This is an optimization exercise on Yosys and OpenROAD, whose aim is small area and a short achievable clock period, not a production implementation. Function was checked by simulation only, so behaviour that the tests miss may differ from the original. Not every run is shown, and edits may drop behaviour that the tests do not exercise. No activity file was given, so power comes from the tool's default toggle rates.

Run 1, path with the least slack:
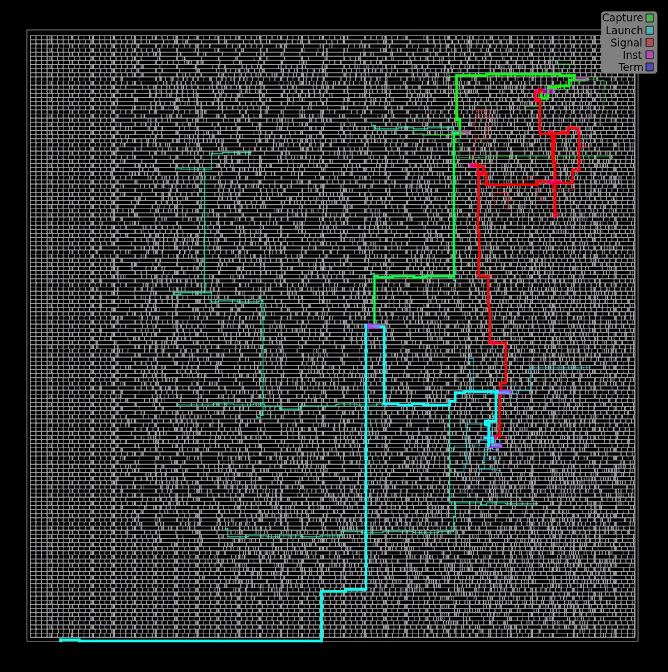
Run 1, metal layers overlaid:
The bar under the picture is 100 um long. Two of the layers only.
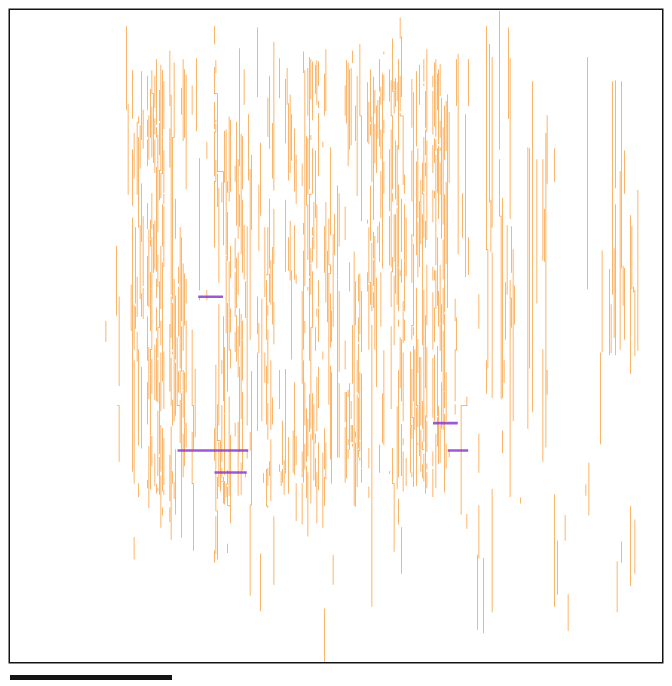
Run 1, signal metal coverage by tile:
The bar under the picture is 100 um long. 20 x 20 tiles, from dark purple (low) to yellow (high), scaled to the fullest tile. Values are wire area over tile area, all layers added.
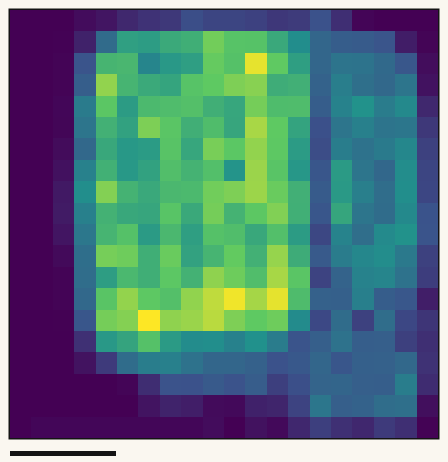
Run 1, port wiring:
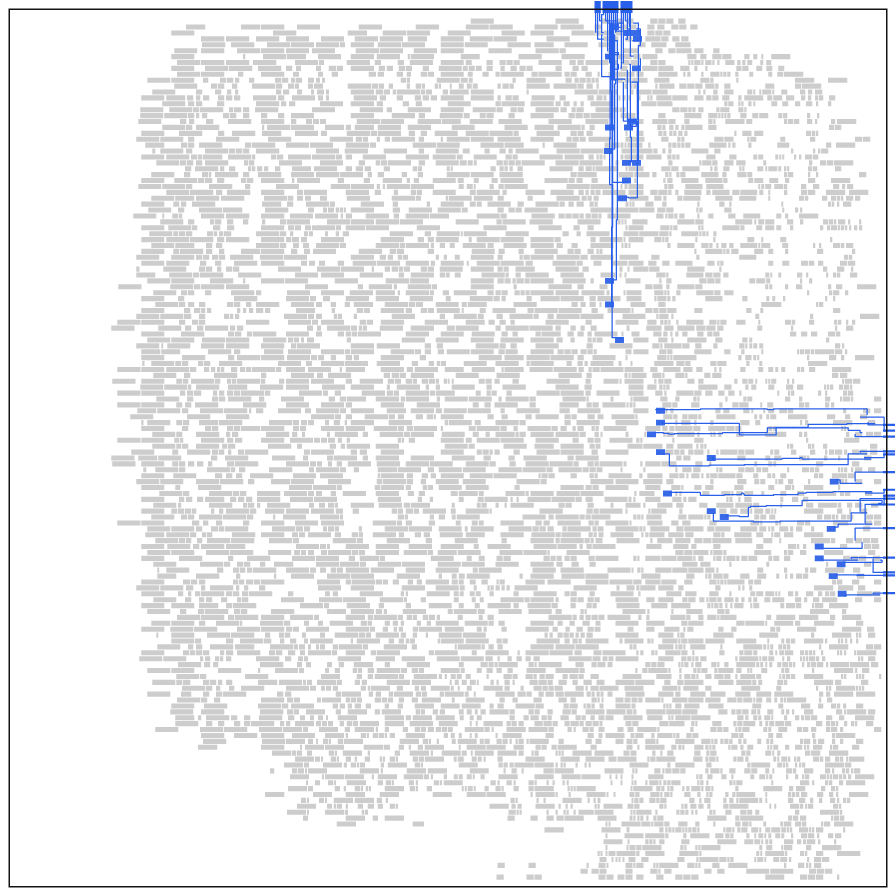
==> design/flow/design.v <==
`timescale 1ns / 1ps
module PPCPU(Clock, Resetn, PC, IF_Inst, MEM_Alu,
             DM_Write, DM_WData, DM_RData);
input Clock, Resetn;
input [31:0] IF_Inst;
output [31:0] PC;
output [31:0] MEM_Alu;
output DM_Write;
output [31:0] DM_WData;
input [31:0] DM_RData;
integer i;
reg [31:2] pc;               
reg [31:0] ir;               
reg [31:28] id_pc4;          
reg [31:1] rs_oh, rt_oh;     
reg [31:0] ea, eb;           
reg [15:0] eimm;             
reg        eimm_s;           
reg        e_fa, e_fb, e_fimm;    
reg        e_add, e_sub, e_and, e_or, e_xor, e_srl, e_sll;
reg [4:0]  exe_rn;
reg        exe_wreg, exe_m2reg, exe_wmem, exe_is_jump, exe_is_beq, exe_is_bne;
reg [31:0] mem_alu, mem_b;
reg [16:0] mem_off;          
reg [4:0]  mem_rn;
reg        mem_wreg, mem_m2reg, mem_wmem, mem_branch;
reg        wb_branch;
reg [32*32-1:32] rf;         
reg [31:1] vld;              
assign PC = {pc, 2'b00};
assign MEM_Alu = mem_alu;
assign DM_Write = mem_wmem;
assign DM_WData = mem_b;
wire [31:0] mem_wd = mem_m2reg ? DM_RData : mem_alu;    
wire [31:1] rf_we;
genvar g;
generate for (g = 1; g < 32; g = g + 1) begin : wdec
    assign rf_we[g] = mem_wreg & (mem_rn == g);
end endgenerate
always @(posedge Clock)
    for (i = 1; i < 32; i = i + 1)
        if (rf_we[i]) rf[i*32 +: 32] <= mem_wd;
always @(posedge Clock or negedge Resetn)
    if (!Resetn) vld <= 0;
    else vld <= vld | rf_we;
wire [5:0] op = ir[31:26];
wire [5:0] func = ir[25:20];
wire [4:0] rs = ir[9:5];
wire [4:0] rt = ir[4:0];
wire [4:0] rd = ir[14:10];
wire op0 = op == 6'd0, op1 = op == 6'd1, op2 = op == 6'd2;
wire i_add  = op0 & (func[2:0] == 3'b001);
wire i_and  = op1 & (func[2:0] == 3'b001);
wire i_or   = op1 & (func[2:0] == 3'b010);
wire i_xor  = op1 & (func[2:0] == 3'b100);
wire i_srl  = op2 & (func[2:0] == 3'b010);
wire i_sll  = op2 & (func[2:0] == 3'b011);
wire i_addi = op == 6'd5;
wire i_andi = op == 6'd9;
wire i_ori  = op == 6'd10;
wire i_xori = op == 6'd12;
wire i_lw   = op == 6'd13;
wire i_sw   = op == 6'd14;
wire i_beq  = op == 6'd15;
wire i_bne  = op == 6'd16;
wire i_j    = op == 6'd18;
wire rs1_is_reg = i_add|i_and|i_or|i_xor|i_addi|i_andi|i_ori|i_xori|i_lw|i_sw|i_beq|i_bne;
wire rs2_is_reg = i_add|i_and|i_or|i_xor|i_srl|i_sll|i_sw|i_beq|i_bne;
wire shift  = i_sll|i_srl;
wire aluimm = i_addi|i_andi|i_ori|i_xori|i_lw|i_sw;
wire regrt  = i_addi|i_andi|i_ori|i_xori|i_lw;
wire sext   = i_addi|i_lw|i_sw|i_beq|i_bne;
wire a_exe = rs1_is_reg & exe_wreg & (exe_rn == rs);
wire b_exe = rs2_is_reg & exe_wreg & (exe_rn == rt);
wire a_mem = rs1_is_reg & mem_wreg & (mem_rn == rs);
wire b_mem = rs2_is_reg & mem_wreg & (mem_rn == rt);
wire stall = (exe_m2reg & (a_exe | b_exe)) | exe_is_bne | exe_is_beq;
wire discard = exe_is_jump | mem_branch | wb_branch | stall;
wire f1 = func == 6'd1, f2 = func == 6'd2, f3 = func == 6'd3, f4 = func == 6'd4;
wire d_add = op0 | i_addi | i_lw | i_sw;
wire d_and = (op1 & f1) | i_andi;
wire d_or  = (op1 & f2) | i_ori;
wire d_xor = (op1 & f4) | i_xori;
wire d_srl = op2 & f2;
wire d_sll = op2 & f3;
wire d_sub = i_beq | i_bne;
wire [31:1] rsv = rs_oh & vld;
wire [31:1] rtv = rt_oh & vld;
wire [31:1] rsi = rs_oh & ~vld;
wire [31:1] rti = rt_oh & ~vld;
reg [31:0] qa, qb;
always @* begin
    qa = 0;
    qb = 0;
    for (i = 1; i < 32; i = i + 1) begin
        qa = qa | ({32{rsv[i]}} & rf[i*32 +: 32]);
        qb = qb | ({32{rtv[i]}} & rf[i*32 +: 32]);
    end
    for (i = 1; i < 9; i = i + 1) begin
        qa[3:0] = qa[3:0] | ({4{rsi[i]}} & i[3:0]);
        qb[3:0] = qb[3:0] | ({4{rti[i]}} & i[3:0]);
    end
end
wire id_wreg = (i_add|i_and|i_or|i_xor|i_sll|i_srl|i_addi|i_andi|i_ori|i_xori|i_lw) & ~discard;
wire [4:0] id_rn = regrt ? rt : rd;
wire [31:2] pc4 = pc + 30'd1;
wire [31:2] bpc = pc + {{13{mem_off[16]}}, mem_off};
wire [31:2] jpc = {id_pc4, ir[25:0]};
wire [31:2] npc = mem_branch ? bpc : (i_j & ~wb_branch) ? jpc : pc4;
function [31:1] onehot(input [4:0] n);
    integer k;
    for (k = 1; k < 32; k = k + 1) onehot[k] = n == k;
endfunction
always @(posedge Clock or negedge Resetn)
    if (!Resetn) begin
        pc <= 0;
        ir <= 0;
        rs_oh <= 0;
        rt_oh <= 0;
    end else if (!stall) begin
        pc <= npc;
        ir <= IF_Inst;
        rs_oh <= onehot(IF_Inst[9:5]);
        rt_oh <= onehot(IF_Inst[4:0]);
    end
always @(posedge Clock)
    if (!stall) id_pc4 <= pc4[31:28];
always @(posedge Clock) begin
    ea <= shift ? {27'b0, ir[19:15]} : (a_mem & ~a_exe) ? mem_wd : qa;
    eb <= (b_mem & ~b_exe & ~aluimm) ? mem_wd : qb;
    eimm <= ir[25:10];
    eimm_s <= sext & ir[25];
    e_fa <= ~shift & a_exe;
    e_fb <= ~aluimm & b_exe;
    e_fimm <= aluimm;
end
always @(posedge Clock or negedge Resetn)
    if (!Resetn) begin
        {e_add, e_sub, e_and, e_or, e_xor, e_srl, e_sll} <= 0;
        exe_rn <= 0;
        {exe_wreg, exe_m2reg, exe_wmem, exe_is_jump, exe_is_beq, exe_is_bne} <= 0;
    end else begin
        {e_add, e_sub, e_and, e_or, e_xor, e_srl, e_sll} <= {d_add, d_sub, d_and, d_or, d_xor, d_srl, d_sll};
        exe_rn <= id_rn;
        exe_wreg <= id_wreg;
        exe_m2reg <= i_lw;
        exe_wmem <= i_sw & ~discard;
        exe_is_jump <= i_j;
        exe_is_beq <= i_beq & ~discard;
        exe_is_bne <= i_bne & ~discard;
    end
wire [31:0] eimm32 = {{16{eimm_s}}, eimm};
wire [31:0] alua = e_fa ? mem_alu : ea;
wire [31:0] alub = e_fb ? mem_alu : e_fimm ? eimm32 : eb;
wire [32:0] sum2 = {alua, 1'b1} + {alub ^ {32{e_sub}}, e_sub};
wire [31:0] sum = sum2[32:1];
wire [31:0] ealu = ({32{e_add | e_sub}} & sum)
                 | ({32{e_and}} & (alua & alub))
                 | ({32{e_or}}  & (alua | alub))
                 | ({32{e_xor}} & (alua ^ alub))
                 | ({32{e_srl}} & (alub >> ea[4:0]))
                 | ({32{e_sll}} & (alub << ea[4:0]));
wire eq = alua == alub;
wire branch = (exe_is_beq & eq) | (exe_is_bne & ~eq);
always @(posedge Clock or negedge Resetn)
    if (!Resetn) begin
        mem_alu <= 0;
        mem_rn <= 0;
        {mem_wreg, mem_m2reg, mem_wmem, mem_branch} <= 0;
        wb_branch <= 0;
    end else begin
        mem_alu <= ealu;
        mem_rn <= exe_rn;
        {mem_wreg, mem_m2reg, mem_wmem, mem_branch} <= {exe_wreg, exe_m2reg, exe_wmem, branch};
        wb_branch <= mem_branch;
    end
always @(posedge Clock) begin
    mem_b <= eb;
    mem_off <= {eimm_s, eimm} - 17'd1;
end
endmodule
==> design/flow/run.sh <==
#!/bin/bash
# synth_recipe.tcl (not shown) runs the flow's synth.tcl, then flattens the netlist and writes it again
# the make line also repeats each setting of config.mk as NAME=value (left out here)
make -C /OpenROAD-flow-scripts/flow DESIGN_CONFIG=/design/flow/config.mk WORK_HOME=/design/flow/orfs CLKGATE_MAP_FILE= SYNTH_SCRIPT=/design/flow/synth_recipe.tcl finish
==> design/flow/config.mk <==
export PLATFORM = sky130hd
export DESIGN_NAME = PPCPU
export DESIGN_NICKNAME = PPCPU
export VERILOG_FILES = /design/flow/design.v
export SDC_FILE = /design/flow/constraint.sdc
export NUM_CORES = 4
export LEC_CHECK = 0
export CAP_MARGIN = 20
export CORE_MARGIN = 2
export CORE_UTILIZATION = 40
export SETUP_SLACK_MARGIN = 0.3
export SLEW_MARGIN = 20
==> design/flow/constraint.sdc <==
create_clock -name core_clock -period 7.0 [get_ports {Clock}]
set_input_delay 1.4000 -clock core_clock [delete_from_list [all_inputs] [get_ports {Clock}]]
set_output_delay 1.4000 -clock core_clock [all_outputs]
set_load 0.01 [all_outputs]
==> summary.md, run 1 <==
| Metric | Value |
|---|---|
| Status | no timing/DRC/antenna violations |
| Die X | 404 um |
| Worst-margin pin slew | between 1 and 1.5 ns |
| WS Path Type | reg -> reg |
| Crit path largest cell delay | 0.78 ns |
| Final hold violations | 0 |
| Highest Signal Layer | met5 |
| Slowest-stage cell, CP | mux2i_1 |
| H-tree depth | 4 |
| Synthesis-to-layout area growth | 13.9% |
| Area leader, netlist | edfxtp_1 |
| Tcrit/Tclk final | around 71% |
| M3 GR Usage | 13.0% |
| Metal-1 WL | ~100000 um |
| FF+latch count, synth | approximately 1300 |
| Drt first pass iters | 10 |
| Num rows | 146 |
| Post-CTS Hold Buffers | 0 |
| Overflow after GRT | 0 |
| Final #Nets | 5379 |
| Vias per cell | a little over 7 |
| CP Buf/Inv Count | 1 |
| Warnings, synthesis | 1 |
| Pins over their slew limit | 0 |
| Max clock buf depth | 3 |
| Final Power | around 20 mW |
| Largest net degree at the start of global routing | 109 |
| Post-Route Skew | roughly 0.038 ns |
| Seq/Total Area, Yosys | a little under 60% |
| Layer with the highest usage | met2 |
| Synth Instances | 5162 |
| MaxCap Viol Count | 0 |
| CTS tree | built |
| Post-synth top area share | ~47% |
| Multi-input logic area | 24200 um^2 |
| Final Cell Area | 72700 um^2 |
| Hold WS | 0.347 ns |
| Clock sinks | 1344 |
| Share of cells above drive strength 1 | 12.2% |
| Core Area | 159000 um^2 |
| Register Area | about 38000 um^2 |
| Fmax | 0.200 GHz |
| CTS Buf Count | 140 |
| Worst-path clk slew | 0.06 ns |
| Setup Buffers After CTS | 0 |
| Req. time, crit path | 7.76 ns |
| Detailed placer's ending HPWL | ~170000 um |
| Critical path endpoint category | flip-flop |
| TNS Setup | 0 ns |
Back to the opening pictures, 'path with the least slack':
final std cells w/o fill: 7382
Final Core Density: 45.9%
min Tclk post-route: 5.00 ns

Back to the opening pictures, 'metal layers overlaid':
layer	colour	wire length
met5	purple	99.4 um
met4	orange	25.3 mm
drt total wl: 296000 um
WL/cell: 40.2 um
Tot GR Track Use: 35.3%
via count: 53500

Back to the opening pictures, 'signal metal coverage by tile':
fullest tile	0.89
tiles over half the peak	36%
mean over tiles	0.34
densest ninth of the die	centre
emptiest ninth of the die	lower left

Back to the opening pictures, 'port wiring':
port	colour	direction	edge	end cells	wire
DM_RData	blue	input	17 top, 15 right	32	2210 um
Ports: 163
Port-buffer cells: 160

## run 1: power breakdown
group          switching (mW)  internal [mW]
combinational            1.82           1.16
clock                    3.43           4.40
sequential              0.389           8.83
total                    5.64           14.4
## run 1: final timing paths
path,from,to,slack [ns],cells past startpoint
min in group asynchronous,Resetn,rt_oh[12],0.64,1
worst max register to register,e_fimm,mem_alu[30],2.00,12
worst max-delay path,e_fimm,mem_alu[30],2.00,12
max in group asynchronous,Resetn,mem_branch,5.02,2
worst min register to register,exe_wmem,mem_wmem,0.35,0
worst min-delay path,exe_wmem,mem_wmem,0.35,0
## run 1: state kept, by name (all words and copies together), names as in the netlist, 4 cells and up
register,count
eimm,16
mem_rn,5
mem_off,17
id_pc4,4
mem_alu,32
eb,32
ea,32
mem_b,32
vld,31
exe_rn,5
rf,992
rt_oh,31
ir,32
rs_oh,31
pc,30
## run 1: final cells by class
cell class | count | share of cell area [%]
inverter | 127 | 0.657
clock buffer | 169 | 5.09
antenna | 9 | 0.0310
sequential | 1344 | 52.2
timing repair buffer | 307 | 3.76
clock inverter | 88 | 1.46
tap | 2072 | 3.56
multi-input combinational | 3266 | 33.2
==> run 2, diff against run 1 <==
--- a/design/flow/design.v
+++ b/design/flow/design.v
@@ -12,7 +12,6 @@
 reg [31:2] pc;               
 reg [31:0] ir;               
 reg [31:28] id_pc4;          
-reg [31:1] rs_oh, rt_oh;     
 reg [31:0] ea, eb;           
 reg [15:0] eimm;             
 reg        eimm_s;           
@@ -84,6 +83,11 @@
 wire d_srl = op2 & f2;
 wire d_sll = op2 & f3;
 wire d_sub = i_beq | i_bne;
+function [31:1] onehot(input [4:0] n);
+    integer k;
+    for (k = 1; k < 32; k = k + 1) onehot[k] = n == k;
+endfunction
+wire [31:1] rs_oh = onehot(rs), rt_oh = onehot(rt);
 wire [31:1] rsv = rs_oh & vld;
 wire [31:1] rtv = rt_oh & vld;
 wire [31:1] rsi = rs_oh & ~vld;
@@ -103,28 +107,19 @@
 end
 wire id_wreg = (i_add|i_and|i_or|i_xor|i_sll|i_srl|i_addi|i_andi|i_ori|i_xori|i_lw) & ~discard;
 wire [4:0] id_rn = regrt ? rt : rd;
-wire [31:2] pc4 = pc + 30'd1;
-wire [31:2] bpc = pc + {{13{mem_off[16]}}, mem_off};
+wire [31:2] pcadd = pc + (mem_branch ? {{13{mem_off[16]}}, mem_off} : 30'd1);
 wire [31:2] jpc = {id_pc4, ir[25:0]};
-wire [31:2] npc = mem_branch ? bpc : (i_j & ~wb_branch) ? jpc : pc4;
-function [31:1] onehot(input [4:0] n);
-    integer k;
-    for (k = 1; k < 32; k = k + 1) onehot[k] = n == k;
-endfunction
+wire [31:2] npc = (i_j & ~wb_branch & ~mem_branch) ? jpc : pcadd;
 always @(posedge Clock or negedge Resetn)
     if (!Resetn) begin
         pc <= 0;
         ir <= 0;
-        rs_oh <= 0;
-        rt_oh <= 0;
     end else if (!stall) begin
         pc <= npc;
         ir <= IF_Inst;
-        rs_oh <= onehot(IF_Inst[9:5]);
-        rt_oh <= onehot(IF_Inst[4:0]);
     end
 always @(posedge Clock)
-    if (!stall) id_pc4 <= pc4[31:28];
+    if (!stall) id_pc4 <= pcadd[31:28];    
 always @(posedge Clock) begin
     ea <= shift ? {27'b0, ir[19:15]} : (a_mem & ~a_exe) ? mem_wd : qa;
     eb <= (b_mem & ~b_exe & ~aluimm) ? mem_wd : qb;
@@ -152,14 +147,18 @@
 wire [31:0] eimm32 = {{16{eimm_s}}, eimm};
 wire [31:0] alua = e_fa ? mem_alu : ea;
 wire [31:0] alub = e_fb ? mem_alu : e_fimm ? eimm32 : eb;
+reg [31:0] sh_in, shl;
+always @* for (i = 0; i < 32; i = i + 1) sh_in[i] = e_sll ? alub[31-i] : alub[i];
+wire [31:0] shr = sh_in >> ea[4:0];
+always @* for (i = 0; i < 32; i = i + 1) shl[i] = shr[31-i];
 wire [32:0] sum2 = {alua, 1'b1} + {alub ^ {32{e_sub}}, e_sub};
 wire [31:0] sum = sum2[32:1];
 wire [31:0] ealu = ({32{e_add | e_sub}} & sum)
                  | ({32{e_and}} & (alua & alub))
                  | ({32{e_or}}  & (alua | alub))
                  | ({32{e_xor}} & (alua ^ alub))
-                 | ({32{e_srl}} & (alub >> ea[4:0]))
-                 | ({32{e_sll}} & (alub << ea[4:0]));
+                 | ({32{e_srl}} & shr)
+                 | ({32{e_sll}} & shl);
 wire eq = alua == alub;
 wire branch = (exe_is_beq & eq) | (exe_is_bne & ~eq);
 always @(posedge Clock or negedge Resetn)
--- a/design/flow/config.mk
+++ b/design/flow/config.mk
@@ -5,8 +5,9 @@
 export SDC_FILE = /design/flow/constraint.sdc
 export NUM_CORES = 4
 export LEC_CHECK = 0
+export ABC_CLOCK_PERIOD_IN_PS = 3000
 export CAP_MARGIN = 20
 export CORE_MARGIN = 2
 export CORE_UTILIZATION = 40
-export SETUP_SLACK_MARGIN = 0.3
+export SETUP_SLACK_MARGIN = 3.5
 export SLEW_MARGIN = 20
Run 2, signal metal coverage by tile:
The bar under the picture is 100 um long. 39 x 39 tiles, from dark purple (low) to yellow (high), scaled to the fullest tile. Values are wire area over tile area, all layers added.
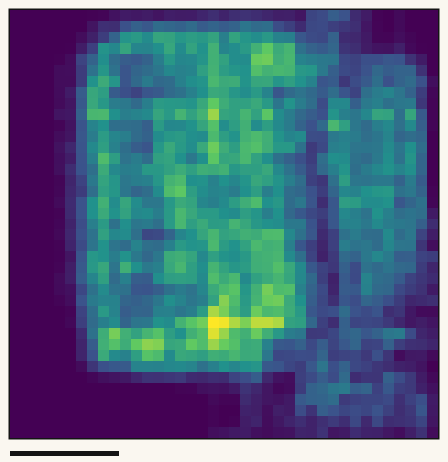
nearly empty tiles	20%
densest ninth of the die	centre
tiles over half the peak	23%
mean over tiles	0.34
fullest tile	1.1
emptiest ninth of the die	lower left
via count: 50200
Tot GR Track Use: 35.2%
drt total wl: 281000 um

Run 2, I/O pins on the die edge:
Pins as bars across the die edge, other pins in grey.
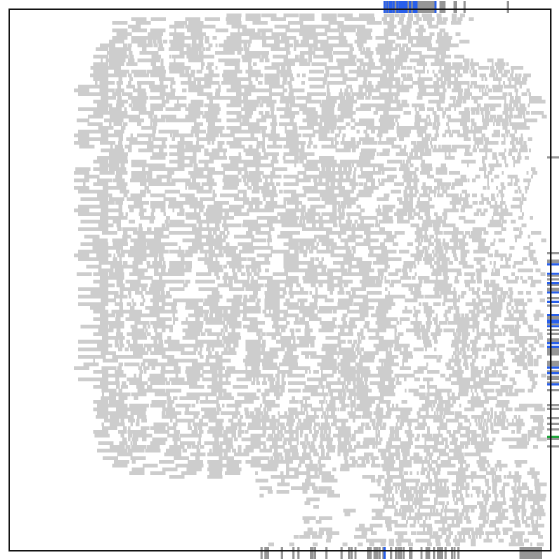
port	colour	pins	direction	edge
DM_RData	blue	32	input	17 top, 14 right, 1 bottom
DM_Write	green	1	output	right
Die X: 391 um
Die H: 391 um

==> summary.md, run 2 <==
| Metric | Value |
|---|---|
| Part of the power in registers | 47.2% |
| Hold_sp | exe_wmem |
| Largest net degree at the start of global routing | 84 |
| Reg2reg setup slack | 3.14 ns |
| Post-Route Skew | 0.0336 ns |
| Metal-1 WL | ~95000 um |
| Final #Nets | 5038 |
| CTS tree | built |
| Final Power | 18.3 mW |
| Sw Share | 25.7% |
| Seq/Total Area, Yosys | 60.6% |
| Vias per cell | 7.19 |
| NetSw | around 4.7 mW |
| Core Area | 149000 um^2 |
| Num rows | 142 |
| Worst-path clk slew | 0.06 ns |
| Asr flop ratio synth | 11.9% |
| Post-CTS Hold Buffers | 0 |
| P_clk | between 7 and 8 mW |
| Worst R2R End | ea[3] |
| Pins over their slew limit | 0 |
| H-tree depth | 4 |
| Detailed placer's ending HPWL | 157000 um |
| Setup Buffers After CTS | 46 |
| Top reg by flops | rf |
| Highest Signal Layer | met5 |
| FF-to-FF Start | ir[9] |
| Biggest consumer | sequential cells |
| Final hold violations | 0 |
| MaxCap Viol Count | 0 |
| Critical path endpoint category | flip-flop |
| Ports | 163 |
| Port-buffer cells | 160 |
| Worst-margin pin slew | between 1 and 1.5 ns |
| Warnings, synthesis | 1 |
| Status | no timing/DRC/antenna violations |
| Synthesis-to-layout area growth | 17.9% |
| Reg2Reg Depth | 10 |
| Layer with the highest usage | met2 |
| Final Cell Area | 70800 um^2 |
| Share of total power in the clock network | 41.3% |
| M3 GR Usage | 12.8% |
| Max reg flops | 992 |
| # DRC | 0 |
| Hold Path End | mem_wmem |
| Area leader, netlist | edfxtp_1 |
| Drt first pass iters | 11 |
| Share of cells above drive strength 1 | roughly 18% |
| Req. time, crit path | 7.69 ns |
| Seq power | roughly 8.7 mW |
| Tcrit/Tclk final | 55.1% |
| FF+latch count, synth | about 1300 |
| WS Path Type | reg -> reg |
| Overflow after GRT | 0 |
| CTS Buf Count | roughly 140 |
| Hold Crit Depth | 0 |
| Pwr dens | around 260 nW/um^2 |
| Synth Instances | 4686 |
| Crit path largest cell delay | between 0.6 and 0.7 ns |
| Combinational power | 2.09 mW |
| Max clock buf depth | 3 |
| Post-synth top area share | 49.8% |
Run 2, path with the least slack:
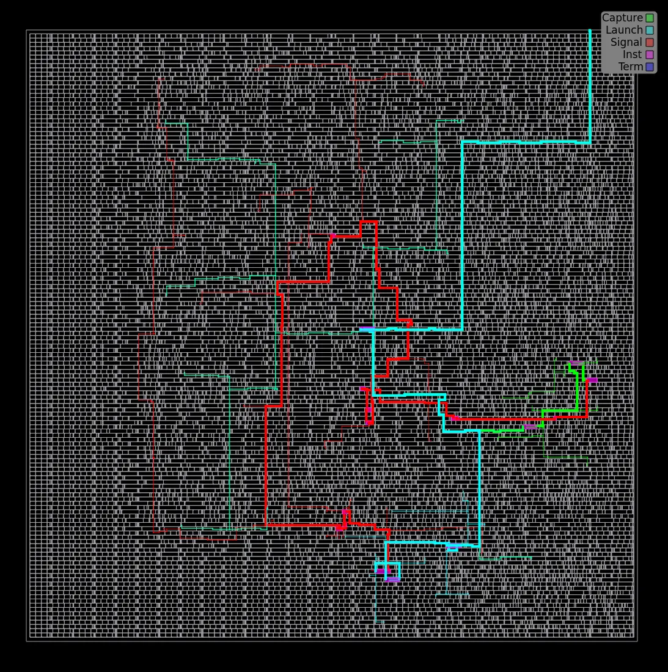
final std cells w/o fill: 6980
PnR worst setup slack: 3.14 ns
min Tclk post-route: 3.86 ns
TNS Setup: 0 ns
Final Core Density: 47.4%

==> run 2: layout make-up <==
class | instances | area, um^2
antenna | 11 | 27.5
clock buffer | 174 | 3760
clock inverter | 71 | 860
fill | 13100 | 78600
inverter | 100 | 388
multi-input combinational | 2937 | 23200
sequential | 1282 | 36400
tap | 2016 | 2520
timing repair buffer | 389 | 3600
==> run 2: worst max-delay path by stage <==
| stage | startpoint | end | slack, ns | cells after the start |
|---|---|---|---|---|
| 2_1_floorplan | e_fimm | mem_alu[29] | 3.42 | 15 |
| 3_3_place_gp | e_fimm | mem_alu[29] | 2.24 | 14 |
| 3_5_place_dp | e_fimm | mem_alu[29] | 2.26 | 14 |
| 4_1_cts | e_fimm | mem_alu[29] | 3.30 | 14 |
| 5_1_grt | e_fimm | mem_alu[25] | 3.15 | 15 |
| 6_report | ir[9] | ea[3] | 3.14 | 10 |
==> run 2: cells by family after synthesis <==
kind of cell,Yosys count
simple gates,986
flops,1282
mux,294
xor+xnor,114
buf+inv,471
other cells,1
fa+ha+maj,126
compound gates,1412
Run 2, port wiring:
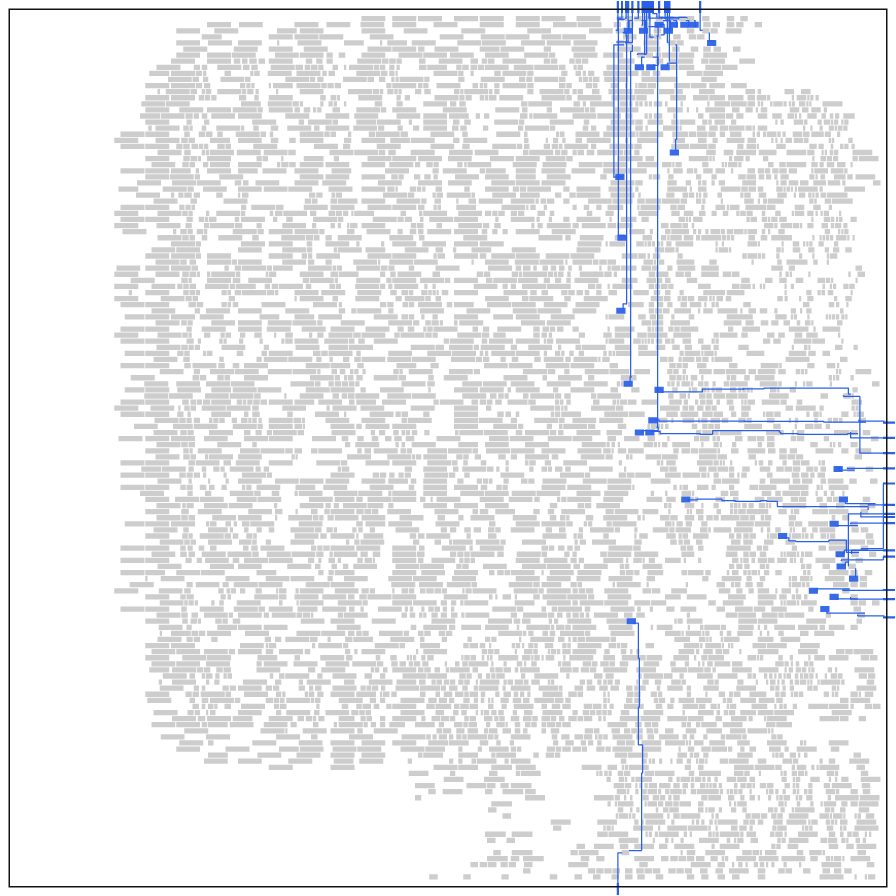

--- run 3 (changed files replaced; the others as in run 2) ---
removed: design/flow/run.sh
==> design/flow/design.v <==
`timescale 1ns / 1ps
module PPCPU(Clock, Resetn, PC, IF_Inst, MEM_Alu,
             DM_Write, DM_WData, DM_RData);
input Clock, Resetn;
input [31:0] IF_Inst;
output [31:0] PC;
output [31:0] MEM_Alu;
output DM_Write;
output [31:0] DM_WData;
input [31:0] DM_RData;
integer i;
reg [31:2] pc;               
reg [31:0] ir;               
reg        id_j, id_r1, id_r2;    
reg [31:28] id_pc4;          
reg [31:0] ea, eb;           
reg [31:0] es;               
reg        e_fa, e_fb;       
reg        e_add, e_sub, e_and, e_or, e_xor, e_srl, e_sll;
reg [4:0]  exe_rn;
reg        exe_wreg, exe_m2reg, exe_wmem, exe_is_jump, exe_is_beq, exe_is_bne;
reg [31:0] mem_alu, mem_b;
reg [4:0]  mem_rn;
reg        mem_wreg, mem_m2reg, mem_wmem, mem_branch;
reg        wb_branch;
reg [32*32-1:32] rf;         
reg [31:1] vld;              
assign PC = {pc, 2'b00};
assign MEM_Alu = mem_alu;
assign DM_Write = mem_wmem;
assign DM_WData = mem_b;
wire [31:0] mem_wd = mem_m2reg ? DM_RData : mem_alu;    
wire [31:1] rf_we;
genvar g;
generate for (g = 1; g < 32; g = g + 1) begin : wdec
    assign rf_we[g] = mem_wreg & (mem_rn == g);
end endgenerate
always @(posedge Clock)
    for (i = 1; i < 32; i = i + 1)
        if (rf_we[i]) rf[i*32 +: 32] <= mem_wd;
always @(posedge Clock or negedge Resetn)
    if (!Resetn) vld <= 0;
    else vld <= vld | rf_we;
wire [5:0] op = ir[31:26];
wire [5:0] func = ir[25:20];
wire [4:0] rs = ir[9:5];
wire [4:0] rt = ir[4:0];
wire [4:0] rd = ir[14:10];
wire op0 = op == 6'd0, op1 = op == 6'd1, op2 = op == 6'd2;
wire i_add  = op0 & (func[2:0] == 3'b001);
wire i_and  = op1 & (func[2:0] == 3'b001);
wire i_or   = op1 & (func[2:0] == 3'b010);
wire i_xor  = op1 & (func[2:0] == 3'b100);
wire i_srl  = op2 & (func[2:0] == 3'b010);
wire i_sll  = op2 & (func[2:0] == 3'b011);
wire i_addi = op == 6'd5;
wire i_andi = op == 6'd9;
wire i_ori  = op == 6'd10;
wire i_xori = op == 6'd12;
wire i_lw   = op == 6'd13;
wire i_sw   = op == 6'd14;
wire i_beq  = op == 6'd15;
wire i_bne  = op == 6'd16;
wire i_j    = op == 6'd18;
wire rs1_is_reg = id_r1;
wire rs2_is_reg = id_r2;
wire shift  = i_sll|i_srl;
wire aluimm = i_addi|i_andi|i_ori|i_xori|i_lw|i_sw;
wire regrt  = i_addi|i_andi|i_ori|i_xori|i_lw;
wire sext   = i_addi|i_lw|i_sw|i_beq|i_bne;
wire a_exe = rs1_is_reg & exe_wreg & (exe_rn == rs);
wire b_exe = rs2_is_reg & exe_wreg & (exe_rn == rt);
wire a_mem = rs1_is_reg & mem_wreg & (mem_rn == rs);
wire b_mem = rs2_is_reg & mem_wreg & (mem_rn == rt);
wire stall = (exe_m2reg & (a_exe | b_exe)) | exe_is_bne | exe_is_beq;
wire discard = exe_is_jump | mem_branch | wb_branch | stall;
wire f1 = func == 6'd1, f2 = func == 6'd2, f3 = func == 6'd3, f4 = func == 6'd4;
wire d_add = op0 | i_addi | i_lw | i_sw;
wire d_and = (op1 & f1) | i_andi;
wire d_or  = (op1 & f2) | i_ori;
wire d_xor = (op1 & f4) | i_xori;
wire d_srl = op2 & f2;
wire d_sll = op2 & f3;
wire d_sub = i_beq | i_bne;
function [31:1] onehot(input [4:0] n);
    integer k;
    for (k = 1; k < 32; k = k + 1) onehot[k] = n == k;
endfunction
wire [31:1] rs_oh = onehot(rs), rt_oh = onehot(rt);
wire [31:1] rsv = rs_oh & vld;
wire [31:1] rtv = rt_oh & vld;
wire [31:1] rsi = rs_oh & ~vld;
wire [31:1] rti = rt_oh & ~vld;
reg [31:0] qa, qb;
always @* begin
    qa = 0;
    qb = 0;
    for (i = 1; i < 32; i = i + 1) begin
        qa = qa | ({32{rsv[i]}} & rf[i*32 +: 32]);
        qb = qb | ({32{rtv[i]}} & rf[i*32 +: 32]);
    end
    for (i = 1; i < 9; i = i + 1) begin
        qa[3:0] = qa[3:0] | ({4{rsi[i]}} & i[3:0]);
        qb[3:0] = qb[3:0] | ({4{rti[i]}} & i[3:0]);
    end
end
wire id_wreg = (i_add|i_and|i_or|i_xor|i_sll|i_srl|i_addi|i_andi|i_ori|i_xori|i_lw) & ~discard;
wire [4:0] id_rn = regrt ? rt : rd;
wire [31:0] imm = {{16{sext & ir[25]}}, ir[25:10]};
function [2:0] if_flags(input [31:0] w);    
    reg o0, o1, o2, add, a, o, x, rl, ll, addi, andi, ori, xori, lw, sw, beq, bne;
    begin
        o0 = w[31:26] == 6'd0; o1 = w[31:26] == 6'd1; o2 = w[31:26] == 6'd2;
        add = o0 & (w[22:20] == 3'b001);
        a   = o1 & (w[22:20] == 3'b001);
        o   = o1 & (w[22:20] == 3'b010);
        x   = o1 & (w[22:20] == 3'b100);
        rl  = o2 & (w[22:20] == 3'b010);
        ll  = o2 & (w[22:20] == 3'b011);
        addi = w[31:26] == 6'd5;  andi = w[31:26] == 6'd9;  ori = w[31:26] == 6'd10;
        xori = w[31:26] == 6'd12; lw = w[31:26] == 6'd13;   sw = w[31:26] == 6'd14;
        beq = w[31:26] == 6'd15;  bne = w[31:26] == 6'd16;
        if_flags = {w[31:26] == 6'd18,
                    add|a|o|x|addi|andi|ori|xori|lw|sw|beq|bne,
                    add|a|o|x|rl|ll|sw|beq|bne};
    end
endfunction
wire [31:2] pc4 = pc + 30'd1;
wire [31:2] bpc = pc + {{13{mem_b[16]}}, mem_b[16:0]};
wire [31:2] pcadd = mem_branch ? bpc : pc4;
wire [31:2] jpc = {id_pc4, ir[25:0]};
wire [31:2] npc = (id_j & ~wb_branch & ~mem_branch) ? jpc : pcadd;
always @(posedge Clock or negedge Resetn)
    if (!Resetn) begin
        pc <= 0;
        ir <= 0;
        {id_j, id_r1, id_r2} <= 0;
    end else if (!stall) begin
        pc <= npc;
        ir <= IF_Inst;
        {id_j, id_r1, id_r2} <= if_flags(IF_Inst);
    end
always @(posedge Clock)
    if (!stall) id_pc4 <= pcadd[31:28];    
always @(posedge Clock) begin
    ea <= shift ? {27'b0, ir[19:15]} : a_exe ? 32'b0 : a_mem ? mem_wd : qa;
    eb <= aluimm ? imm : b_exe ? 32'b0 : b_mem ? mem_wd : qb;
    es <= (i_beq | i_bne) ? {15'b0, {ir[25], ir[25:10]} - 17'd1} : qb;
    e_fa <= ~shift & a_exe;
    e_fb <= ~aluimm & b_exe;
end
always @(posedge Clock or negedge Resetn)
    if (!Resetn) begin
        {e_add, e_sub, e_and, e_or, e_xor, e_srl, e_sll} <= 0;
        exe_rn <= 0;
        {exe_wreg, exe_m2reg, exe_wmem, exe_is_jump, exe_is_beq, exe_is_bne} <= 0;
    end else begin
        {e_add, e_sub, e_and, e_or, e_xor, e_srl, e_sll} <= {d_add, d_sub, d_and, d_or, d_xor, d_srl, d_sll};
        exe_rn <= id_rn;
        exe_wreg <= id_wreg;
        exe_m2reg <= i_lw;
        exe_wmem <= i_sw & ~discard;
        exe_is_jump <= i_j;
        exe_is_beq <= i_beq & ~discard;
        exe_is_bne <= i_bne & ~discard;
    end
wire [31:0] alua = ({32{e_fa}} & mem_alu) | ea;
wire [31:0] alub = ({32{e_fb}} & mem_alu) | eb;
reg [31:0] sh_in, shl;
always @* for (i = 0; i < 32; i = i + 1) sh_in[i] = e_sll ? alub[31-i] : alub[i];
wire [31:0] shr = sh_in >> ea[4:0];
always @* for (i = 0; i < 32; i = i + 1) shl[i] = shr[31-i];
wire [32:0] sum2 = {alua, 1'b1} + {alub ^ {32{e_sub}}, e_sub};
wire [31:0] sum = sum2[32:1];
wire [31:0] ealu = ({32{e_add | e_sub}} & sum)
                 | ({32{e_and}} & (alua & alub))
                 | ({32{e_or}}  & (alua | alub))
                 | ({32{e_xor}} & (alua ^ alub))
                 | ({32{e_srl}} & shr)
                 | ({32{e_sll}} & shl);
wire eq = alua == alub;
wire branch = (exe_is_beq & eq) | (exe_is_bne & ~eq);
always @(posedge Clock or negedge Resetn)
    if (!Resetn) begin
        mem_alu <= 0;
        mem_rn <= 0;
        {mem_wreg, mem_m2reg, mem_wmem, mem_branch} <= 0;
        wb_branch <= 0;
    end else begin
        mem_alu <= ealu;
        mem_rn <= exe_rn;
        {mem_wreg, mem_m2reg, mem_wmem, mem_branch} <= {exe_wreg, exe_m2reg, exe_wmem, branch};
        wb_branch <= mem_branch;
    end
always @(posedge Clock) begin
    mem_b <= es;
end
endmodule
==> design/flow/flow/run.sh <==
#!/bin/bash
# Layout: the standard flow (standard.sh, standard synthesis unchanged), with
# one change: the input and output ports are buffered with buf_2 cells instead of
# the buffer that buffer_ports picks by default (a slow delay cell).
set -e
PORT_BUF="-buffer_cell sky130_fd_sc_hd__buf_2"
export BUFFER_PORTS_ARGS="$PORT_BUF"
if [ -w config.mk ]; then
    echo "export BUFFER_PORTS_ARGS = $PORT_BUF" >> config.mk
fi
bash standard.sh > standard_sh.log 2>&1
==> design/flow/standard.sh <==
#!/bin/bash
# synth_recipe.tcl (not shown) runs the flow's synth.tcl, then flattens the netlist and writes it again
# the make line also repeats each setting of config.mk as NAME=value (left out here)
make -C /OpenROAD-flow-scripts/flow DESIGN_CONFIG=/design/flow/config.mk WORK_HOME=/design/flow/orfs CLKGATE_MAP_FILE= SYNTH_SCRIPT=/design/flow/synth_recipe.tcl "${@:-finish}"
==> design/flow/config.mk <==
export PLATFORM = sky130hd
export DESIGN_NAME = PPCPU
export DESIGN_NICKNAME = PPCPU
export VERILOG_FILES = /design/flow/design.v
export SDC_FILE = /design/flow/constraint.sdc
export NUM_CORES = 4
export LEC_CHECK = 0
export CAP_MARGIN = 20
export CORE_MARGIN = 2
export CORE_UTILIZATION = 55
export SETUP_SLACK_MARGIN = 4.3
export SLEW_MARGIN = 20
export TNS_END_PERCENT = 0
export BUFFER_PORTS_ARGS = -buffer_cell sky130_fd_sc_hd__buf_2
Run 3, port wiring:
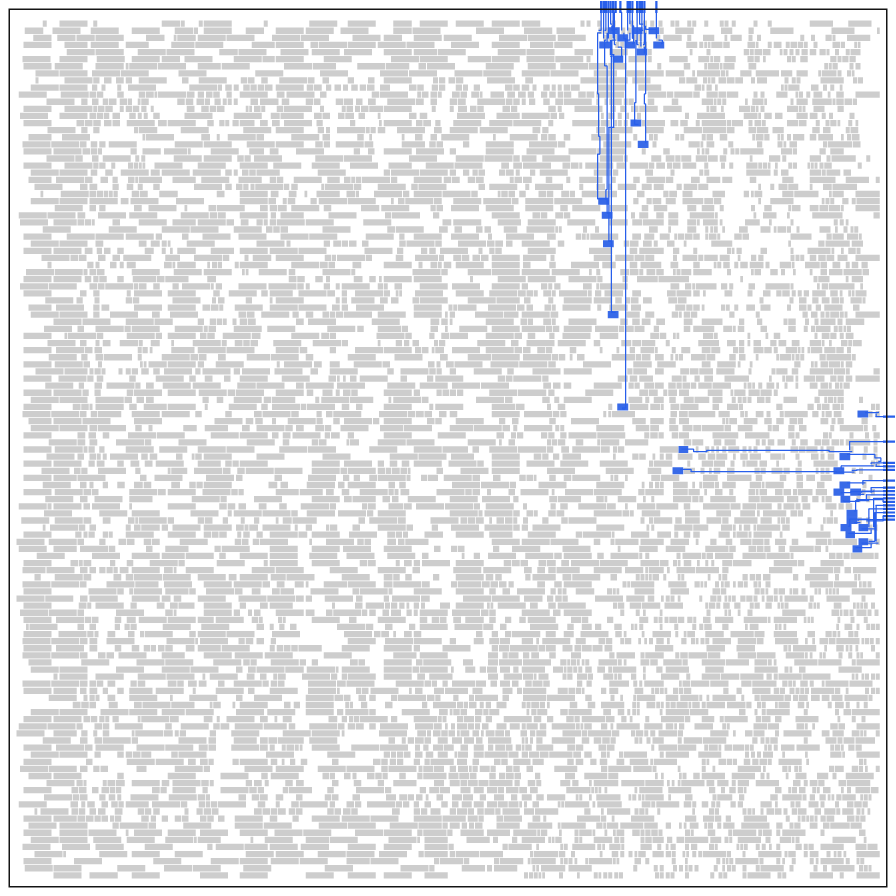
port	colour	direction	edge	end cells	wire
DM_RData	blue	input	16 right, 16 top	32	1170 um

Run 3, path with the least slack:
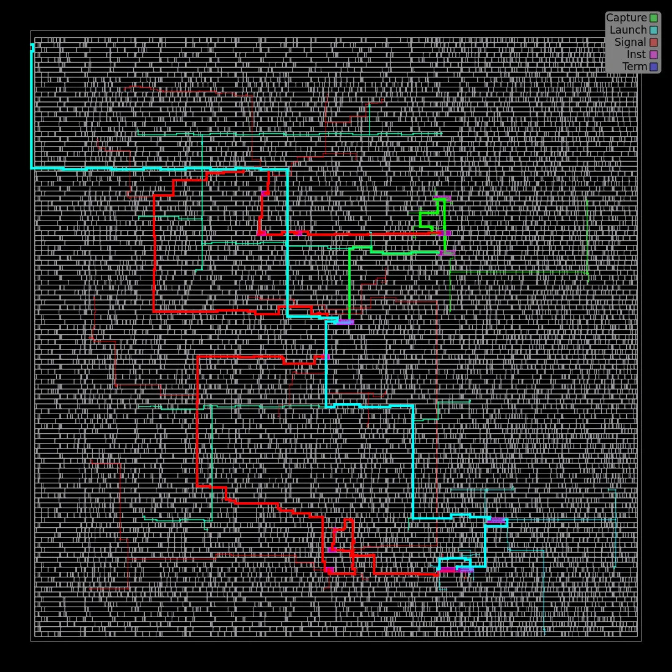
final std cells w/o fill: 6648
Final Core Density: 64.6%

Run 3, signal metal coverage by tile:
The bar under the picture is 100 um long. 34 x 34 tiles, from dark purple (low) to yellow (high), scaled to the fullest tile. Values are wire area over tile area, all layers added.
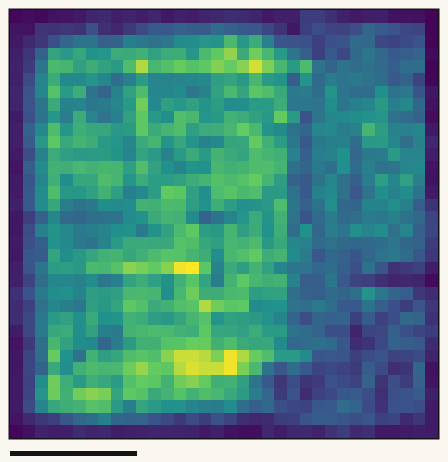
emptiest ninth of the die	lower right
mean over tiles	0.50
tiles over half the peak	40%
drt total wl: 293000 um
WL/cell: 44.1 um
via count: 53700
Tot GR Track Use: 50.9%

==> summary.md, run 3 <==
| Metric | Value |
|---|---|
| Status | no timing/DRC/antenna violations |
| Final #Nets | 5303 |
| Signal buffers share of area | 4.70% |
| Pins over their slew limit | 0 |
| Max reg flops | roughly 1000 |
| Overflow after GRT | 0 |
| Warnings, synthesis | 1 |
| Seq/total area | 51.8% |
| Tcrit/Tclk final | 48.5% |
| Post-Route Skew | 0.0281 ns |
| Fmax | 0.295 GHz |
| Vias per cell | about 8 |
| Detailed placer's ending HPWL | 167000 um |
| Critical path endpoint category | flip-flop |
| Clk_buf instances | 174 |
| Clk latency of the worst-skew pair | 0.80 ns |
| Core Area | about 110000 um^2 |
| Worst R2R End | ea[18] |
| CTS Buf Count | 136 |
| WS Path Type | reg -> reg |
| Starting DRC count in detailed routing | roughly 12000 |
| Final Cell Area | just over 70000 um^2 |
| Layer with the highest usage | met2 |
| Post-Synth Simple-Gate Area | 8.98% |
| Pwr dens | 269 nW/um^2 |
| H-tree depth | 4 |
| Min Tclk post-route | 3.39 ns |
| Num rows | 121 |
| Final Power | 18.9 mW |
| Highest Signal Layer | met5 |
| Initial antenna violation count | 16 |
| Non-clk bufs | about 430 |
| Port-buffer cells | 160 |
| FF+latch count, synth | 1282 |
| Fillers | 8292 |
| Synth top area cells | edfxtp_1, dfrtp_1, a22oi_1 |
| Final hold violations | 0 |
| Area leader, netlist | edfxtp_1 |
| FF-to-FF Start | ir[7] |
| Ports | 163 |
| Asr flop ratio synth | ~12% |
| Synth Instances | between 4000 and 5000 |
| Worst-path clk slew | 0.06 ns |
| Max clock buf depth | 3 |
| Reg2Reg Depth | 8 |
| Clock sinks | roughly 1300 |
| M1 GR Usage | 61.0% |
| Worst-margin pin slew | roughly 1.2 ns |
| M3 GR Usage | 24.4% |
| Diode count | 12 |
| Die H | between 300 and 400 um |
| Metal-1 WL | 94800 um |
| PnR worst setup slack | 3.61 ns |
| Hold_sp | es[11] |
| Hold WS | 0.324 ns |
| Share of cells above drive strength 1 | 20.4% |
| TNS Setup | 0 ns |
| Hold Path End | mem_b[11] |
| Post-CTS Hold Buffers | 0 |
| Multi-input combinational cell count | about 3100 |
| Register Area | 36500 um^2 |
| Reg2reg setup slack | 3.61 ns |
| Drt first pass iters | 13 |
| Multi-input logic area | between 20000 and 25000 um^2 |
| Synthesis-to-layout area growth | 16.3% |
| Hold Crit Depth | 0 |
| Top reg by flops | rf |
| Die X | 336 um |
| Seq Cell Count | 1282 |
| Total placed cells including tap cells | 6270 |
| Req. time, crit path | 7.60 ns |
| Seq/Total Area, Yosys | 60.2% |
| Clock buffers and inverters, area share | between 6 and 7% |
| CTS tree | built |
| Post-synth top area share | 49.4% |
| # DRC | 0 |
| Tap Count | 1414 |
| Largest net degree at the start of global routing | 85 |
[run 3: report_power, final]
part           internal [mW]  leakage [nW]  switching, mW
combinational          0.921          11.2           1.60
clock                   4.29          2.21           3.23
sequential              8.48          12.6          0.377
total                   13.7          26.0           5.21
[run 3: what timing repair did]
item	CTS	global route
pin swaps	62	33
endpoints found under the setup margin	412	428
resized for setup	295	51
cloned	6	0
setup buffers	97	14
[run 3: worst max path at each step]
stage | slack, ns | endpoint | cells after the start | startpoint
final | 3.61 | ea[18] | 8 | ir[7]
after global placement | 2.92 | mem_alu[24] | 11 | ea[3]
after CTS | 3.95 | mem_alu[24] | 11 | e_sub
after detailed placement | 2.97 | mem_alu[24] | 11 | ea[3]
after global routing | 3.75 | mem_alu[19] | 12 | e_sub
after floorplan | 3.88 | mem_alu[24] | 15 | e_fb
[run 3: worst max-delay path, stage by stage, from the launching register on]
cell      delay (ns)
dfrtp_2         0.53
inv_1           0.14
nor2_4          0.46
and3_4          0.62
buf_6           0.43
a22oi_1         0.18
nand4_1         0.13
nor3_1          0.08
a221oi_1        0.57
Run 3, I/O pins on the die edge:
Pins as bars across the die edge, other pins in grey.
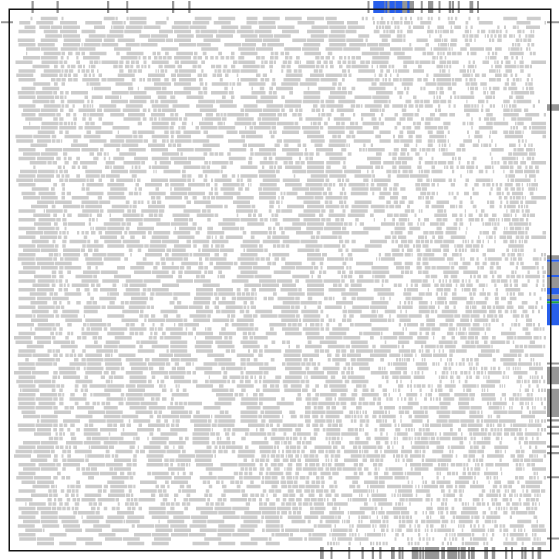

==> run 4, diff against run 3 <==
--- a/design/flow/design.v
+++ b/design/flow/design.v
@@ -13,6 +13,7 @@
 reg [31:0] ir;               
 reg        id_j, id_r1, id_r2;    
 reg [31:28] id_pc4;          
+reg [31:1] rs_oh, rt_oh;     
 reg [31:0] ea, eb;           
 reg [31:0] es;               
 reg        e_fa, e_fb;       
@@ -82,28 +83,18 @@
 wire d_srl = op2 & f2;
 wire d_sll = op2 & f3;
 wire d_sub = i_beq | i_bne;
-function [31:1] onehot(input [4:0] n);
-    integer k;
-    for (k = 1; k < 32; k = k + 1) onehot[k] = n == k;
-endfunction
-wire [31:1] rs_oh = onehot(rs), rt_oh = onehot(rt);
-wire [31:1] rsv = rs_oh & vld;
-wire [31:1] rtv = rt_oh & vld;
-wire [31:1] rsi = rs_oh & ~vld;
-wire [31:1] rti = rt_oh & ~vld;
-reg [31:0] qa, qb;
+wire va = |(rs_oh & vld), vb = |(rt_oh & vld);
+reg [31:0] ra, rb;
 always @* begin
-    qa = 0;
-    qb = 0;
+    ra = 0;
+    rb = 0;
     for (i = 1; i < 32; i = i + 1) begin
-        qa = qa | ({32{rsv[i]}} & rf[i*32 +: 32]);
-        qb = qb | ({32{rtv[i]}} & rf[i*32 +: 32]);
-    end
-    for (i = 1; i < 9; i = i + 1) begin
-        qa[3:0] = qa[3:0] | ({4{rsi[i]}} & i[3:0]);
-        qb[3:0] = qb[3:0] | ({4{rti[i]}} & i[3:0]);
+        ra = ra | ({32{rs_oh[i]}} & rf[i*32 +: 32]);
+        rb = rb | ({32{rt_oh[i]}} & rf[i*32 +: 32]);
     end
 end
+wire [31:0] qa = va ? ra : {28'b0, (rs <= 5'd8) ? rs[3:0] : 4'd0};
+wire [31:0] qb = vb ? rb : {28'b0, (rt <= 5'd8) ? rt[3:0] : 4'd0};
 wire id_wreg = (i_add|i_and|i_or|i_xor|i_sll|i_srl|i_addi|i_andi|i_ori|i_xori|i_lw) & ~discard;
 wire [4:0] id_rn = regrt ? rt : rd;
 wire [31:0] imm = {{16{sext & ir[25]}}, ir[25:10]};
@@ -140,8 +131,16 @@
         ir <= IF_Inst;
         {id_j, id_r1, id_r2} <= if_flags(IF_Inst);
     end
+function [31:1] onehot(input [4:0] n);
+    integer k;
+    for (k = 1; k < 32; k = k + 1) onehot[k] = n == k;
+endfunction
 always @(posedge Clock)
-    if (!stall) id_pc4 <= pcadd[31:28];    
+    if (!stall) begin
+        id_pc4 <= pcadd[31:28];    
+        rs_oh <= onehot(IF_Inst[9:5]);
+        rt_oh <= onehot(IF_Inst[4:0]);
+    end
 always @(posedge Clock) begin
     ea <= shift ? {27'b0, ir[19:15]} : a_exe ? 32'b0 : a_mem ? mem_wd : qa;
     eb <= aluimm ? imm : b_exe ? 32'b0 : b_mem ? mem_wd : qb;
Run 4, I/O pins on the die edge:
Pins as bars across the die edge, other pins in grey.
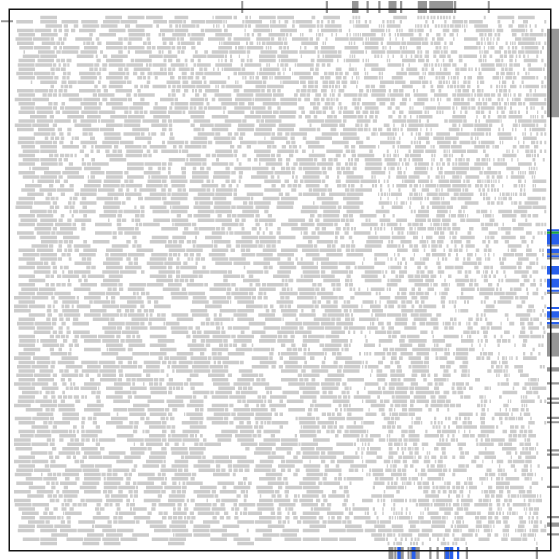
port	colour	pins	direction	edge
DM_RData	blue	32	input	23 right, 9 bottom
DM_Write	green	1	output	right
Die H: 341 um
Die X: 341 um

Run 4, metal layers overlaid:
The bar under the picture is 100 um long. Two of the layers only.
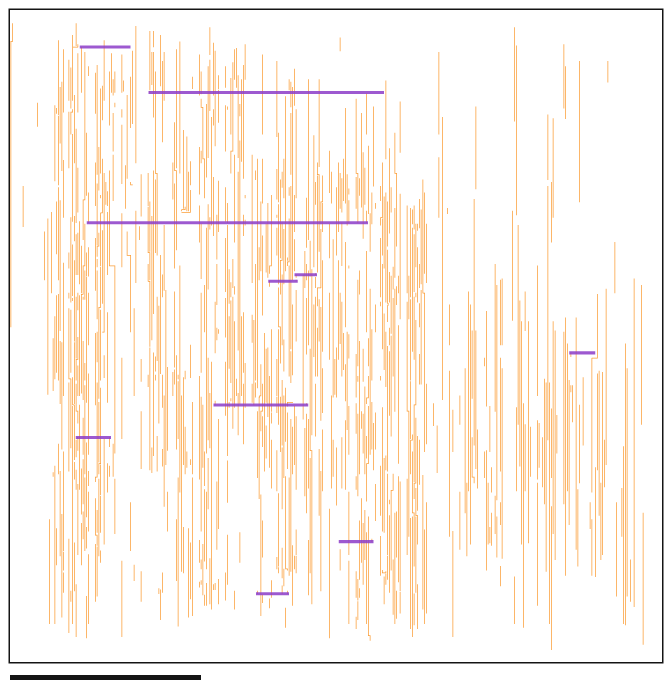
layer	colour	wire length
met5	purple	424 um
met4	orange	26.7 mm
via count: 53600
drt total wl: 293000 um

Run 4, path with the least slack:
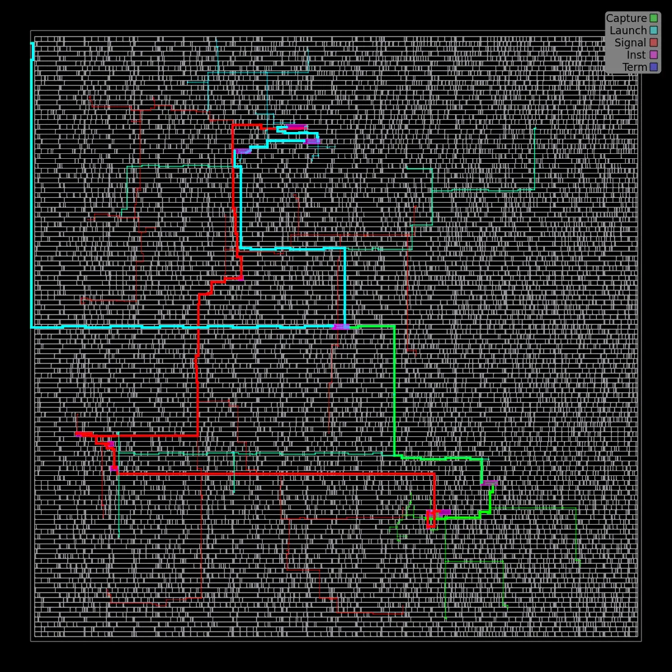
Final Core Density: 63.8%
final std cells w/o fill: 6685
PnR worst setup slack: 3.64 ns
min Tclk post-route: 3.36 ns

==> summary.md, run 4 <==
| Metric | Value |
|---|---|
| Biggest consumer | sequential cells |
| Vias per cell | 8.02 |
| Overflow after GRT | 0 |
| Worst-margin pin slew | 1.37 ns |
| Num rows | 123 |
| TNS Setup | 0 ns |
| Combinational share of power | 22.8% |
| Critical Path Start | rt_oh[19] |
| Slowest-stage cell, CP | edfxtp_1 |
| Synthesis-to-layout area growth | 15.2% |
| M3 GR Usage | 22.6% |
| Starting DRC count in detailed routing | 12100 |
| Clock sinks | 1344 |
| Highest Signal Layer | met5 |
| Setup Buffers After CTS | just under 70 |
| Hold_sp | es[15] |
| Cell Chain, Critical Path | buf_4 > a22o_1 > a221oi_1 > nand4_1 > o21ai_1 > nor2_1 > a21oi_1 > o21ai_0 |
| Critical path endpoint | eb[25] |
| Pins over their slew limit | 0 |
| CP Buf/Inv Count | 1 |
| # DRC | 0 |
| Share of cells above drive strength 1 | 18.3% |
| Combinational power | just over 5 mW |
| CTS tree | built |
| Post-CTS sizing | 192 |
| M1 GR Usage | 60.8% |
| Synth Instances | between 4000 and 5000 |
| Fmax | roughly 0.30 GHz |
| Req. time, crit path | 7.62 ns |
| Tcrit/Tclk final | 48.0% |
| CP delay by family, top | compound AO/OA/AOI/OAI gates |
| Post-synth top area share | 51.0% |
| P_clk | 7.55 mW |
| FF-to-FF Start | rt_oh[19] |
| Critical path endpoint category | flip-flop |
| Final #Nets | about 5300 |
| Share of total power in the clock network | 33.8% |
| Reg2Reg Depth | 8 |
| Crit path largest cell delay | 0.81 ns |
| Layer with the highest usage | met2 |
| WL/cell | 43.8 um |
| Seq/Total Area, Yosys | between 60% and 70% |
| Warnings, synthesis | 1 |
| H-tree depth | 4 |
| Port-buffer cells | 160 |
| Worst-path clk slew | 0.06 ns |
| Worst R2R End | eb[25] |
| Hold Crit Depth | 0 |
| Post-Synth Simple-Gate Area | 7.82% |
| Max reg flops | 992 |
| Status | no timing/DRC/antenna violations |
| Hold Path End | mem_b[15] |
| FF+latch count, synth | 1344 |
| CP Depth | 8 |
| NetSw | 7.18 mW |
| Metal-1 WL | 95600 um |
| Synth top area cells | edfxtp_1, dfrtp_1, a221oi_1 |
| Seq power | 9.72 mW |
[run 4: cell count changes in the layout (fill, tap and decap cells not counted), sizes merged, moves of 28 or more]
cell,previous run,this run
a221oi,279,396
a222oi,37,97
a22o,183,363
a22oi,505,199
and3,79,6
buf,427,387
edfxtp,996,1058
mux2i,79,51
nand2,343,243
nand3,155,81
nor2,141,246
[run 4: area by class of cell]
| class | count | area, um^2 |
|---|---|---|
| Antenna cell | 8 | 20.0 |
| Clock buffer | 183 | 3840 |
| Clock inverter | 73 | 758 |
| Fill cell | 8662 | 40700 |
| Inverter | 134 | 532 |
| Multi-Input combinational cell | 3046 | 23400 |
| Sequential cell | 1344 | 38300 |
| Tap cell | 1500 | 1880 |
| Timing Repair Buffer | 396 | 3030 |
| Timing Repair inverter | 1 | 8.76 |
[run 4: metrics by stage]
stage	hold slack [ns]	area (um^2)	total power [mW]	setup slack (ns)
after floorplan	0.310	62600	12.3	3.85
after global placement	0.312	65100	14.2	2.68
after detailed placement	0.312	65200	14.3	2.57
after CTS	0.313	71400	21.9	3.89
after global routing	0.326	71800	22.9	3.75
final	0.316	71800	22.4	3.64
Run 4, port wiring:
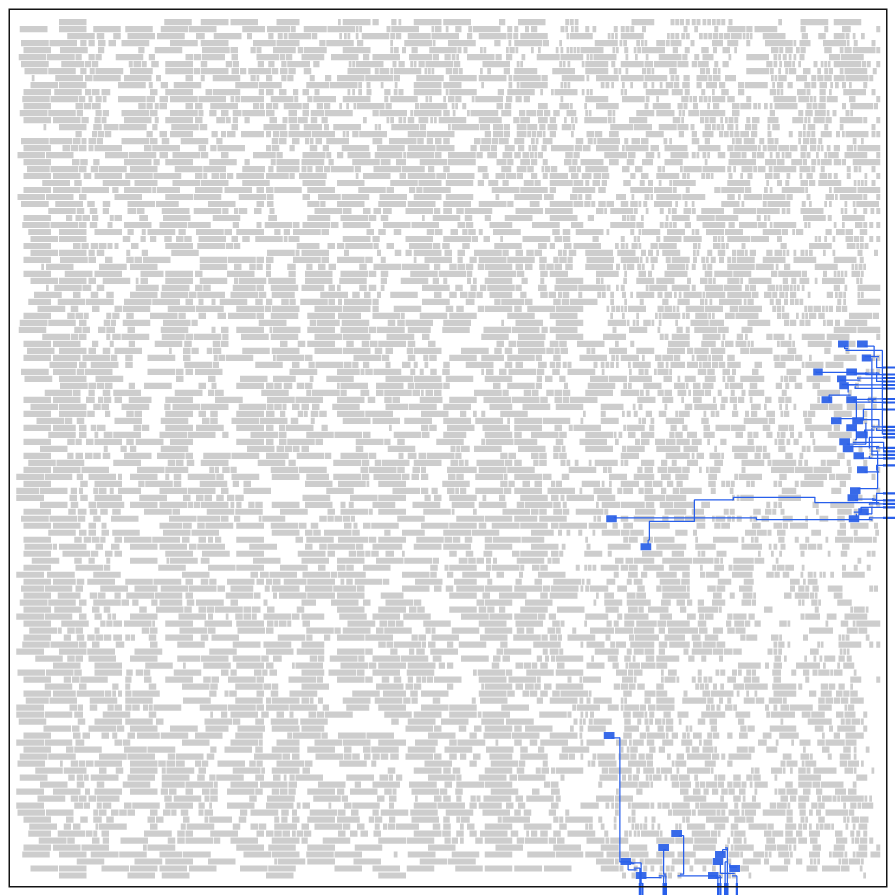

==> run 5, diff against run 4 <==
--- a/design/flow/design.v
+++ b/design/flow/design.v
@@ -136,11 +136,11 @@
     for (k = 1; k < 32; k = k + 1) onehot[k] = n == k;
 endfunction
 always @(posedge Clock)
-    if (!stall) begin
-        id_pc4 <= pcadd[31:28];    
-        rs_oh <= onehot(IF_Inst[9:5]);
-        rt_oh <= onehot(IF_Inst[4:0]);
-    end
+    if (!stall) id_pc4 <= pcadd[31:28];    
+always @(posedge Clock) begin
+    rs_oh <= onehot(stall ? ir[9:5] : IF_Inst[9:5]);
+    rt_oh <= onehot(stall ? ir[4:0] : IF_Inst[4:0]);
+end
 always @(posedge Clock) begin
     ea <= shift ? {27'b0, ir[19:15]} : a_exe ? 32'b0 : a_mem ? mem_wd : qa;
     eb <= aluimm ? imm : b_exe ? 32'b0 : b_mem ? mem_wd : qb;
Run 5, port wiring:
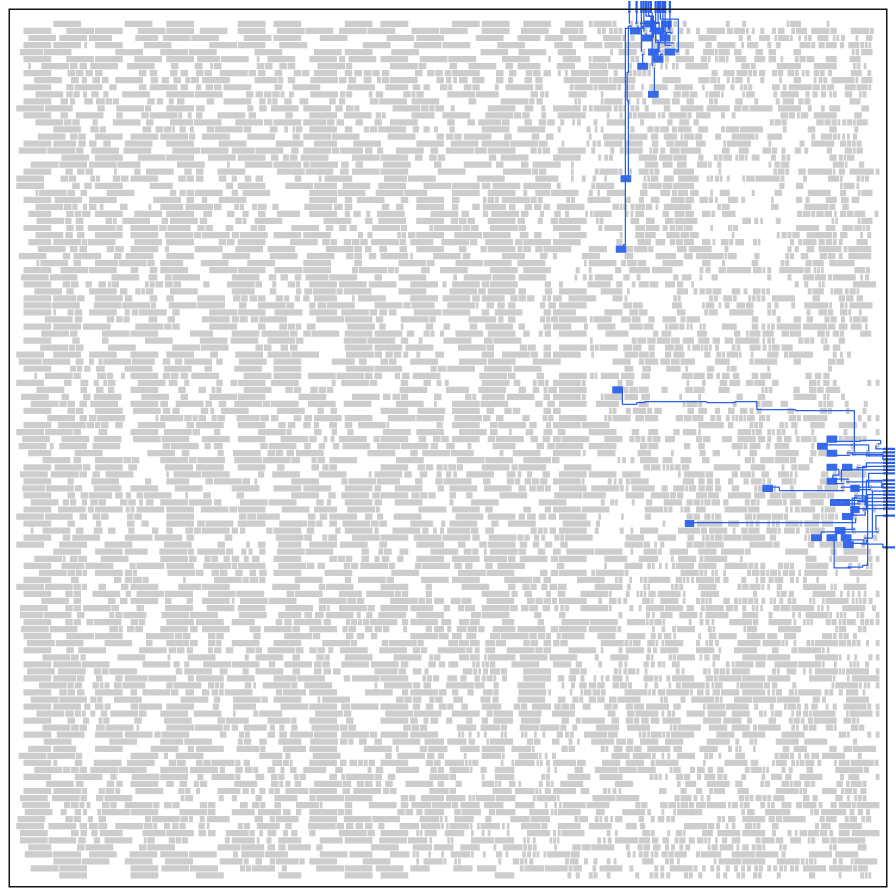
port	colour	direction	edge	end cells	wire
DM_RData	blue	input	19 right, 13 top	32	1070 um

Run 5, I/O pins on the die edge:
Pins as bars across the die edge, other pins in grey.
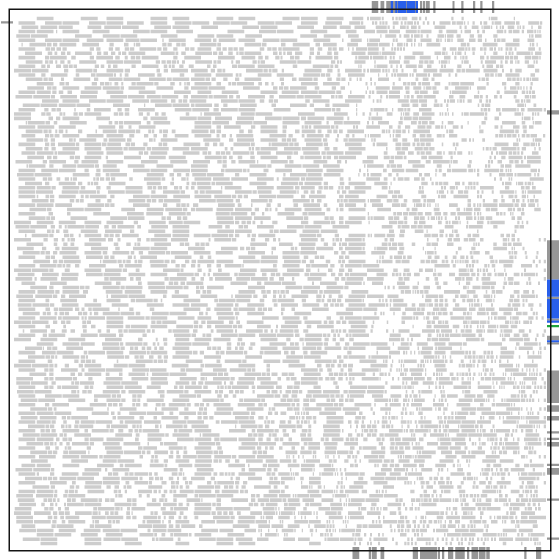
port	colour	pins	direction	edge
DM_RData	blue	32	input	19 right, 13 top
DM_Write	green	1	output	right
Die H: 339 um
Die X: 339 um

Run 5, signal metal coverage by tile:
The bar under the picture is 100 um long. 34 x 34 tiles, from dark purple (low) to yellow (high), scaled to the fullest tile. Values are wire area over tile area, all layers added.
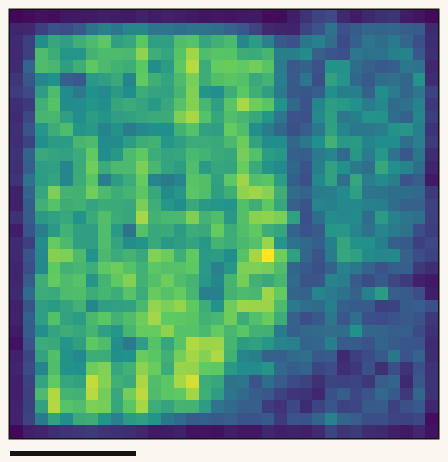
emptiest ninth of the die	lower right
fullest tile	1.0
tiles over half the peak	48%
densest ninth of the die	centre
nearly empty tiles	0.10%
mean over tiles	0.48
WL/cell: 43.6 um
drt total wl: 289000 um

==> summary.md, run 5 <==
| Metric | Value |
|---|---|
| Hold Path End | mem_b[21] |
| Total placed cells including tap cells | 6327 |
| MaxCap Viol Count | 0 |
| Slowest-stage cell, CP | nor3_1 |
| Tcrit/Tclk final | 49.3% |
| Hold_sp | es[21] |
| Post-Route Skew | 0.0319 ns |
| # DRC | 0 |
| Fillers | 8677 |
| Combinational share of power | 14.1% |
| Tap Count | 1488 |
| Area leader, netlist | edfxtp_1 |
| M1 GR Usage | 60.8% |
| Final #Nets | 5215 |
| Seq/Total Area, Yosys | between 60% and 70% |
| Final Core Density | 63.2% |
| Port-buffer cells | 160 |
| Ports | 163 |
| Area after DPL | 64300 um^2 |
| Layer with the highest usage | met2 |
| Worst-path clk slew | 0.06 ns |
| Min Tclk post-route | 3.45 ns |
| Final std cells w/o fill | 6630 |
| Status | no timing/DRC/antenna violations |
| Clock sinks | 1344 |
| Fmax | 0.290 GHz |
| Leading cell kind | sequential cells |
| Highest Signal Layer | met5 |
| Critical path endpoint category | flip-flop |
| Hold Crit Depth | 0 |
| Synth top area cells | edfxtp_1, dfrtp_1, dfxtp_1 |
| Final Cell Area | 70000 um^2 |
| M3 GR Usage | 21.9% |
| NetSw | 5.40 mW |
| Pins over their slew limit | 0 |
| Clk latency of the worst-skew pair | 0.79 ns |
| Worst-margin pin slew | about 1.4 ns |
| Fraction of area in multi-input gates | 33.0% |
| Pwr dens | about 280 nW/um^2 |
| Clk_buf instances | 190 |
| Cell Chain, Critical Path | buf_4 > a22o_1 > a221oi_1 > nand4_1 > nor3_1 > nand2_1 > o21ai_1 > nor2_1 > a21oi_1 > o21ai_0 |
| CTS Buf Count | 138 |
| Metal-1 WL | 95700 um |
| Multi-input combinational cell count | 3079 |
| FF+latch count, synth | 1344 |
| Multi-input logic area | 23100 um^2 |
| PnR worst setup slack | 3.55 ns |
| Seq/total area | 54.0% |
| Part of the power in registers | 47.9% |
| Detailed placer's ending HPWL | 169000 um |
| Via count | 53000 |
| Reg2reg setup slack | around 3.5 ns |
| WS Path Type | reg -> reg |
| Worst R2R End | eb[3] |
| CTS tree | built |
| Top reg by flops | rf |
| Largest net degree at the start of global routing | 65 |
| Seq Cell Count | around 1300 |
| Pint | 13.9 mW |
| Post-Synth Simple-Gate Area | 7.87% |
| Clock buffers and inverters, area share | 6.28% |
| Synth Instances | 4903 |
| H-tree depth | 4 |
| Max reg flops | between 900 and 1000 |
| Diode count | 14 |
| Post-synth top area share | 48.6% |
| Vias per cell | 7.99 |
| Initial antenna violation count | 19 |
| Tot GR Track Use | 49.0% |
| Num rows | 122 |
| Critical Path Start | rt_oh[28] |
| CP delay by family, top | simple AND/OR/NAND/NOR gates |
| Crit path largest cell delay | 0.84 ns |
| Hold WS | 0.321 ns |
| FF-to-FF Start | rt_oh[28] |
| Drt first pass iters | 10 |
| Post-CTS Hold Buffers | 0 |
| Share of total power in the clock network | 37.9% |
| Overflow after GRT | 0 |
| Register Area | around 38000 um^2 |
| Final hold violations | 0 |
| Reg2Reg Depth | 10 |
| Dpl ws | ~2.5 ns |
==> run 5: power by group through the flow <==
stage / clock network (mW) / logic (mW) / registers, mW
after floorplan: 0 / 1.56 / 9.19
after global placement: 0 / 2.44 / 9.37
after detailed placement: 0 / 2.45 / 9.37
after CTS: 7.29 / 2.56 / 9.22
after global routing: 7.62 / 2.87 / 9.25
final: 7.32 / 2.73 / 9.25
==> run 5: logic make-up after synthesis <==
group / count (synthesis)
and+or+nand+nor: 1006
muxes: 157
other: 1
xor gates and xnor gates: 115
buffers and inverters: 481
DFF: 1344
AOI/OAI and AO/OA: 1673
adders and majority gates: 126
==> run 5: worst max-delay path by stage <==
stage                       end  slack, ns  cells past startpoint
global placement    mem_alu[27]       2.50                     13
global route        mem_alu[25]       3.53                     13
CTS                      pc[22]       3.73                     13
detailed placement  mem_alu[31]       2.46                     13
finish                    eb[3]       3.55                     10
floorplan           mem_alu[25]       3.63                     17
==> run 5: what timing repair did <==
item,CTS,global route
pin swaps,18,24
setup endpoints to repair,727,916
buffers inserted,27,15
resized for setup,148,51
==> run 6, diff against run 5 <==
--- a/design/flow/config.mk
+++ b/design/flow/config.mk
@@ -10,5 +10,5 @@
 export CORE_UTILIZATION = 55
 export SETUP_SLACK_MARGIN = 4.3
 export SLEW_MARGIN = 20
-export TNS_END_PERCENT = 0
+export TNS_END_PERCENT = 100
 export BUFFER_PORTS_ARGS = -buffer_cell sky130_fd_sc_hd__buf_2
Run 6, metal layers overlaid:
The bar under the picture is 100 um long. Two of the layers only.
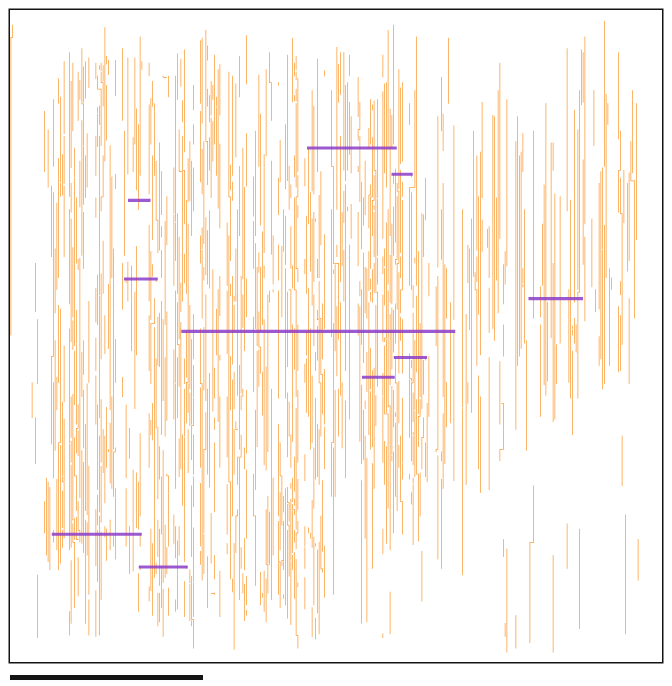
layer	colour	wire length
met4	orange	30.2 mm
met5	purple	348 um
drt total wl: 297000 um
via count: 54700
WL/cell: 43.3 um

Run 6, signal metal coverage by tile:
The bar under the picture is 100 um long. 34 x 34 tiles, from dark purple (low) to yellow (high), scaled to the fullest tile. Values are wire area over tile area, all layers added.
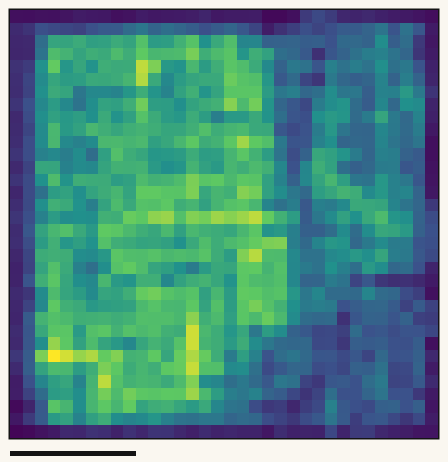
emptiest ninth of the die	lower right
densest ninth of the die	centre
nearly empty tiles	0.10%
mean over tiles	0.50
tiles over half the peak	46%
fullest tile	1.1
Tot GR Track Use: 50.0%

==> summary.md, run 6 <==
| Metric | Value |
|---|---|
| Status | no timing/DRC/antenna violations |
| P_clk | ~7.9 mW |
| Biggest consumer | sequential cells |
| Initial antenna violation count | 19 |
| Signal buffers share of area | 6.53% |
| Fraction of area in multi-input gates | 33.8% |
| Non-clk invs | between 100 and 150 |
| MaxCap Viol Count | 0 |
| Tcrit/Tclk final | 46.5% |
| # DRC | 0 |
| Pint | 14.9 mW |
| Area leader, netlist | edfxtp_1 |
| Pwr dens | 275 nW/um^2 |
| Synth Instances | between 4000 and 5000 |
| Dpl ws | 2.56 ns |
| Overflow after GRT | 0 |
| Die H | 339 um |
| Req. time, crit path | 7.65 ns |
| H-tree depth | 4 |
| Max reg flops | 992 |
| Final hold violations | 0 |
| Largest net degree at the start of global routing | 73 |
| Sw Share | 28.5% |
| WS Path Type | reg -> reg |
| Drt first pass iters | 10 |
| TNS Setup | 0 ns |
| Final Cell Area | 75500 um^2 |
| Final Power | about 21 mW |
| Cell Chain, Critical Path | buf_12 > buf_16 > xnor2_4 > ha_4 > a211oi_4 > nor2_2 > o31a_1 > a31oi_4 > nor2_4 > a2111oi_4 > o21bai_2 > a211oi_2 > xor2_1 > o21ai_1 |
| Clock buffers and inverters, area share | 6.44% |
| Multi-input logic area | approximately 26000 um^2 |
| Fmax | 0.307 GHz |
| Post-CTS sizing | 545 |
| Asr flop ratio synth | around 12% |
| Vias per cell | about 8 |
| FF+latch count, synth | 1344 |
| Non-clk bufs | 566 |
| Final Core Density | roughly two thirds |
| Warnings, synthesis | 1 |
| Multi-input combinational cell count | 3081 |
| Clk latency of the worst-skew pair | about 0.8 ns |
| Starting DRC count in detailed routing | 11900 |
| Die X | 339 um |
Run 6, path with the least slack:
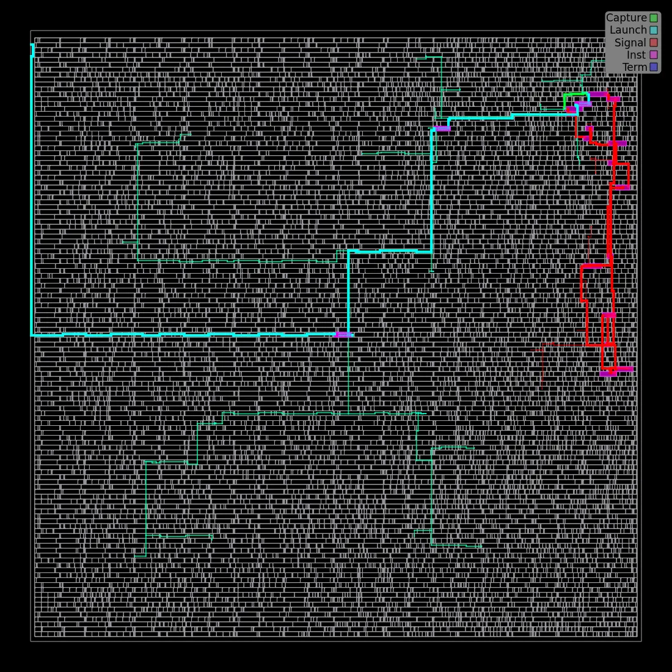
min Tclk post-route: 3.26 ns
final std cells w/o fill: 6860

run 6: cell counts after synthesis:
No cell type changed its count.
run 6: logic make-up (layout without fill, tap and decap cells):
| family | count (synthesis) | count (layout) | synth area share [%] |
|---|---|---|---|
| xor+xnor | 115 | 115 | 1.64 |
| compound gates | 1673 | 1675 | 20.8 |
| flops | 1344 | 1344 | 61.2 |
| mux | 157 | 157 | 2.93 |
| fa+ha+maj | 126 | 126 | 2.57 |
| buf+inv | 481 | 933 | 3.06 |
| simple gates | 1006 | 1006 | 7.87 |
| other cells | 1 | 16 | 0.00609 |
run 6: final timing paths:
kind	from	endpoint	slack (ns)	cells after the start
worst max-delay path	e_sub	mem_alu[25]	3.74	14
worst min-delay path	es[28]	mem_b[28]	0.32	0
worst max register to register	e_sub	mem_alu[25]	3.74	14
worst min register to register	es[28]	mem_b[28]	0.32	0
max in group asynchronous	Resetn	ir[3]	4.86	2
min in group asynchronous	Resetn	pc[22]	0.61	1
run 6: routing by layer:
layer / global-route usage (%) / routed length, um / up-vias
met5: 1.17 / 347 / -
met4: 36.5 / 30200 / 20
met1: 60.3 / 95900 / 26300
met3: 22.1 / 50600 / 1909
li1: - / - / 20500
met2: 70.7 / 120000 / 5997
==> run 7, diff against run 6 <==
--- a/design/flow/design.v
+++ b/design/flow/design.v
@@ -138,8 +138,8 @@
 always @(posedge Clock)
     if (!stall) id_pc4 <= pcadd[31:28];    
 always @(posedge Clock) begin
-    rs_oh <= onehot(stall ? ir[9:5] : IF_Inst[9:5]);
-    rt_oh <= onehot(stall ? ir[4:0] : IF_Inst[4:0]);
+    rs_oh <= stall ? onehot(ir[9:5]) : onehot(IF_Inst[9:5]);
+    rt_oh <= stall ? onehot(ir[4:0]) : onehot(IF_Inst[4:0]);
 end
 always @(posedge Clock) begin
     ea <= shift ? {27'b0, ir[19:15]} : a_exe ? 32'b0 : a_mem ? mem_wd : qa;
--- a/design/flow/config.mk
+++ b/design/flow/config.mk
@@ -10,5 +10,5 @@
 export CORE_UTILIZATION = 55
 export SETUP_SLACK_MARGIN = 4.3
 export SLEW_MARGIN = 20
-export TNS_END_PERCENT = 100
+export TNS_END_PERCENT = 0
 export BUFFER_PORTS_ARGS = -buffer_cell sky130_fd_sc_hd__buf_2
==> summary.md, run 7 <==
| Metric | Value |
|---|---|
| Vias per cell | 7.96 |
| Die X | 339 um |
| NetSw | between 5 and 6 mW |
| Multi-input logic area | 23100 um^2 |
| Worst-margin pin slew | around 1.3 ns |
| Compound-Gate Fraction of Synth Area | 20.5% |
| Combinational share of power | 13.9% |
| Crit path largest cell delay | roughly 0.90 ns |
| Pint | between 10 and 15 mW |
| Non-clk bufs | around 360 |
| Synth Instances | approximately 4900 |
| Setup Buffers After CTS | 34 |
| Num rows | 122 |
| CTS Buf Count | approximately 140 |
| Share of total power in the clock network | 39.2% |
| Pwr dens | 279 nW/um^2 |
| Synthesis-to-layout area growth | 14.5% |
| Worst-path clk slew | roughly 0.060 ns |
| Metal-1 WL | 95400 um |
| Ports | 163 |
| Die H | 339 um |
| Met2 routed WL | 118000 um |
| Post-Route Skew | 0.0478 ns |
| Layer with the highest usage | met2 |
| Final #Nets | 5249 |
| Diode count | 8 |
| Met2 Resource Use GR | 69.4% |
| Fillers | 8585 |
| TNS Setup | 0 ns |
| WS Path Type | reg -> reg |
| Final Power | just under 20 mW |
| Status | no timing/DRC/antenna violations |
| Hold Path End | mem_b[2] |
| Largest net degree at the start of global routing | 69 |
| Asr flop ratio synth | roughly 12% |
| CTS tree | built |
| Req. time, crit path | 7.65 ns |
| Hold_sp | es[2] |
| Post-synthesis adder-cell area fraction | 2.57% |
| CP delay by family, top | compound AO/OA/AOI/OAI gates |
| Max reg flops | 992 |
| Reg2reg setup slack | between 3 and 4 ns |
| Final hold violations | 0 |
| Sw Share | around 28% |
| Non-clk invs | 125 |
| Final Core Density | between 60% and 70% |
| CP most frequent cell | o21ai_0 |
| Clk latency of the worst-skew pair | 0.81 ns |
| Min Tclk post-route | 3.54 ns |
| Post-CTS sizing | between 100 and 150 |
| Post-synth top area share | 48.4% |
| Signal buffers share of area | 3.82% |
| Main combinational cell family by area after synthesis | compound AO/OA/AOI/OAI gates |
| Fmax | 0.282 GHz |
| Leading cell kind | sequential cells |
| Area leader, netlist | edfxtp_1 |
| Reg2Reg Depth | 8 |
| # DRC | 0 |
| CP Depth | 8 |
| Total placed cells including tap cells | 6345 |
| WL met3 | roughly 50000 um |
| Mux contribution to synthesized area | around 3.3% |
| Warnings, synthesis | 1 |
| Highest Signal Layer | met5 |
| Final Cell Area | roughly 70000 um^2 |
| Hold Crit Depth | 0 |
| MaxCap Viol Count | 0 |
| XOR/XNOR Fraction of Synth Area | 1.59% |
| Post-CTS Hold Buffers | 0 |
| Pins over their slew limit | 0 |
| CP Buf/Inv Count | 1 |
==> run 7: cell types whose count changed after synthesis, sizes merged, moves of 8 or more <==
cell and change:
a211oi -13, a21oi -36, clkbuf -10, nor2 -35, mux4 +8, nand2 +34
a22oi -15, nand3 +8, nand2b +8, a221o +28, inv +16
==> run 7: logic make-up (layout without fill, tap and decap cells) <==
family / count (synthesis) / after routing
compound gates: 1652 / 1652
other cells: 1 / 10
buf+inv: 489 / 745
mux: 168 / 168
simple gates: 1024 / 1024
flops: 1344 / 1344
xor+xnor: 112 / 112
fa+ha+maj: 126 / 126
==> run 7: power by group through the flow <==
stage	Clock, mW	Sequential (mW)	Combinational (mW)
2_1_floorplan	0	9.21	1.55
3_3_place_gp	0	9.38	2.47
3_5_place_dp	0	9.38	2.49
4_1_cts	7.70	9.23	2.60
5_1_grt	8.04	9.26	2.90
6_report	7.73	9.25	2.75
==> run 7: worst max-delay path by stage <==
stage                           from           to  slack [ns]
final                       rt_oh[3]       eb[10]        3.46
after global routing      mem_alu[6]  mem_alu[31]        3.56
after CTS                       e_fb  mem_alu[20]        3.74
after detailed placement       e_sll  mem_alu[31]        2.80
after global placement         e_sll  mem_alu[31]        2.83
after floorplan                 e_fb  mem_alu[31]        3.54
Run 7, path with the least slack:
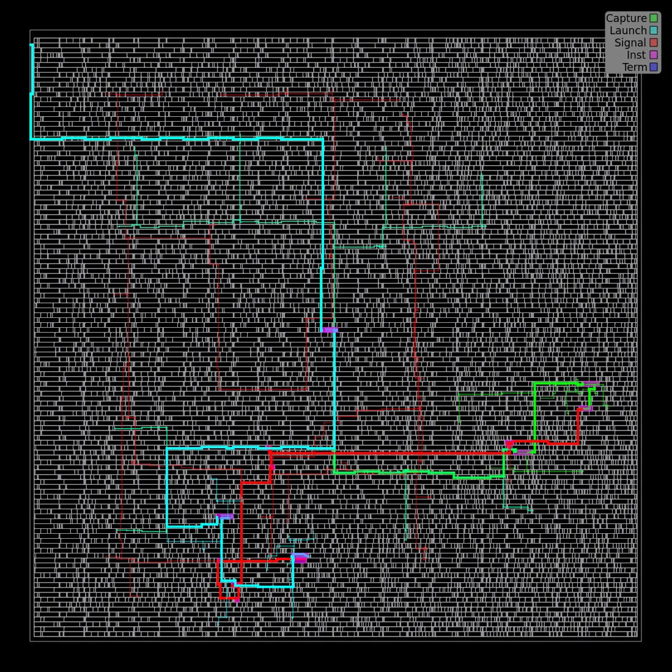
PnR worst setup slack: 3.46 ns
final std cells w/o fill: 6669

Run 7, metal layers overlaid:
The bar under the picture is 100 um long. Two of the layers only.
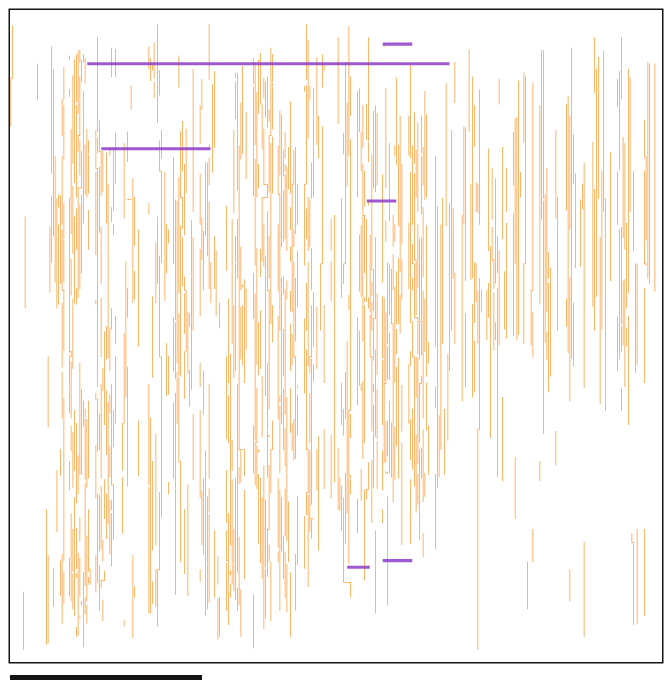
layer	colour	wire length
met4	orange	27.7 mm
met5	purple	294 um
WL/cell: 43.5 um
drt total wl: 290000 um

Run 7, signal metal coverage by tile:
The bar under the picture is 100 um long. 34 x 34 tiles, from dark purple (low) to yellow (high), scaled to the fullest tile. Values are wire area over tile area, all layers added.
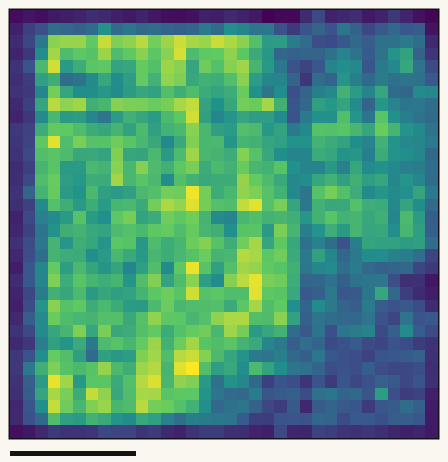
densest ninth of the die	centre
emptiest ninth of the die	lower right
fullest tile	0.95
mean over tiles	0.48
Tot GR Track Use: 49.1%
via count: 53100

==> run 8, diff against run 7 <==
--- a/design/flow/design.v
+++ b/design/flow/design.v
@@ -30,12 +30,12 @@
 assign MEM_Alu = mem_alu;
 assign DM_Write = mem_wmem;
 assign DM_WData = mem_b;
+function [31:1] onehot(input [4:0] n);
+    integer k;
+    for (k = 1; k < 32; k = k + 1) onehot[k] = n == k;
+endfunction
 wire [31:0] mem_wd = mem_m2reg ? DM_RData : mem_alu;    
-wire [31:1] rf_we;
-genvar g;
-generate for (g = 1; g < 32; g = g + 1) begin : wdec
-    assign rf_we[g] = mem_wreg & (mem_rn == g);
-end endgenerate
+reg [31:1] rf_we;
 always @(posedge Clock)
     for (i = 1; i < 32; i = i + 1)
         if (rf_we[i]) rf[i*32 +: 32] <= mem_wd;
@@ -131,10 +131,6 @@
         ir <= IF_Inst;
         {id_j, id_r1, id_r2} <= if_flags(IF_Inst);
     end
-function [31:1] onehot(input [4:0] n);
-    integer k;
-    for (k = 1; k < 32; k = k + 1) onehot[k] = n == k;
-endfunction
 always @(posedge Clock)
     if (!stall) id_pc4 <= pcadd[31:28];    
 always @(posedge Clock) begin
@@ -183,11 +179,13 @@
     if (!Resetn) begin
         mem_alu <= 0;
         mem_rn <= 0;
+        rf_we <= 0;
         {mem_wreg, mem_m2reg, mem_wmem, mem_branch} <= 0;
         wb_branch <= 0;
     end else begin
         mem_alu <= ealu;
         mem_rn <= exe_rn;
+        rf_we <= exe_wreg ? onehot(exe_rn) : 31'b0;
         {mem_wreg, mem_m2reg, mem_wmem, mem_branch} <= {exe_wreg, exe_m2reg, exe_wmem, branch};
         wb_branch <= mem_branch;
     end
==> summary.md, run 8 <==
| Metric | Value |
|---|---|
| Overflow after GRT | 0 |
| Worst-margin pin slew | 1.22 ns |
| Port-buffer cells | 160 |
| Status | no timing/DRC/antenna violations |
| Drt first pass iters | 14 |
| Clk latency of the worst-skew pair | around 0.8 ns |
| Combinational power | 2.73 mW |
| Largest net degree at the start of global routing | 86 |
| P_clk | 8.20 mW |
| NetSw | 5.55 mW |
| Crit path largest cell delay | 0.71 ns |
| Biggest consumer | sequential cells |
| Seq power | 9.42 mW |
| Slowest-stage cell, CP | or4_2 |
| CTS Buf Count | 142 |
| Sw Share | approximately 27% |
| Post-synth top area share | 48.1% |
| Asr flop ratio synth | a little over an eighth |
| Req. time, crit path | 7.63 ns |
| Synth top area cells | edfxtp_1, dfrtp_1, dfxtp_1 |
| Initial antenna violation count | 16 |
| Main combinational cell family by area after synthesis | compound AO/OA/AOI/OAI gates |
| Multi-input logic area | 22900 um^2 |
| TNS Setup | 0 ns |
| CP most frequent cell | o21ai_0 |
| Cell Chain, Critical Path | a22o_1 > a221oi_1 > nand3_1 > or4_2 > buf_6 > o21ai_0 > nor2_1 > a21oi_1 > o21ai_0 |
| Mux contribution to synthesized area | 2.97% |
| Core Area | 112000 um^2 |
| Clock sinks | 1375 |
| Top reg by flops | rf |
| Post-synthesis adder-cell area fraction | under 10% |
| Tcrit/Tclk final | between 40% and 50% |
| Num rows | 123 |
| Fmax | 0.292 GHz |
| CP Buf/Inv Count | 1 |
| Area after DPL | around 65000 um^2 |
| Max reg flops | 992 |
| Part of the power in registers | 46.3% |
| CP delay by family, top | compound AO/OA/AOI/OAI gates |
| Ports | 163 |
| FF+latch count, synth | 1375 |
| Final #Nets | roughly 5200 |
| MaxCap Viol Count | 0 |
| Final std cells w/o fill | 6688 |
| Synthesis-to-layout area growth | 15.0% |
| Register Area | 38600 um^2 |
| Warnings, synthesis | 1 |
| XOR/XNOR Fraction of Synth Area | 1.59% |
[run 8: routing by layer]
metal | track usage, % | wire [um] | vias up
met1 | 61.1 | 96400 | 26100
met4 | 33.2 | 26700 | 16
li1 | - | - | 20100
met3 | 21.4 | 50300 | 1781
met2 | 69.0 | 119000 | 5933
met5 | 0.817 | 260 | -
[run 8: area by class of cell]
| class | count | area share (%) |
|---|---|---|
| repair buffers | 358 | 3.59 |
| flip-flops and latches | 1375 | 53.9 |
| diodes | 20 | 0.0699 |
| clock buffers | 176 | 5.46 |
| clock inverters | 88 | 1.54 |
| repair inverters | 1 | 0.0105 |
| multi-input cells | 3038 | 32.0 |
| inverters | 132 | 0.745 |
| well taps | 1500 | 2.62 |
[run 8: worst paths after layout]
| check | endpoint | slack [ns] | cells after the start |
|---|---|---|---|
| min in group asynchronous | pc[29] | 0.69 | 1 |
| max | eb[30] | 3.58 | 9 |
| max in group asynchronous | e_sub | 4.94 | 2 |
| min reg2reg | mem_b[14] | 0.32 | 0 |
| min | mem_b[14] | 0.32 | 0 |
| max reg2reg | eb[30] | 3.58 | 9 |
Run 8, path with the least slack:
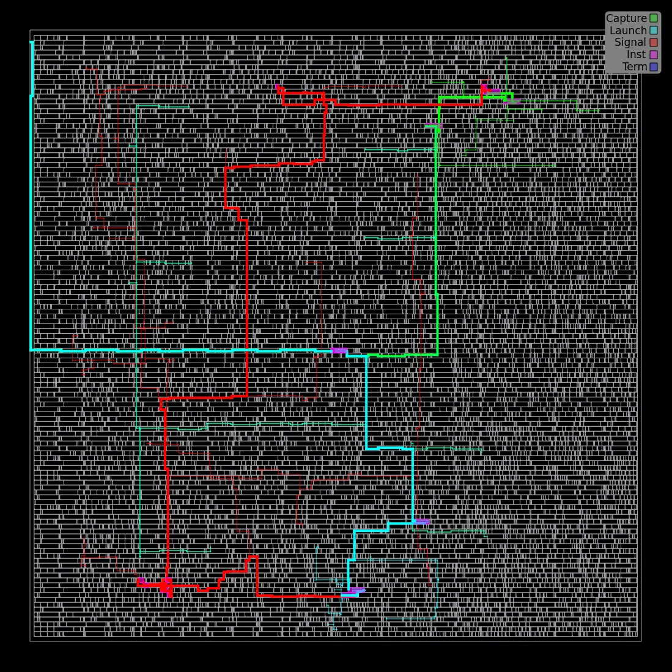
PnR worst setup slack: 3.58 ns
Final Core Density: 63.7%
min Tclk post-route: 3.42 ns

Run 8, metal layers overlaid:
The bar under the picture is 100 um long. Two of the layers only.
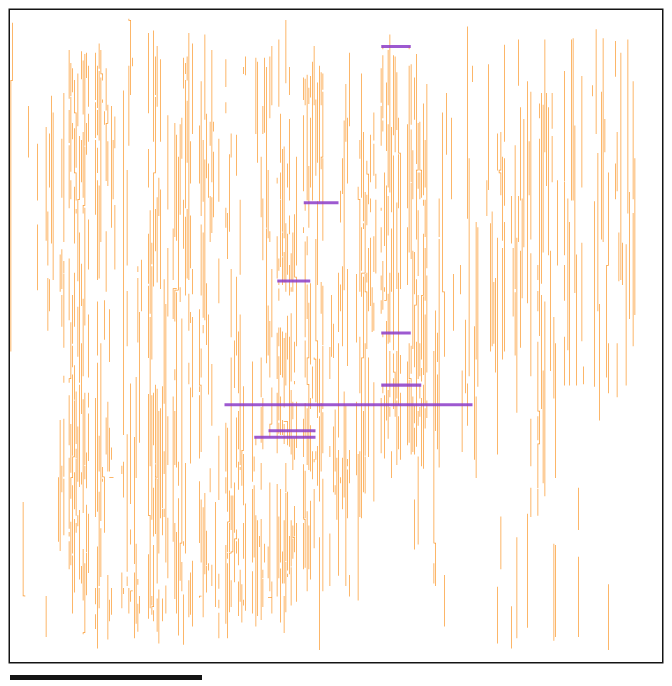
layer	colour	wire length
met4	orange	26.7 mm
met5	purple	260 um
WL/cell: 43.8 um
via count: 54000
drt total wl: 293000 um
Tot GR Track Use: 49.1%

Run 8, I/O pins on the die edge:
Pins as bars across the die edge, other pins in grey.
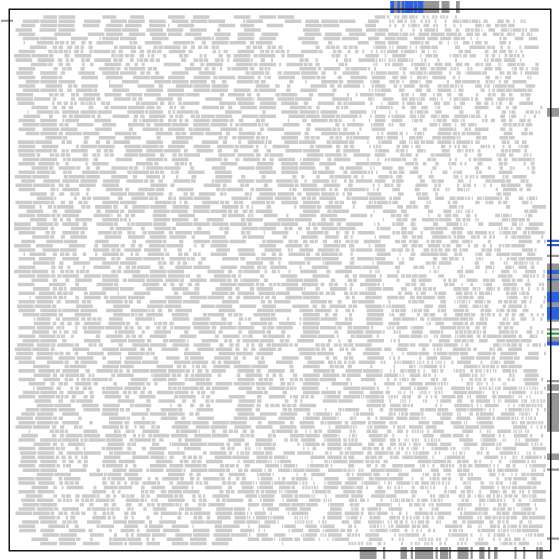
port	colour	pins	direction	edge
DM_Write	green	1	output	right
DM_RData	blue	32	input	18 right, 14 top
all pins by edge	67 right, 55 bottom, 40 top, 1 left
Die X: 340 um
Die H: 340 um

Run 8, signal metal coverage by tile:
The bar under the picture is 100 um long. 34 x 34 tiles, from dark purple (low) to yellow (high), scaled to the fullest tile. Values are wire area over tile area, all layers added.
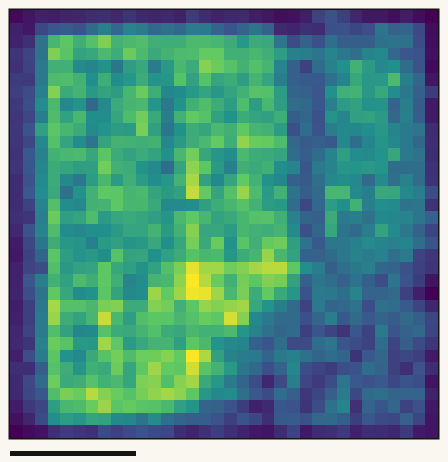

==> run 9, diff against run 8 <==
--- a/design/flow/design.v
+++ b/design/flow/design.v
@@ -16,11 +16,13 @@
 reg [31:1] rs_oh, rt_oh;     
 reg [31:0] ea, eb;           
 reg [31:0] es;               
-reg        e_fa, e_fb;       
+reg        e_fa;             
+reg        e_fbp, e_fbn, e_fbr, e_fbs;    
 reg        e_add, e_sub, e_and, e_or, e_xor, e_srl, e_sll;
 reg [4:0]  exe_rn;
 reg        exe_wreg, exe_m2reg, exe_wmem, exe_is_jump, exe_is_beq, exe_is_bne;
 reg [31:0] mem_alu, mem_b;
+reg [31:0] mem_alu_n;        
 reg [4:0]  mem_rn;
 reg        mem_wreg, mem_m2reg, mem_wmem, mem_branch;
 reg        wb_branch;
@@ -98,6 +100,11 @@
 wire id_wreg = (i_add|i_and|i_or|i_xor|i_sll|i_srl|i_addi|i_andi|i_ori|i_xori|i_lw) & ~discard;
 wire [4:0] id_rn = regrt ? rt : rd;
 wire [31:0] imm = {{16{sext & ir[25]}}, ir[25:10]};
+wire [31:0] opb_id = aluimm ? imm : b_mem ? mem_wd : qb;
+function [31:0] rev32(input [31:0] x);
+    integer k;
+    for (k = 0; k < 32; k = k + 1) rev32[k] = x[31-k];
+endfunction
 function [2:0] if_flags(input [31:0] w);    
     reg o0, o1, o2, add, a, o, x, rl, ll, addi, andi, ori, xori, lw, sw, beq, bne;
     begin
@@ -132,17 +139,20 @@
         {id_j, id_r1, id_r2} <= if_flags(IF_Inst);
     end
 always @(posedge Clock)
-    if (!stall) id_pc4 <= pcadd[31:28];    
-always @(posedge Clock) begin
-    rs_oh <= stall ? onehot(ir[9:5]) : onehot(IF_Inst[9:5]);
-    rt_oh <= stall ? onehot(ir[4:0]) : onehot(IF_Inst[4:0]);
-end
+    if (!stall) begin
+        id_pc4 <= pcadd[31:28];    
+        rs_oh <= onehot(IF_Inst[9:5]);
+        rt_oh <= onehot(IF_Inst[4:0]);
+    end
 always @(posedge Clock) begin
     ea <= shift ? {27'b0, ir[19:15]} : a_exe ? 32'b0 : a_mem ? mem_wd : qa;
-    eb <= aluimm ? imm : b_exe ? 32'b0 : b_mem ? mem_wd : qb;
+    eb <= (~aluimm & b_exe) ? 32'b0 : d_sub ? ~opb_id : d_sll ? rev32(opb_id) : opb_id;
     es <= (i_beq | i_bne) ? {15'b0, {ir[25], ir[25:10]} - 17'd1} : qb;
     e_fa <= ~shift & a_exe;
-    e_fb <= ~aluimm & b_exe;
+    e_fbp <= ~aluimm & b_exe & ~d_sub;
+    e_fbn <= ~aluimm & b_exe & d_sub;
+    e_fbr <= ~aluimm & b_exe & d_sll;
+    e_fbs <= ~aluimm & b_exe & ~d_sll;
 end
 always @(posedge Clock or negedge Resetn)
     if (!Resetn) begin
@@ -160,12 +170,12 @@
         exe_is_bne <= i_bne & ~discard;
     end
 wire [31:0] alua = ({32{e_fa}} & mem_alu) | ea;
-wire [31:0] alub = ({32{e_fb}} & mem_alu) | eb;
-reg [31:0] sh_in, shl;
-always @* for (i = 0; i < 32; i = i + 1) sh_in[i] = e_sll ? alub[31-i] : alub[i];
+wire [31:0] alub = ({32{e_fbp}} & mem_alu) | ({32{e_fbn}} & mem_alu_n) | eb;
+wire [31:0] sh_in = ({32{e_fbs}} & mem_alu) | ({32{e_fbr}} & rev32(mem_alu)) | eb;
+reg [31:0] shl;
 wire [31:0] shr = sh_in >> ea[4:0];
 always @* for (i = 0; i < 32; i = i + 1) shl[i] = shr[31-i];
-wire [32:0] sum2 = {alua, 1'b1} + {alub ^ {32{e_sub}}, e_sub};
+wire [32:0] sum2 = {alua, 1'b1} + {alub, e_sub};
 wire [31:0] sum = sum2[32:1];
 wire [31:0] ealu = ({32{e_add | e_sub}} & sum)
                  | ({32{e_and}} & (alua & alub))
@@ -173,7 +183,7 @@
                  | ({32{e_xor}} & (alua ^ alub))
                  | ({32{e_srl}} & shr)
                  | ({32{e_sll}} & shl);
-wire eq = alua == alub;
+wire eq = &(alua ^ alub);    
 wire branch = (exe_is_beq & eq) | (exe_is_bne & ~eq);
 always @(posedge Clock or negedge Resetn)
     if (!Resetn) begin
@@ -190,6 +200,7 @@
         wb_branch <= mem_branch;
     end
 always @(posedge Clock) begin
+    mem_alu_n <= ~ealu;
     mem_b <= es;
 end
 endmodule
Run 9, signal metal coverage by tile:
The bar under the picture is 100 um long. 35 x 35 tiles, from dark purple (low) to yellow (high), scaled to the fullest tile. Values are wire area over tile area, all layers added.
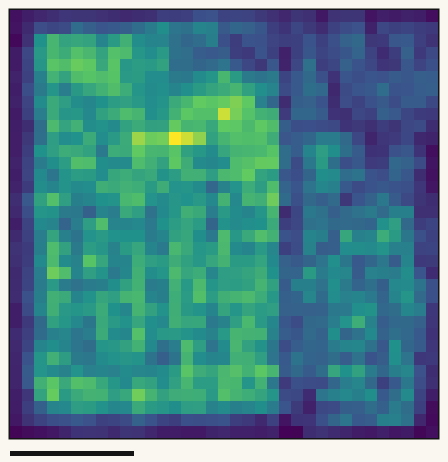
mean over tiles	0.46
nearly empty tiles	0.30%
emptiest ninth of the die	upper right
fullest tile	1.1
WL/cell: 42.4 um
via count: 54700
Tot GR Track Use: 47.8%

Run 9, port wiring:
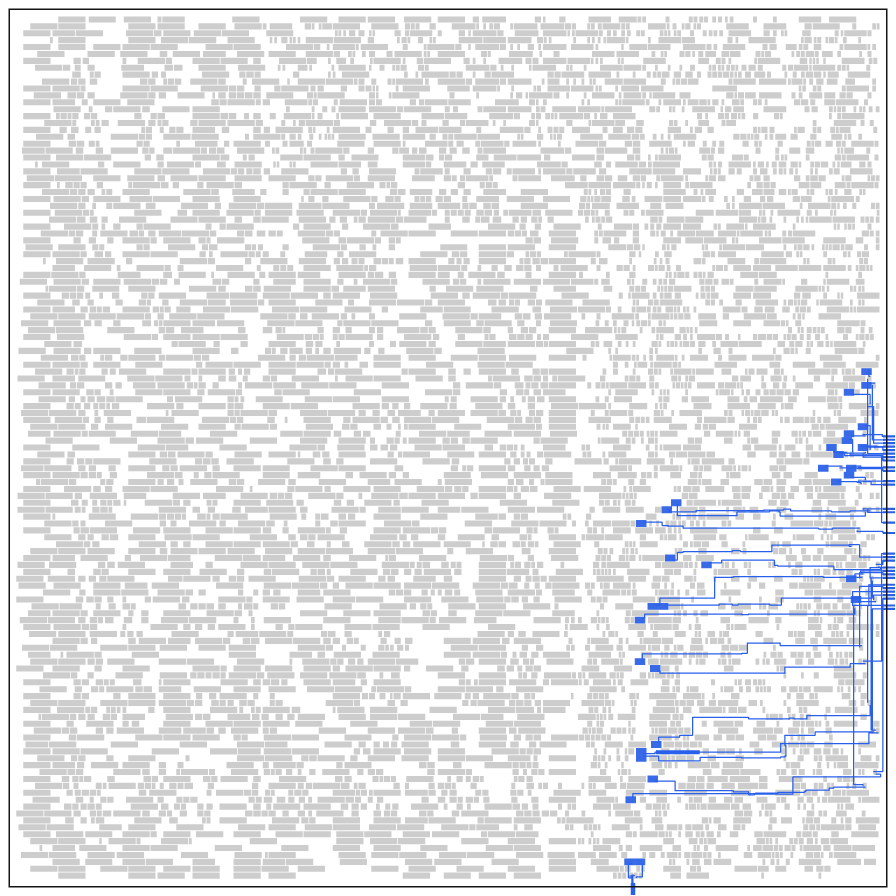
port	colour	direction	edge	end cells	wire
DM_RData	blue	input	30 right, 2 bottom	32	2240 um

Run 9, metal layers overlaid:
The bar under the picture is 100 um long. Two of the layers only.
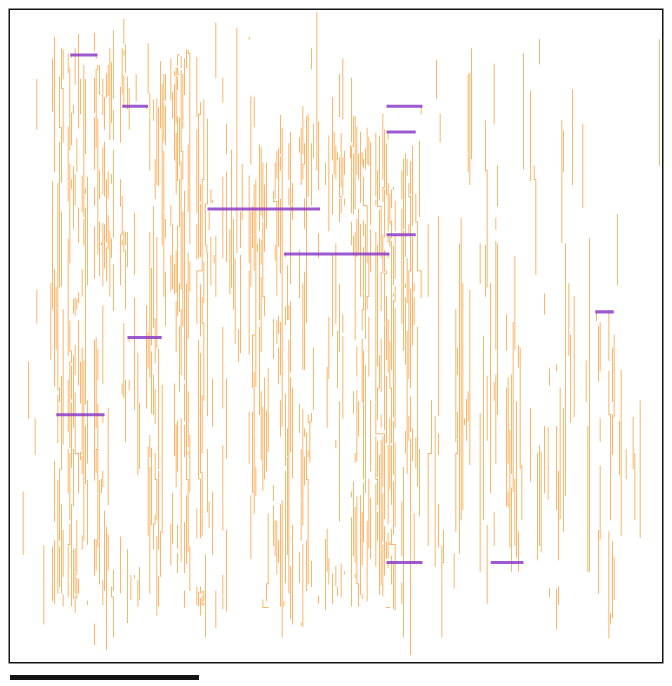
layer	colour	wire length
met5	purple	264 um
met4	orange	23.9 mm
drt total wl: 293000 um

==> summary.md, run 9 <==
| Metric | Value |
|---|---|
| Cell Chain, Critical Path | buf_4 > a22o_1 > a221oi_1 > nand4_1 > nor3_1 > nor3_1 > a21oi_1 > nor2_1 |
| Max FO, Critical Path | 22 |
| Pwr dens | 317 nW/um^2 |
| WS Path Type | reg -> reg |
| Detailed placer's ending HPWL | 163000 um |
| CP Depth | 8 |
| CP most frequent cell | nor3_1 |
| Clock sinks | 1410 |
| Port-buffer cells | 160 |
| Metal-1 WL | 97000 um |
| Post-CTS sizing | 38 |
| CP Buf/Inv Count | 1 |
| Hold_sp | es[2] |
| Fillers | 8980 |
| CTS Buf Count | ~150 |
| Combinational share of power | 20.2% |
| Critical Path Start | rs_oh[27] |
| Final Core Density | 62.4% |
| Synthesized area | 64000 um^2 |
| Hold Path End | mem_b[2] |
| Final Cell Area | 72200 um^2 |
| Initial antenna violation count | 28 |
| Post-synth top area share | 49.7% |
| H-tree depth | 4 |
| Req. time, crit path | 7.68 ns |
| Post-CTS Hold Buffers | 0 |
| Biggest consumer | sequential cells |
| Share of total power in the clock network | a little over a third |
| Seq/Total Area, Yosys | around 62% |
| Combinational power | 4.63 mW |
| MaxCap Viol Count | 0 |
| Reg2Reg Depth | 8 |
| Die X | 345 um |
| Worst R2R End | ea[15] |
| FF-to-FF Start | rs_oh[27] |
| WL met3 | 49600 um |
| Die H | 345 um |
| Max clock buf depth | 3 |
| PnR worst setup slack | 3.36 ns |
| Ports | approximately 160 |
| Pins over their slew limit | 0 |
| P_clk | 8.11 mW |
| CP delay by family, top | simple AND/OR/NAND/NOR gates |
| Area after DPL | 66500 um^2 |
| RSZ-0062 raised after global routing | true |
| Area leader, netlist | edfxtp_1 |
| Fmax | 0.275 GHz |
| Sw Share | 31.2% |
| Critical path endpoint category | flip-flop |
| Reg2reg setup slack | 3.36 ns |
| # DRC | 0 |
| FF+latch count, synth | 1410 |
| Vias per cell | between 7 and 8 |
| Worst-path clk slew | 0.06 ns |
| Seq power | 10.1 mW |
| Tcrit/Tclk final | 52.0% |
| Warnings, synthesis | 1 |
| Crit path largest cell delay | 1.00 ns |
| Core Area | 116000 um^2 |
| Pint | approximately 16 mW |
| Drt first pass iters | 11 |
| Largest net degree at the start of global routing | 160 |
| Slowest-stage cell, CP | nor3_1 |
| Post-Route Skew | 0.0334 ns |
| Min Tclk post-route | roughly 3.6 ns |
| Worst-margin pin slew | 1.36 ns |
| Part of the power in registers | between 40% and 50% |
| Overflow after GRT | 0 |
| Total placed cells including tap cells | 6581 |
| TNS Setup | 0 ns |
| Setup Buffers After CTS | 27 |
| Top reg by flops | rf |
| Highest Signal Layer | met5 |
| Clk latency of the worst-skew pair | between 0.8 and 0.9 ns |
| Hold WS | 0.313 ns |
| Synth Instances | 5139 |
| Met2 routed WL | 122000 um |
| NetSw | 7.14 mW |
| Num rows | 125 |
| Max reg flops | 992 |
| Starting DRC count in detailed routing | 11400 |
| Dpl ws | 2.83 ns |
| Final std cells w/o fill | between 6000 and 7000 |
| Status | no timing/DRC/antenna violations |
| CTS tree | built |
| Critical path endpoint | ea[15] |
| Hold Crit Depth | 0 |
| Synthesis-to-layout area growth | 12.8% |
| Share of cells above drive strength 1 | 15.0% |
| Asr flop ratio synth | 13.3% |
| Synth top area cells | edfxtp_1, dfrtp_1, dfxtp_1 |
| Final hold violations | 0 |
==> run 9: changes by cell type in the layout (fill, tap and decap cells not counted), sizes merged, moves of 37 or more <==
cell and delta:
nor2 +58, a221o +49, nor3 +62, a221oi -79, edfxtp +62, nand2 +65
a22o -80, mux2 -37, xnor2 -37, nand3 +53, a22oi +161
==> run 9: cell families after synthesis <==
group,share of synthesized area [%]
fa+ha+maj,1.90
flops,62.1
other cells,0.00586
compound gates,20.0
simple gates,9.74
xor+xnor,0.917
mux,2.27
buf+inv,3.02
==> run 9: layout make-up <==
cell class / count / area [um^2] / share of cell area [%]
Tap cell: 1524 / 1910 / 2.64
Clock inverter: 80 / 1040 / 1.44
Clock buffer: 188 / 3940 / 5.45
Antenna cell: 11 / 27.5 / 0.0381
Timing Repair Buffer: 350 / 2360 / 3.28
Multi-Input combinational cell: 3229 / 22700 / 31.4
Sequential cell: 1410 / 39800 / 55.2
Inverter: 112 / 433 / 0.600
==> run 9: metal layers <==
layer	up-vias	GRT usage, %
met2	5885	69.2
met4	24	29.7
met5	-	0.280
met3	1673	20.6
met1	26300	58.9
li1	20800	-

==> layout pictures side by side <==
I/O pins on the die edge.
Pins as bars across the die edge, other pins in grey.
picture 1
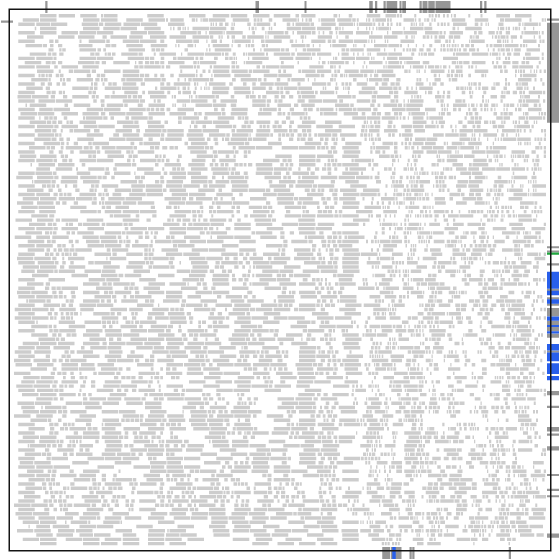
picture 2
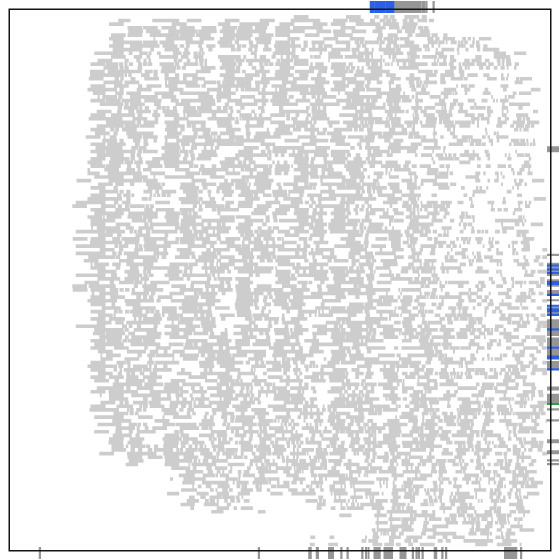
- picture 2 = run 1
- picture 1 = run 9

Key to picture 2:
port	colour	pins	direction	edge
DM_Write	green	1	output	right
DM_RData	blue	32	input	17 top, 15 right

re-timing with driven ports:
No port has a modelled driver above. Below, the same layouts with a new extraction and two added sets of constraints. Step 1 sets driving cells, clkbuf_16 on the clock port and buf_2 on the other inputs (assumed; they add their load-dependent delay and slew). Step 2 adds t to the input delays and takes it off the output delays; t is the mean of the earliest and latest rising clock arrival at the registers after step 1. Input paths then give back, and output paths get back, about the clock's delay inside the block. Three values: no drivers, after step 1, after step 2; two values: the first two.
| run | shift t [ns] | slack for setup (ns) | worst setup path after step 2 | latest minus earliest clock arrival (ns) | worst register clock-pin slew, ns |
|---|---|---|---|---|---|
| run 1 | 0.893 | 1.997 / 1.997 / 1.997 | register to register | 0.051 / 0.051 | 0.07 / 0.07 |
| run 2 | 0.893 | 3.144 / 3.144 / 3.144 | register to register | 0.042 / 0.042 | 0.08 / 0.08 |
| run 3 | 0.861 | 3.606 / 3.606 / 3.348 | input to register | 0.030 / 0.029 | 0.07 / 0.07 |
| run 4 | 0.830 | 3.637 / 3.637 / 3.609 | input to register | 0.053 / 0.052 | 0.07 / 0.07 |
| run 5 | 0.853 | 3.549 / 3.549 / 3.248 | input to register | 0.032 / 0.032 | 0.07 / 0.07 |
| run 6 | 0.863 | 3.742 / 3.742 / 3.731 | input to register | 0.041 / 0.041 | 0.07 / 0.07 |
| run 7 | 0.864 | 3.455 / 3.455 / 3.331 | input to register | 0.049 / 0.048 | 0.07 / 0.07 |
| run 8 | 0.852 | 3.579 / 3.579 / 3.249 | input to register | 0.032 / 0.032 | 0.07 / 0.07 |
| run 9 | 0.874 | 3.359 / 3.359 / 3.359 | register to register | 0.034 / 0.034 | 0.07 / 0.07 |
After both steps every run listed still meets setup and hold. For run 8, which loses most, drivers alone change the setup slack by 0.000 ns; drivers and shift together by -0.330 ns.
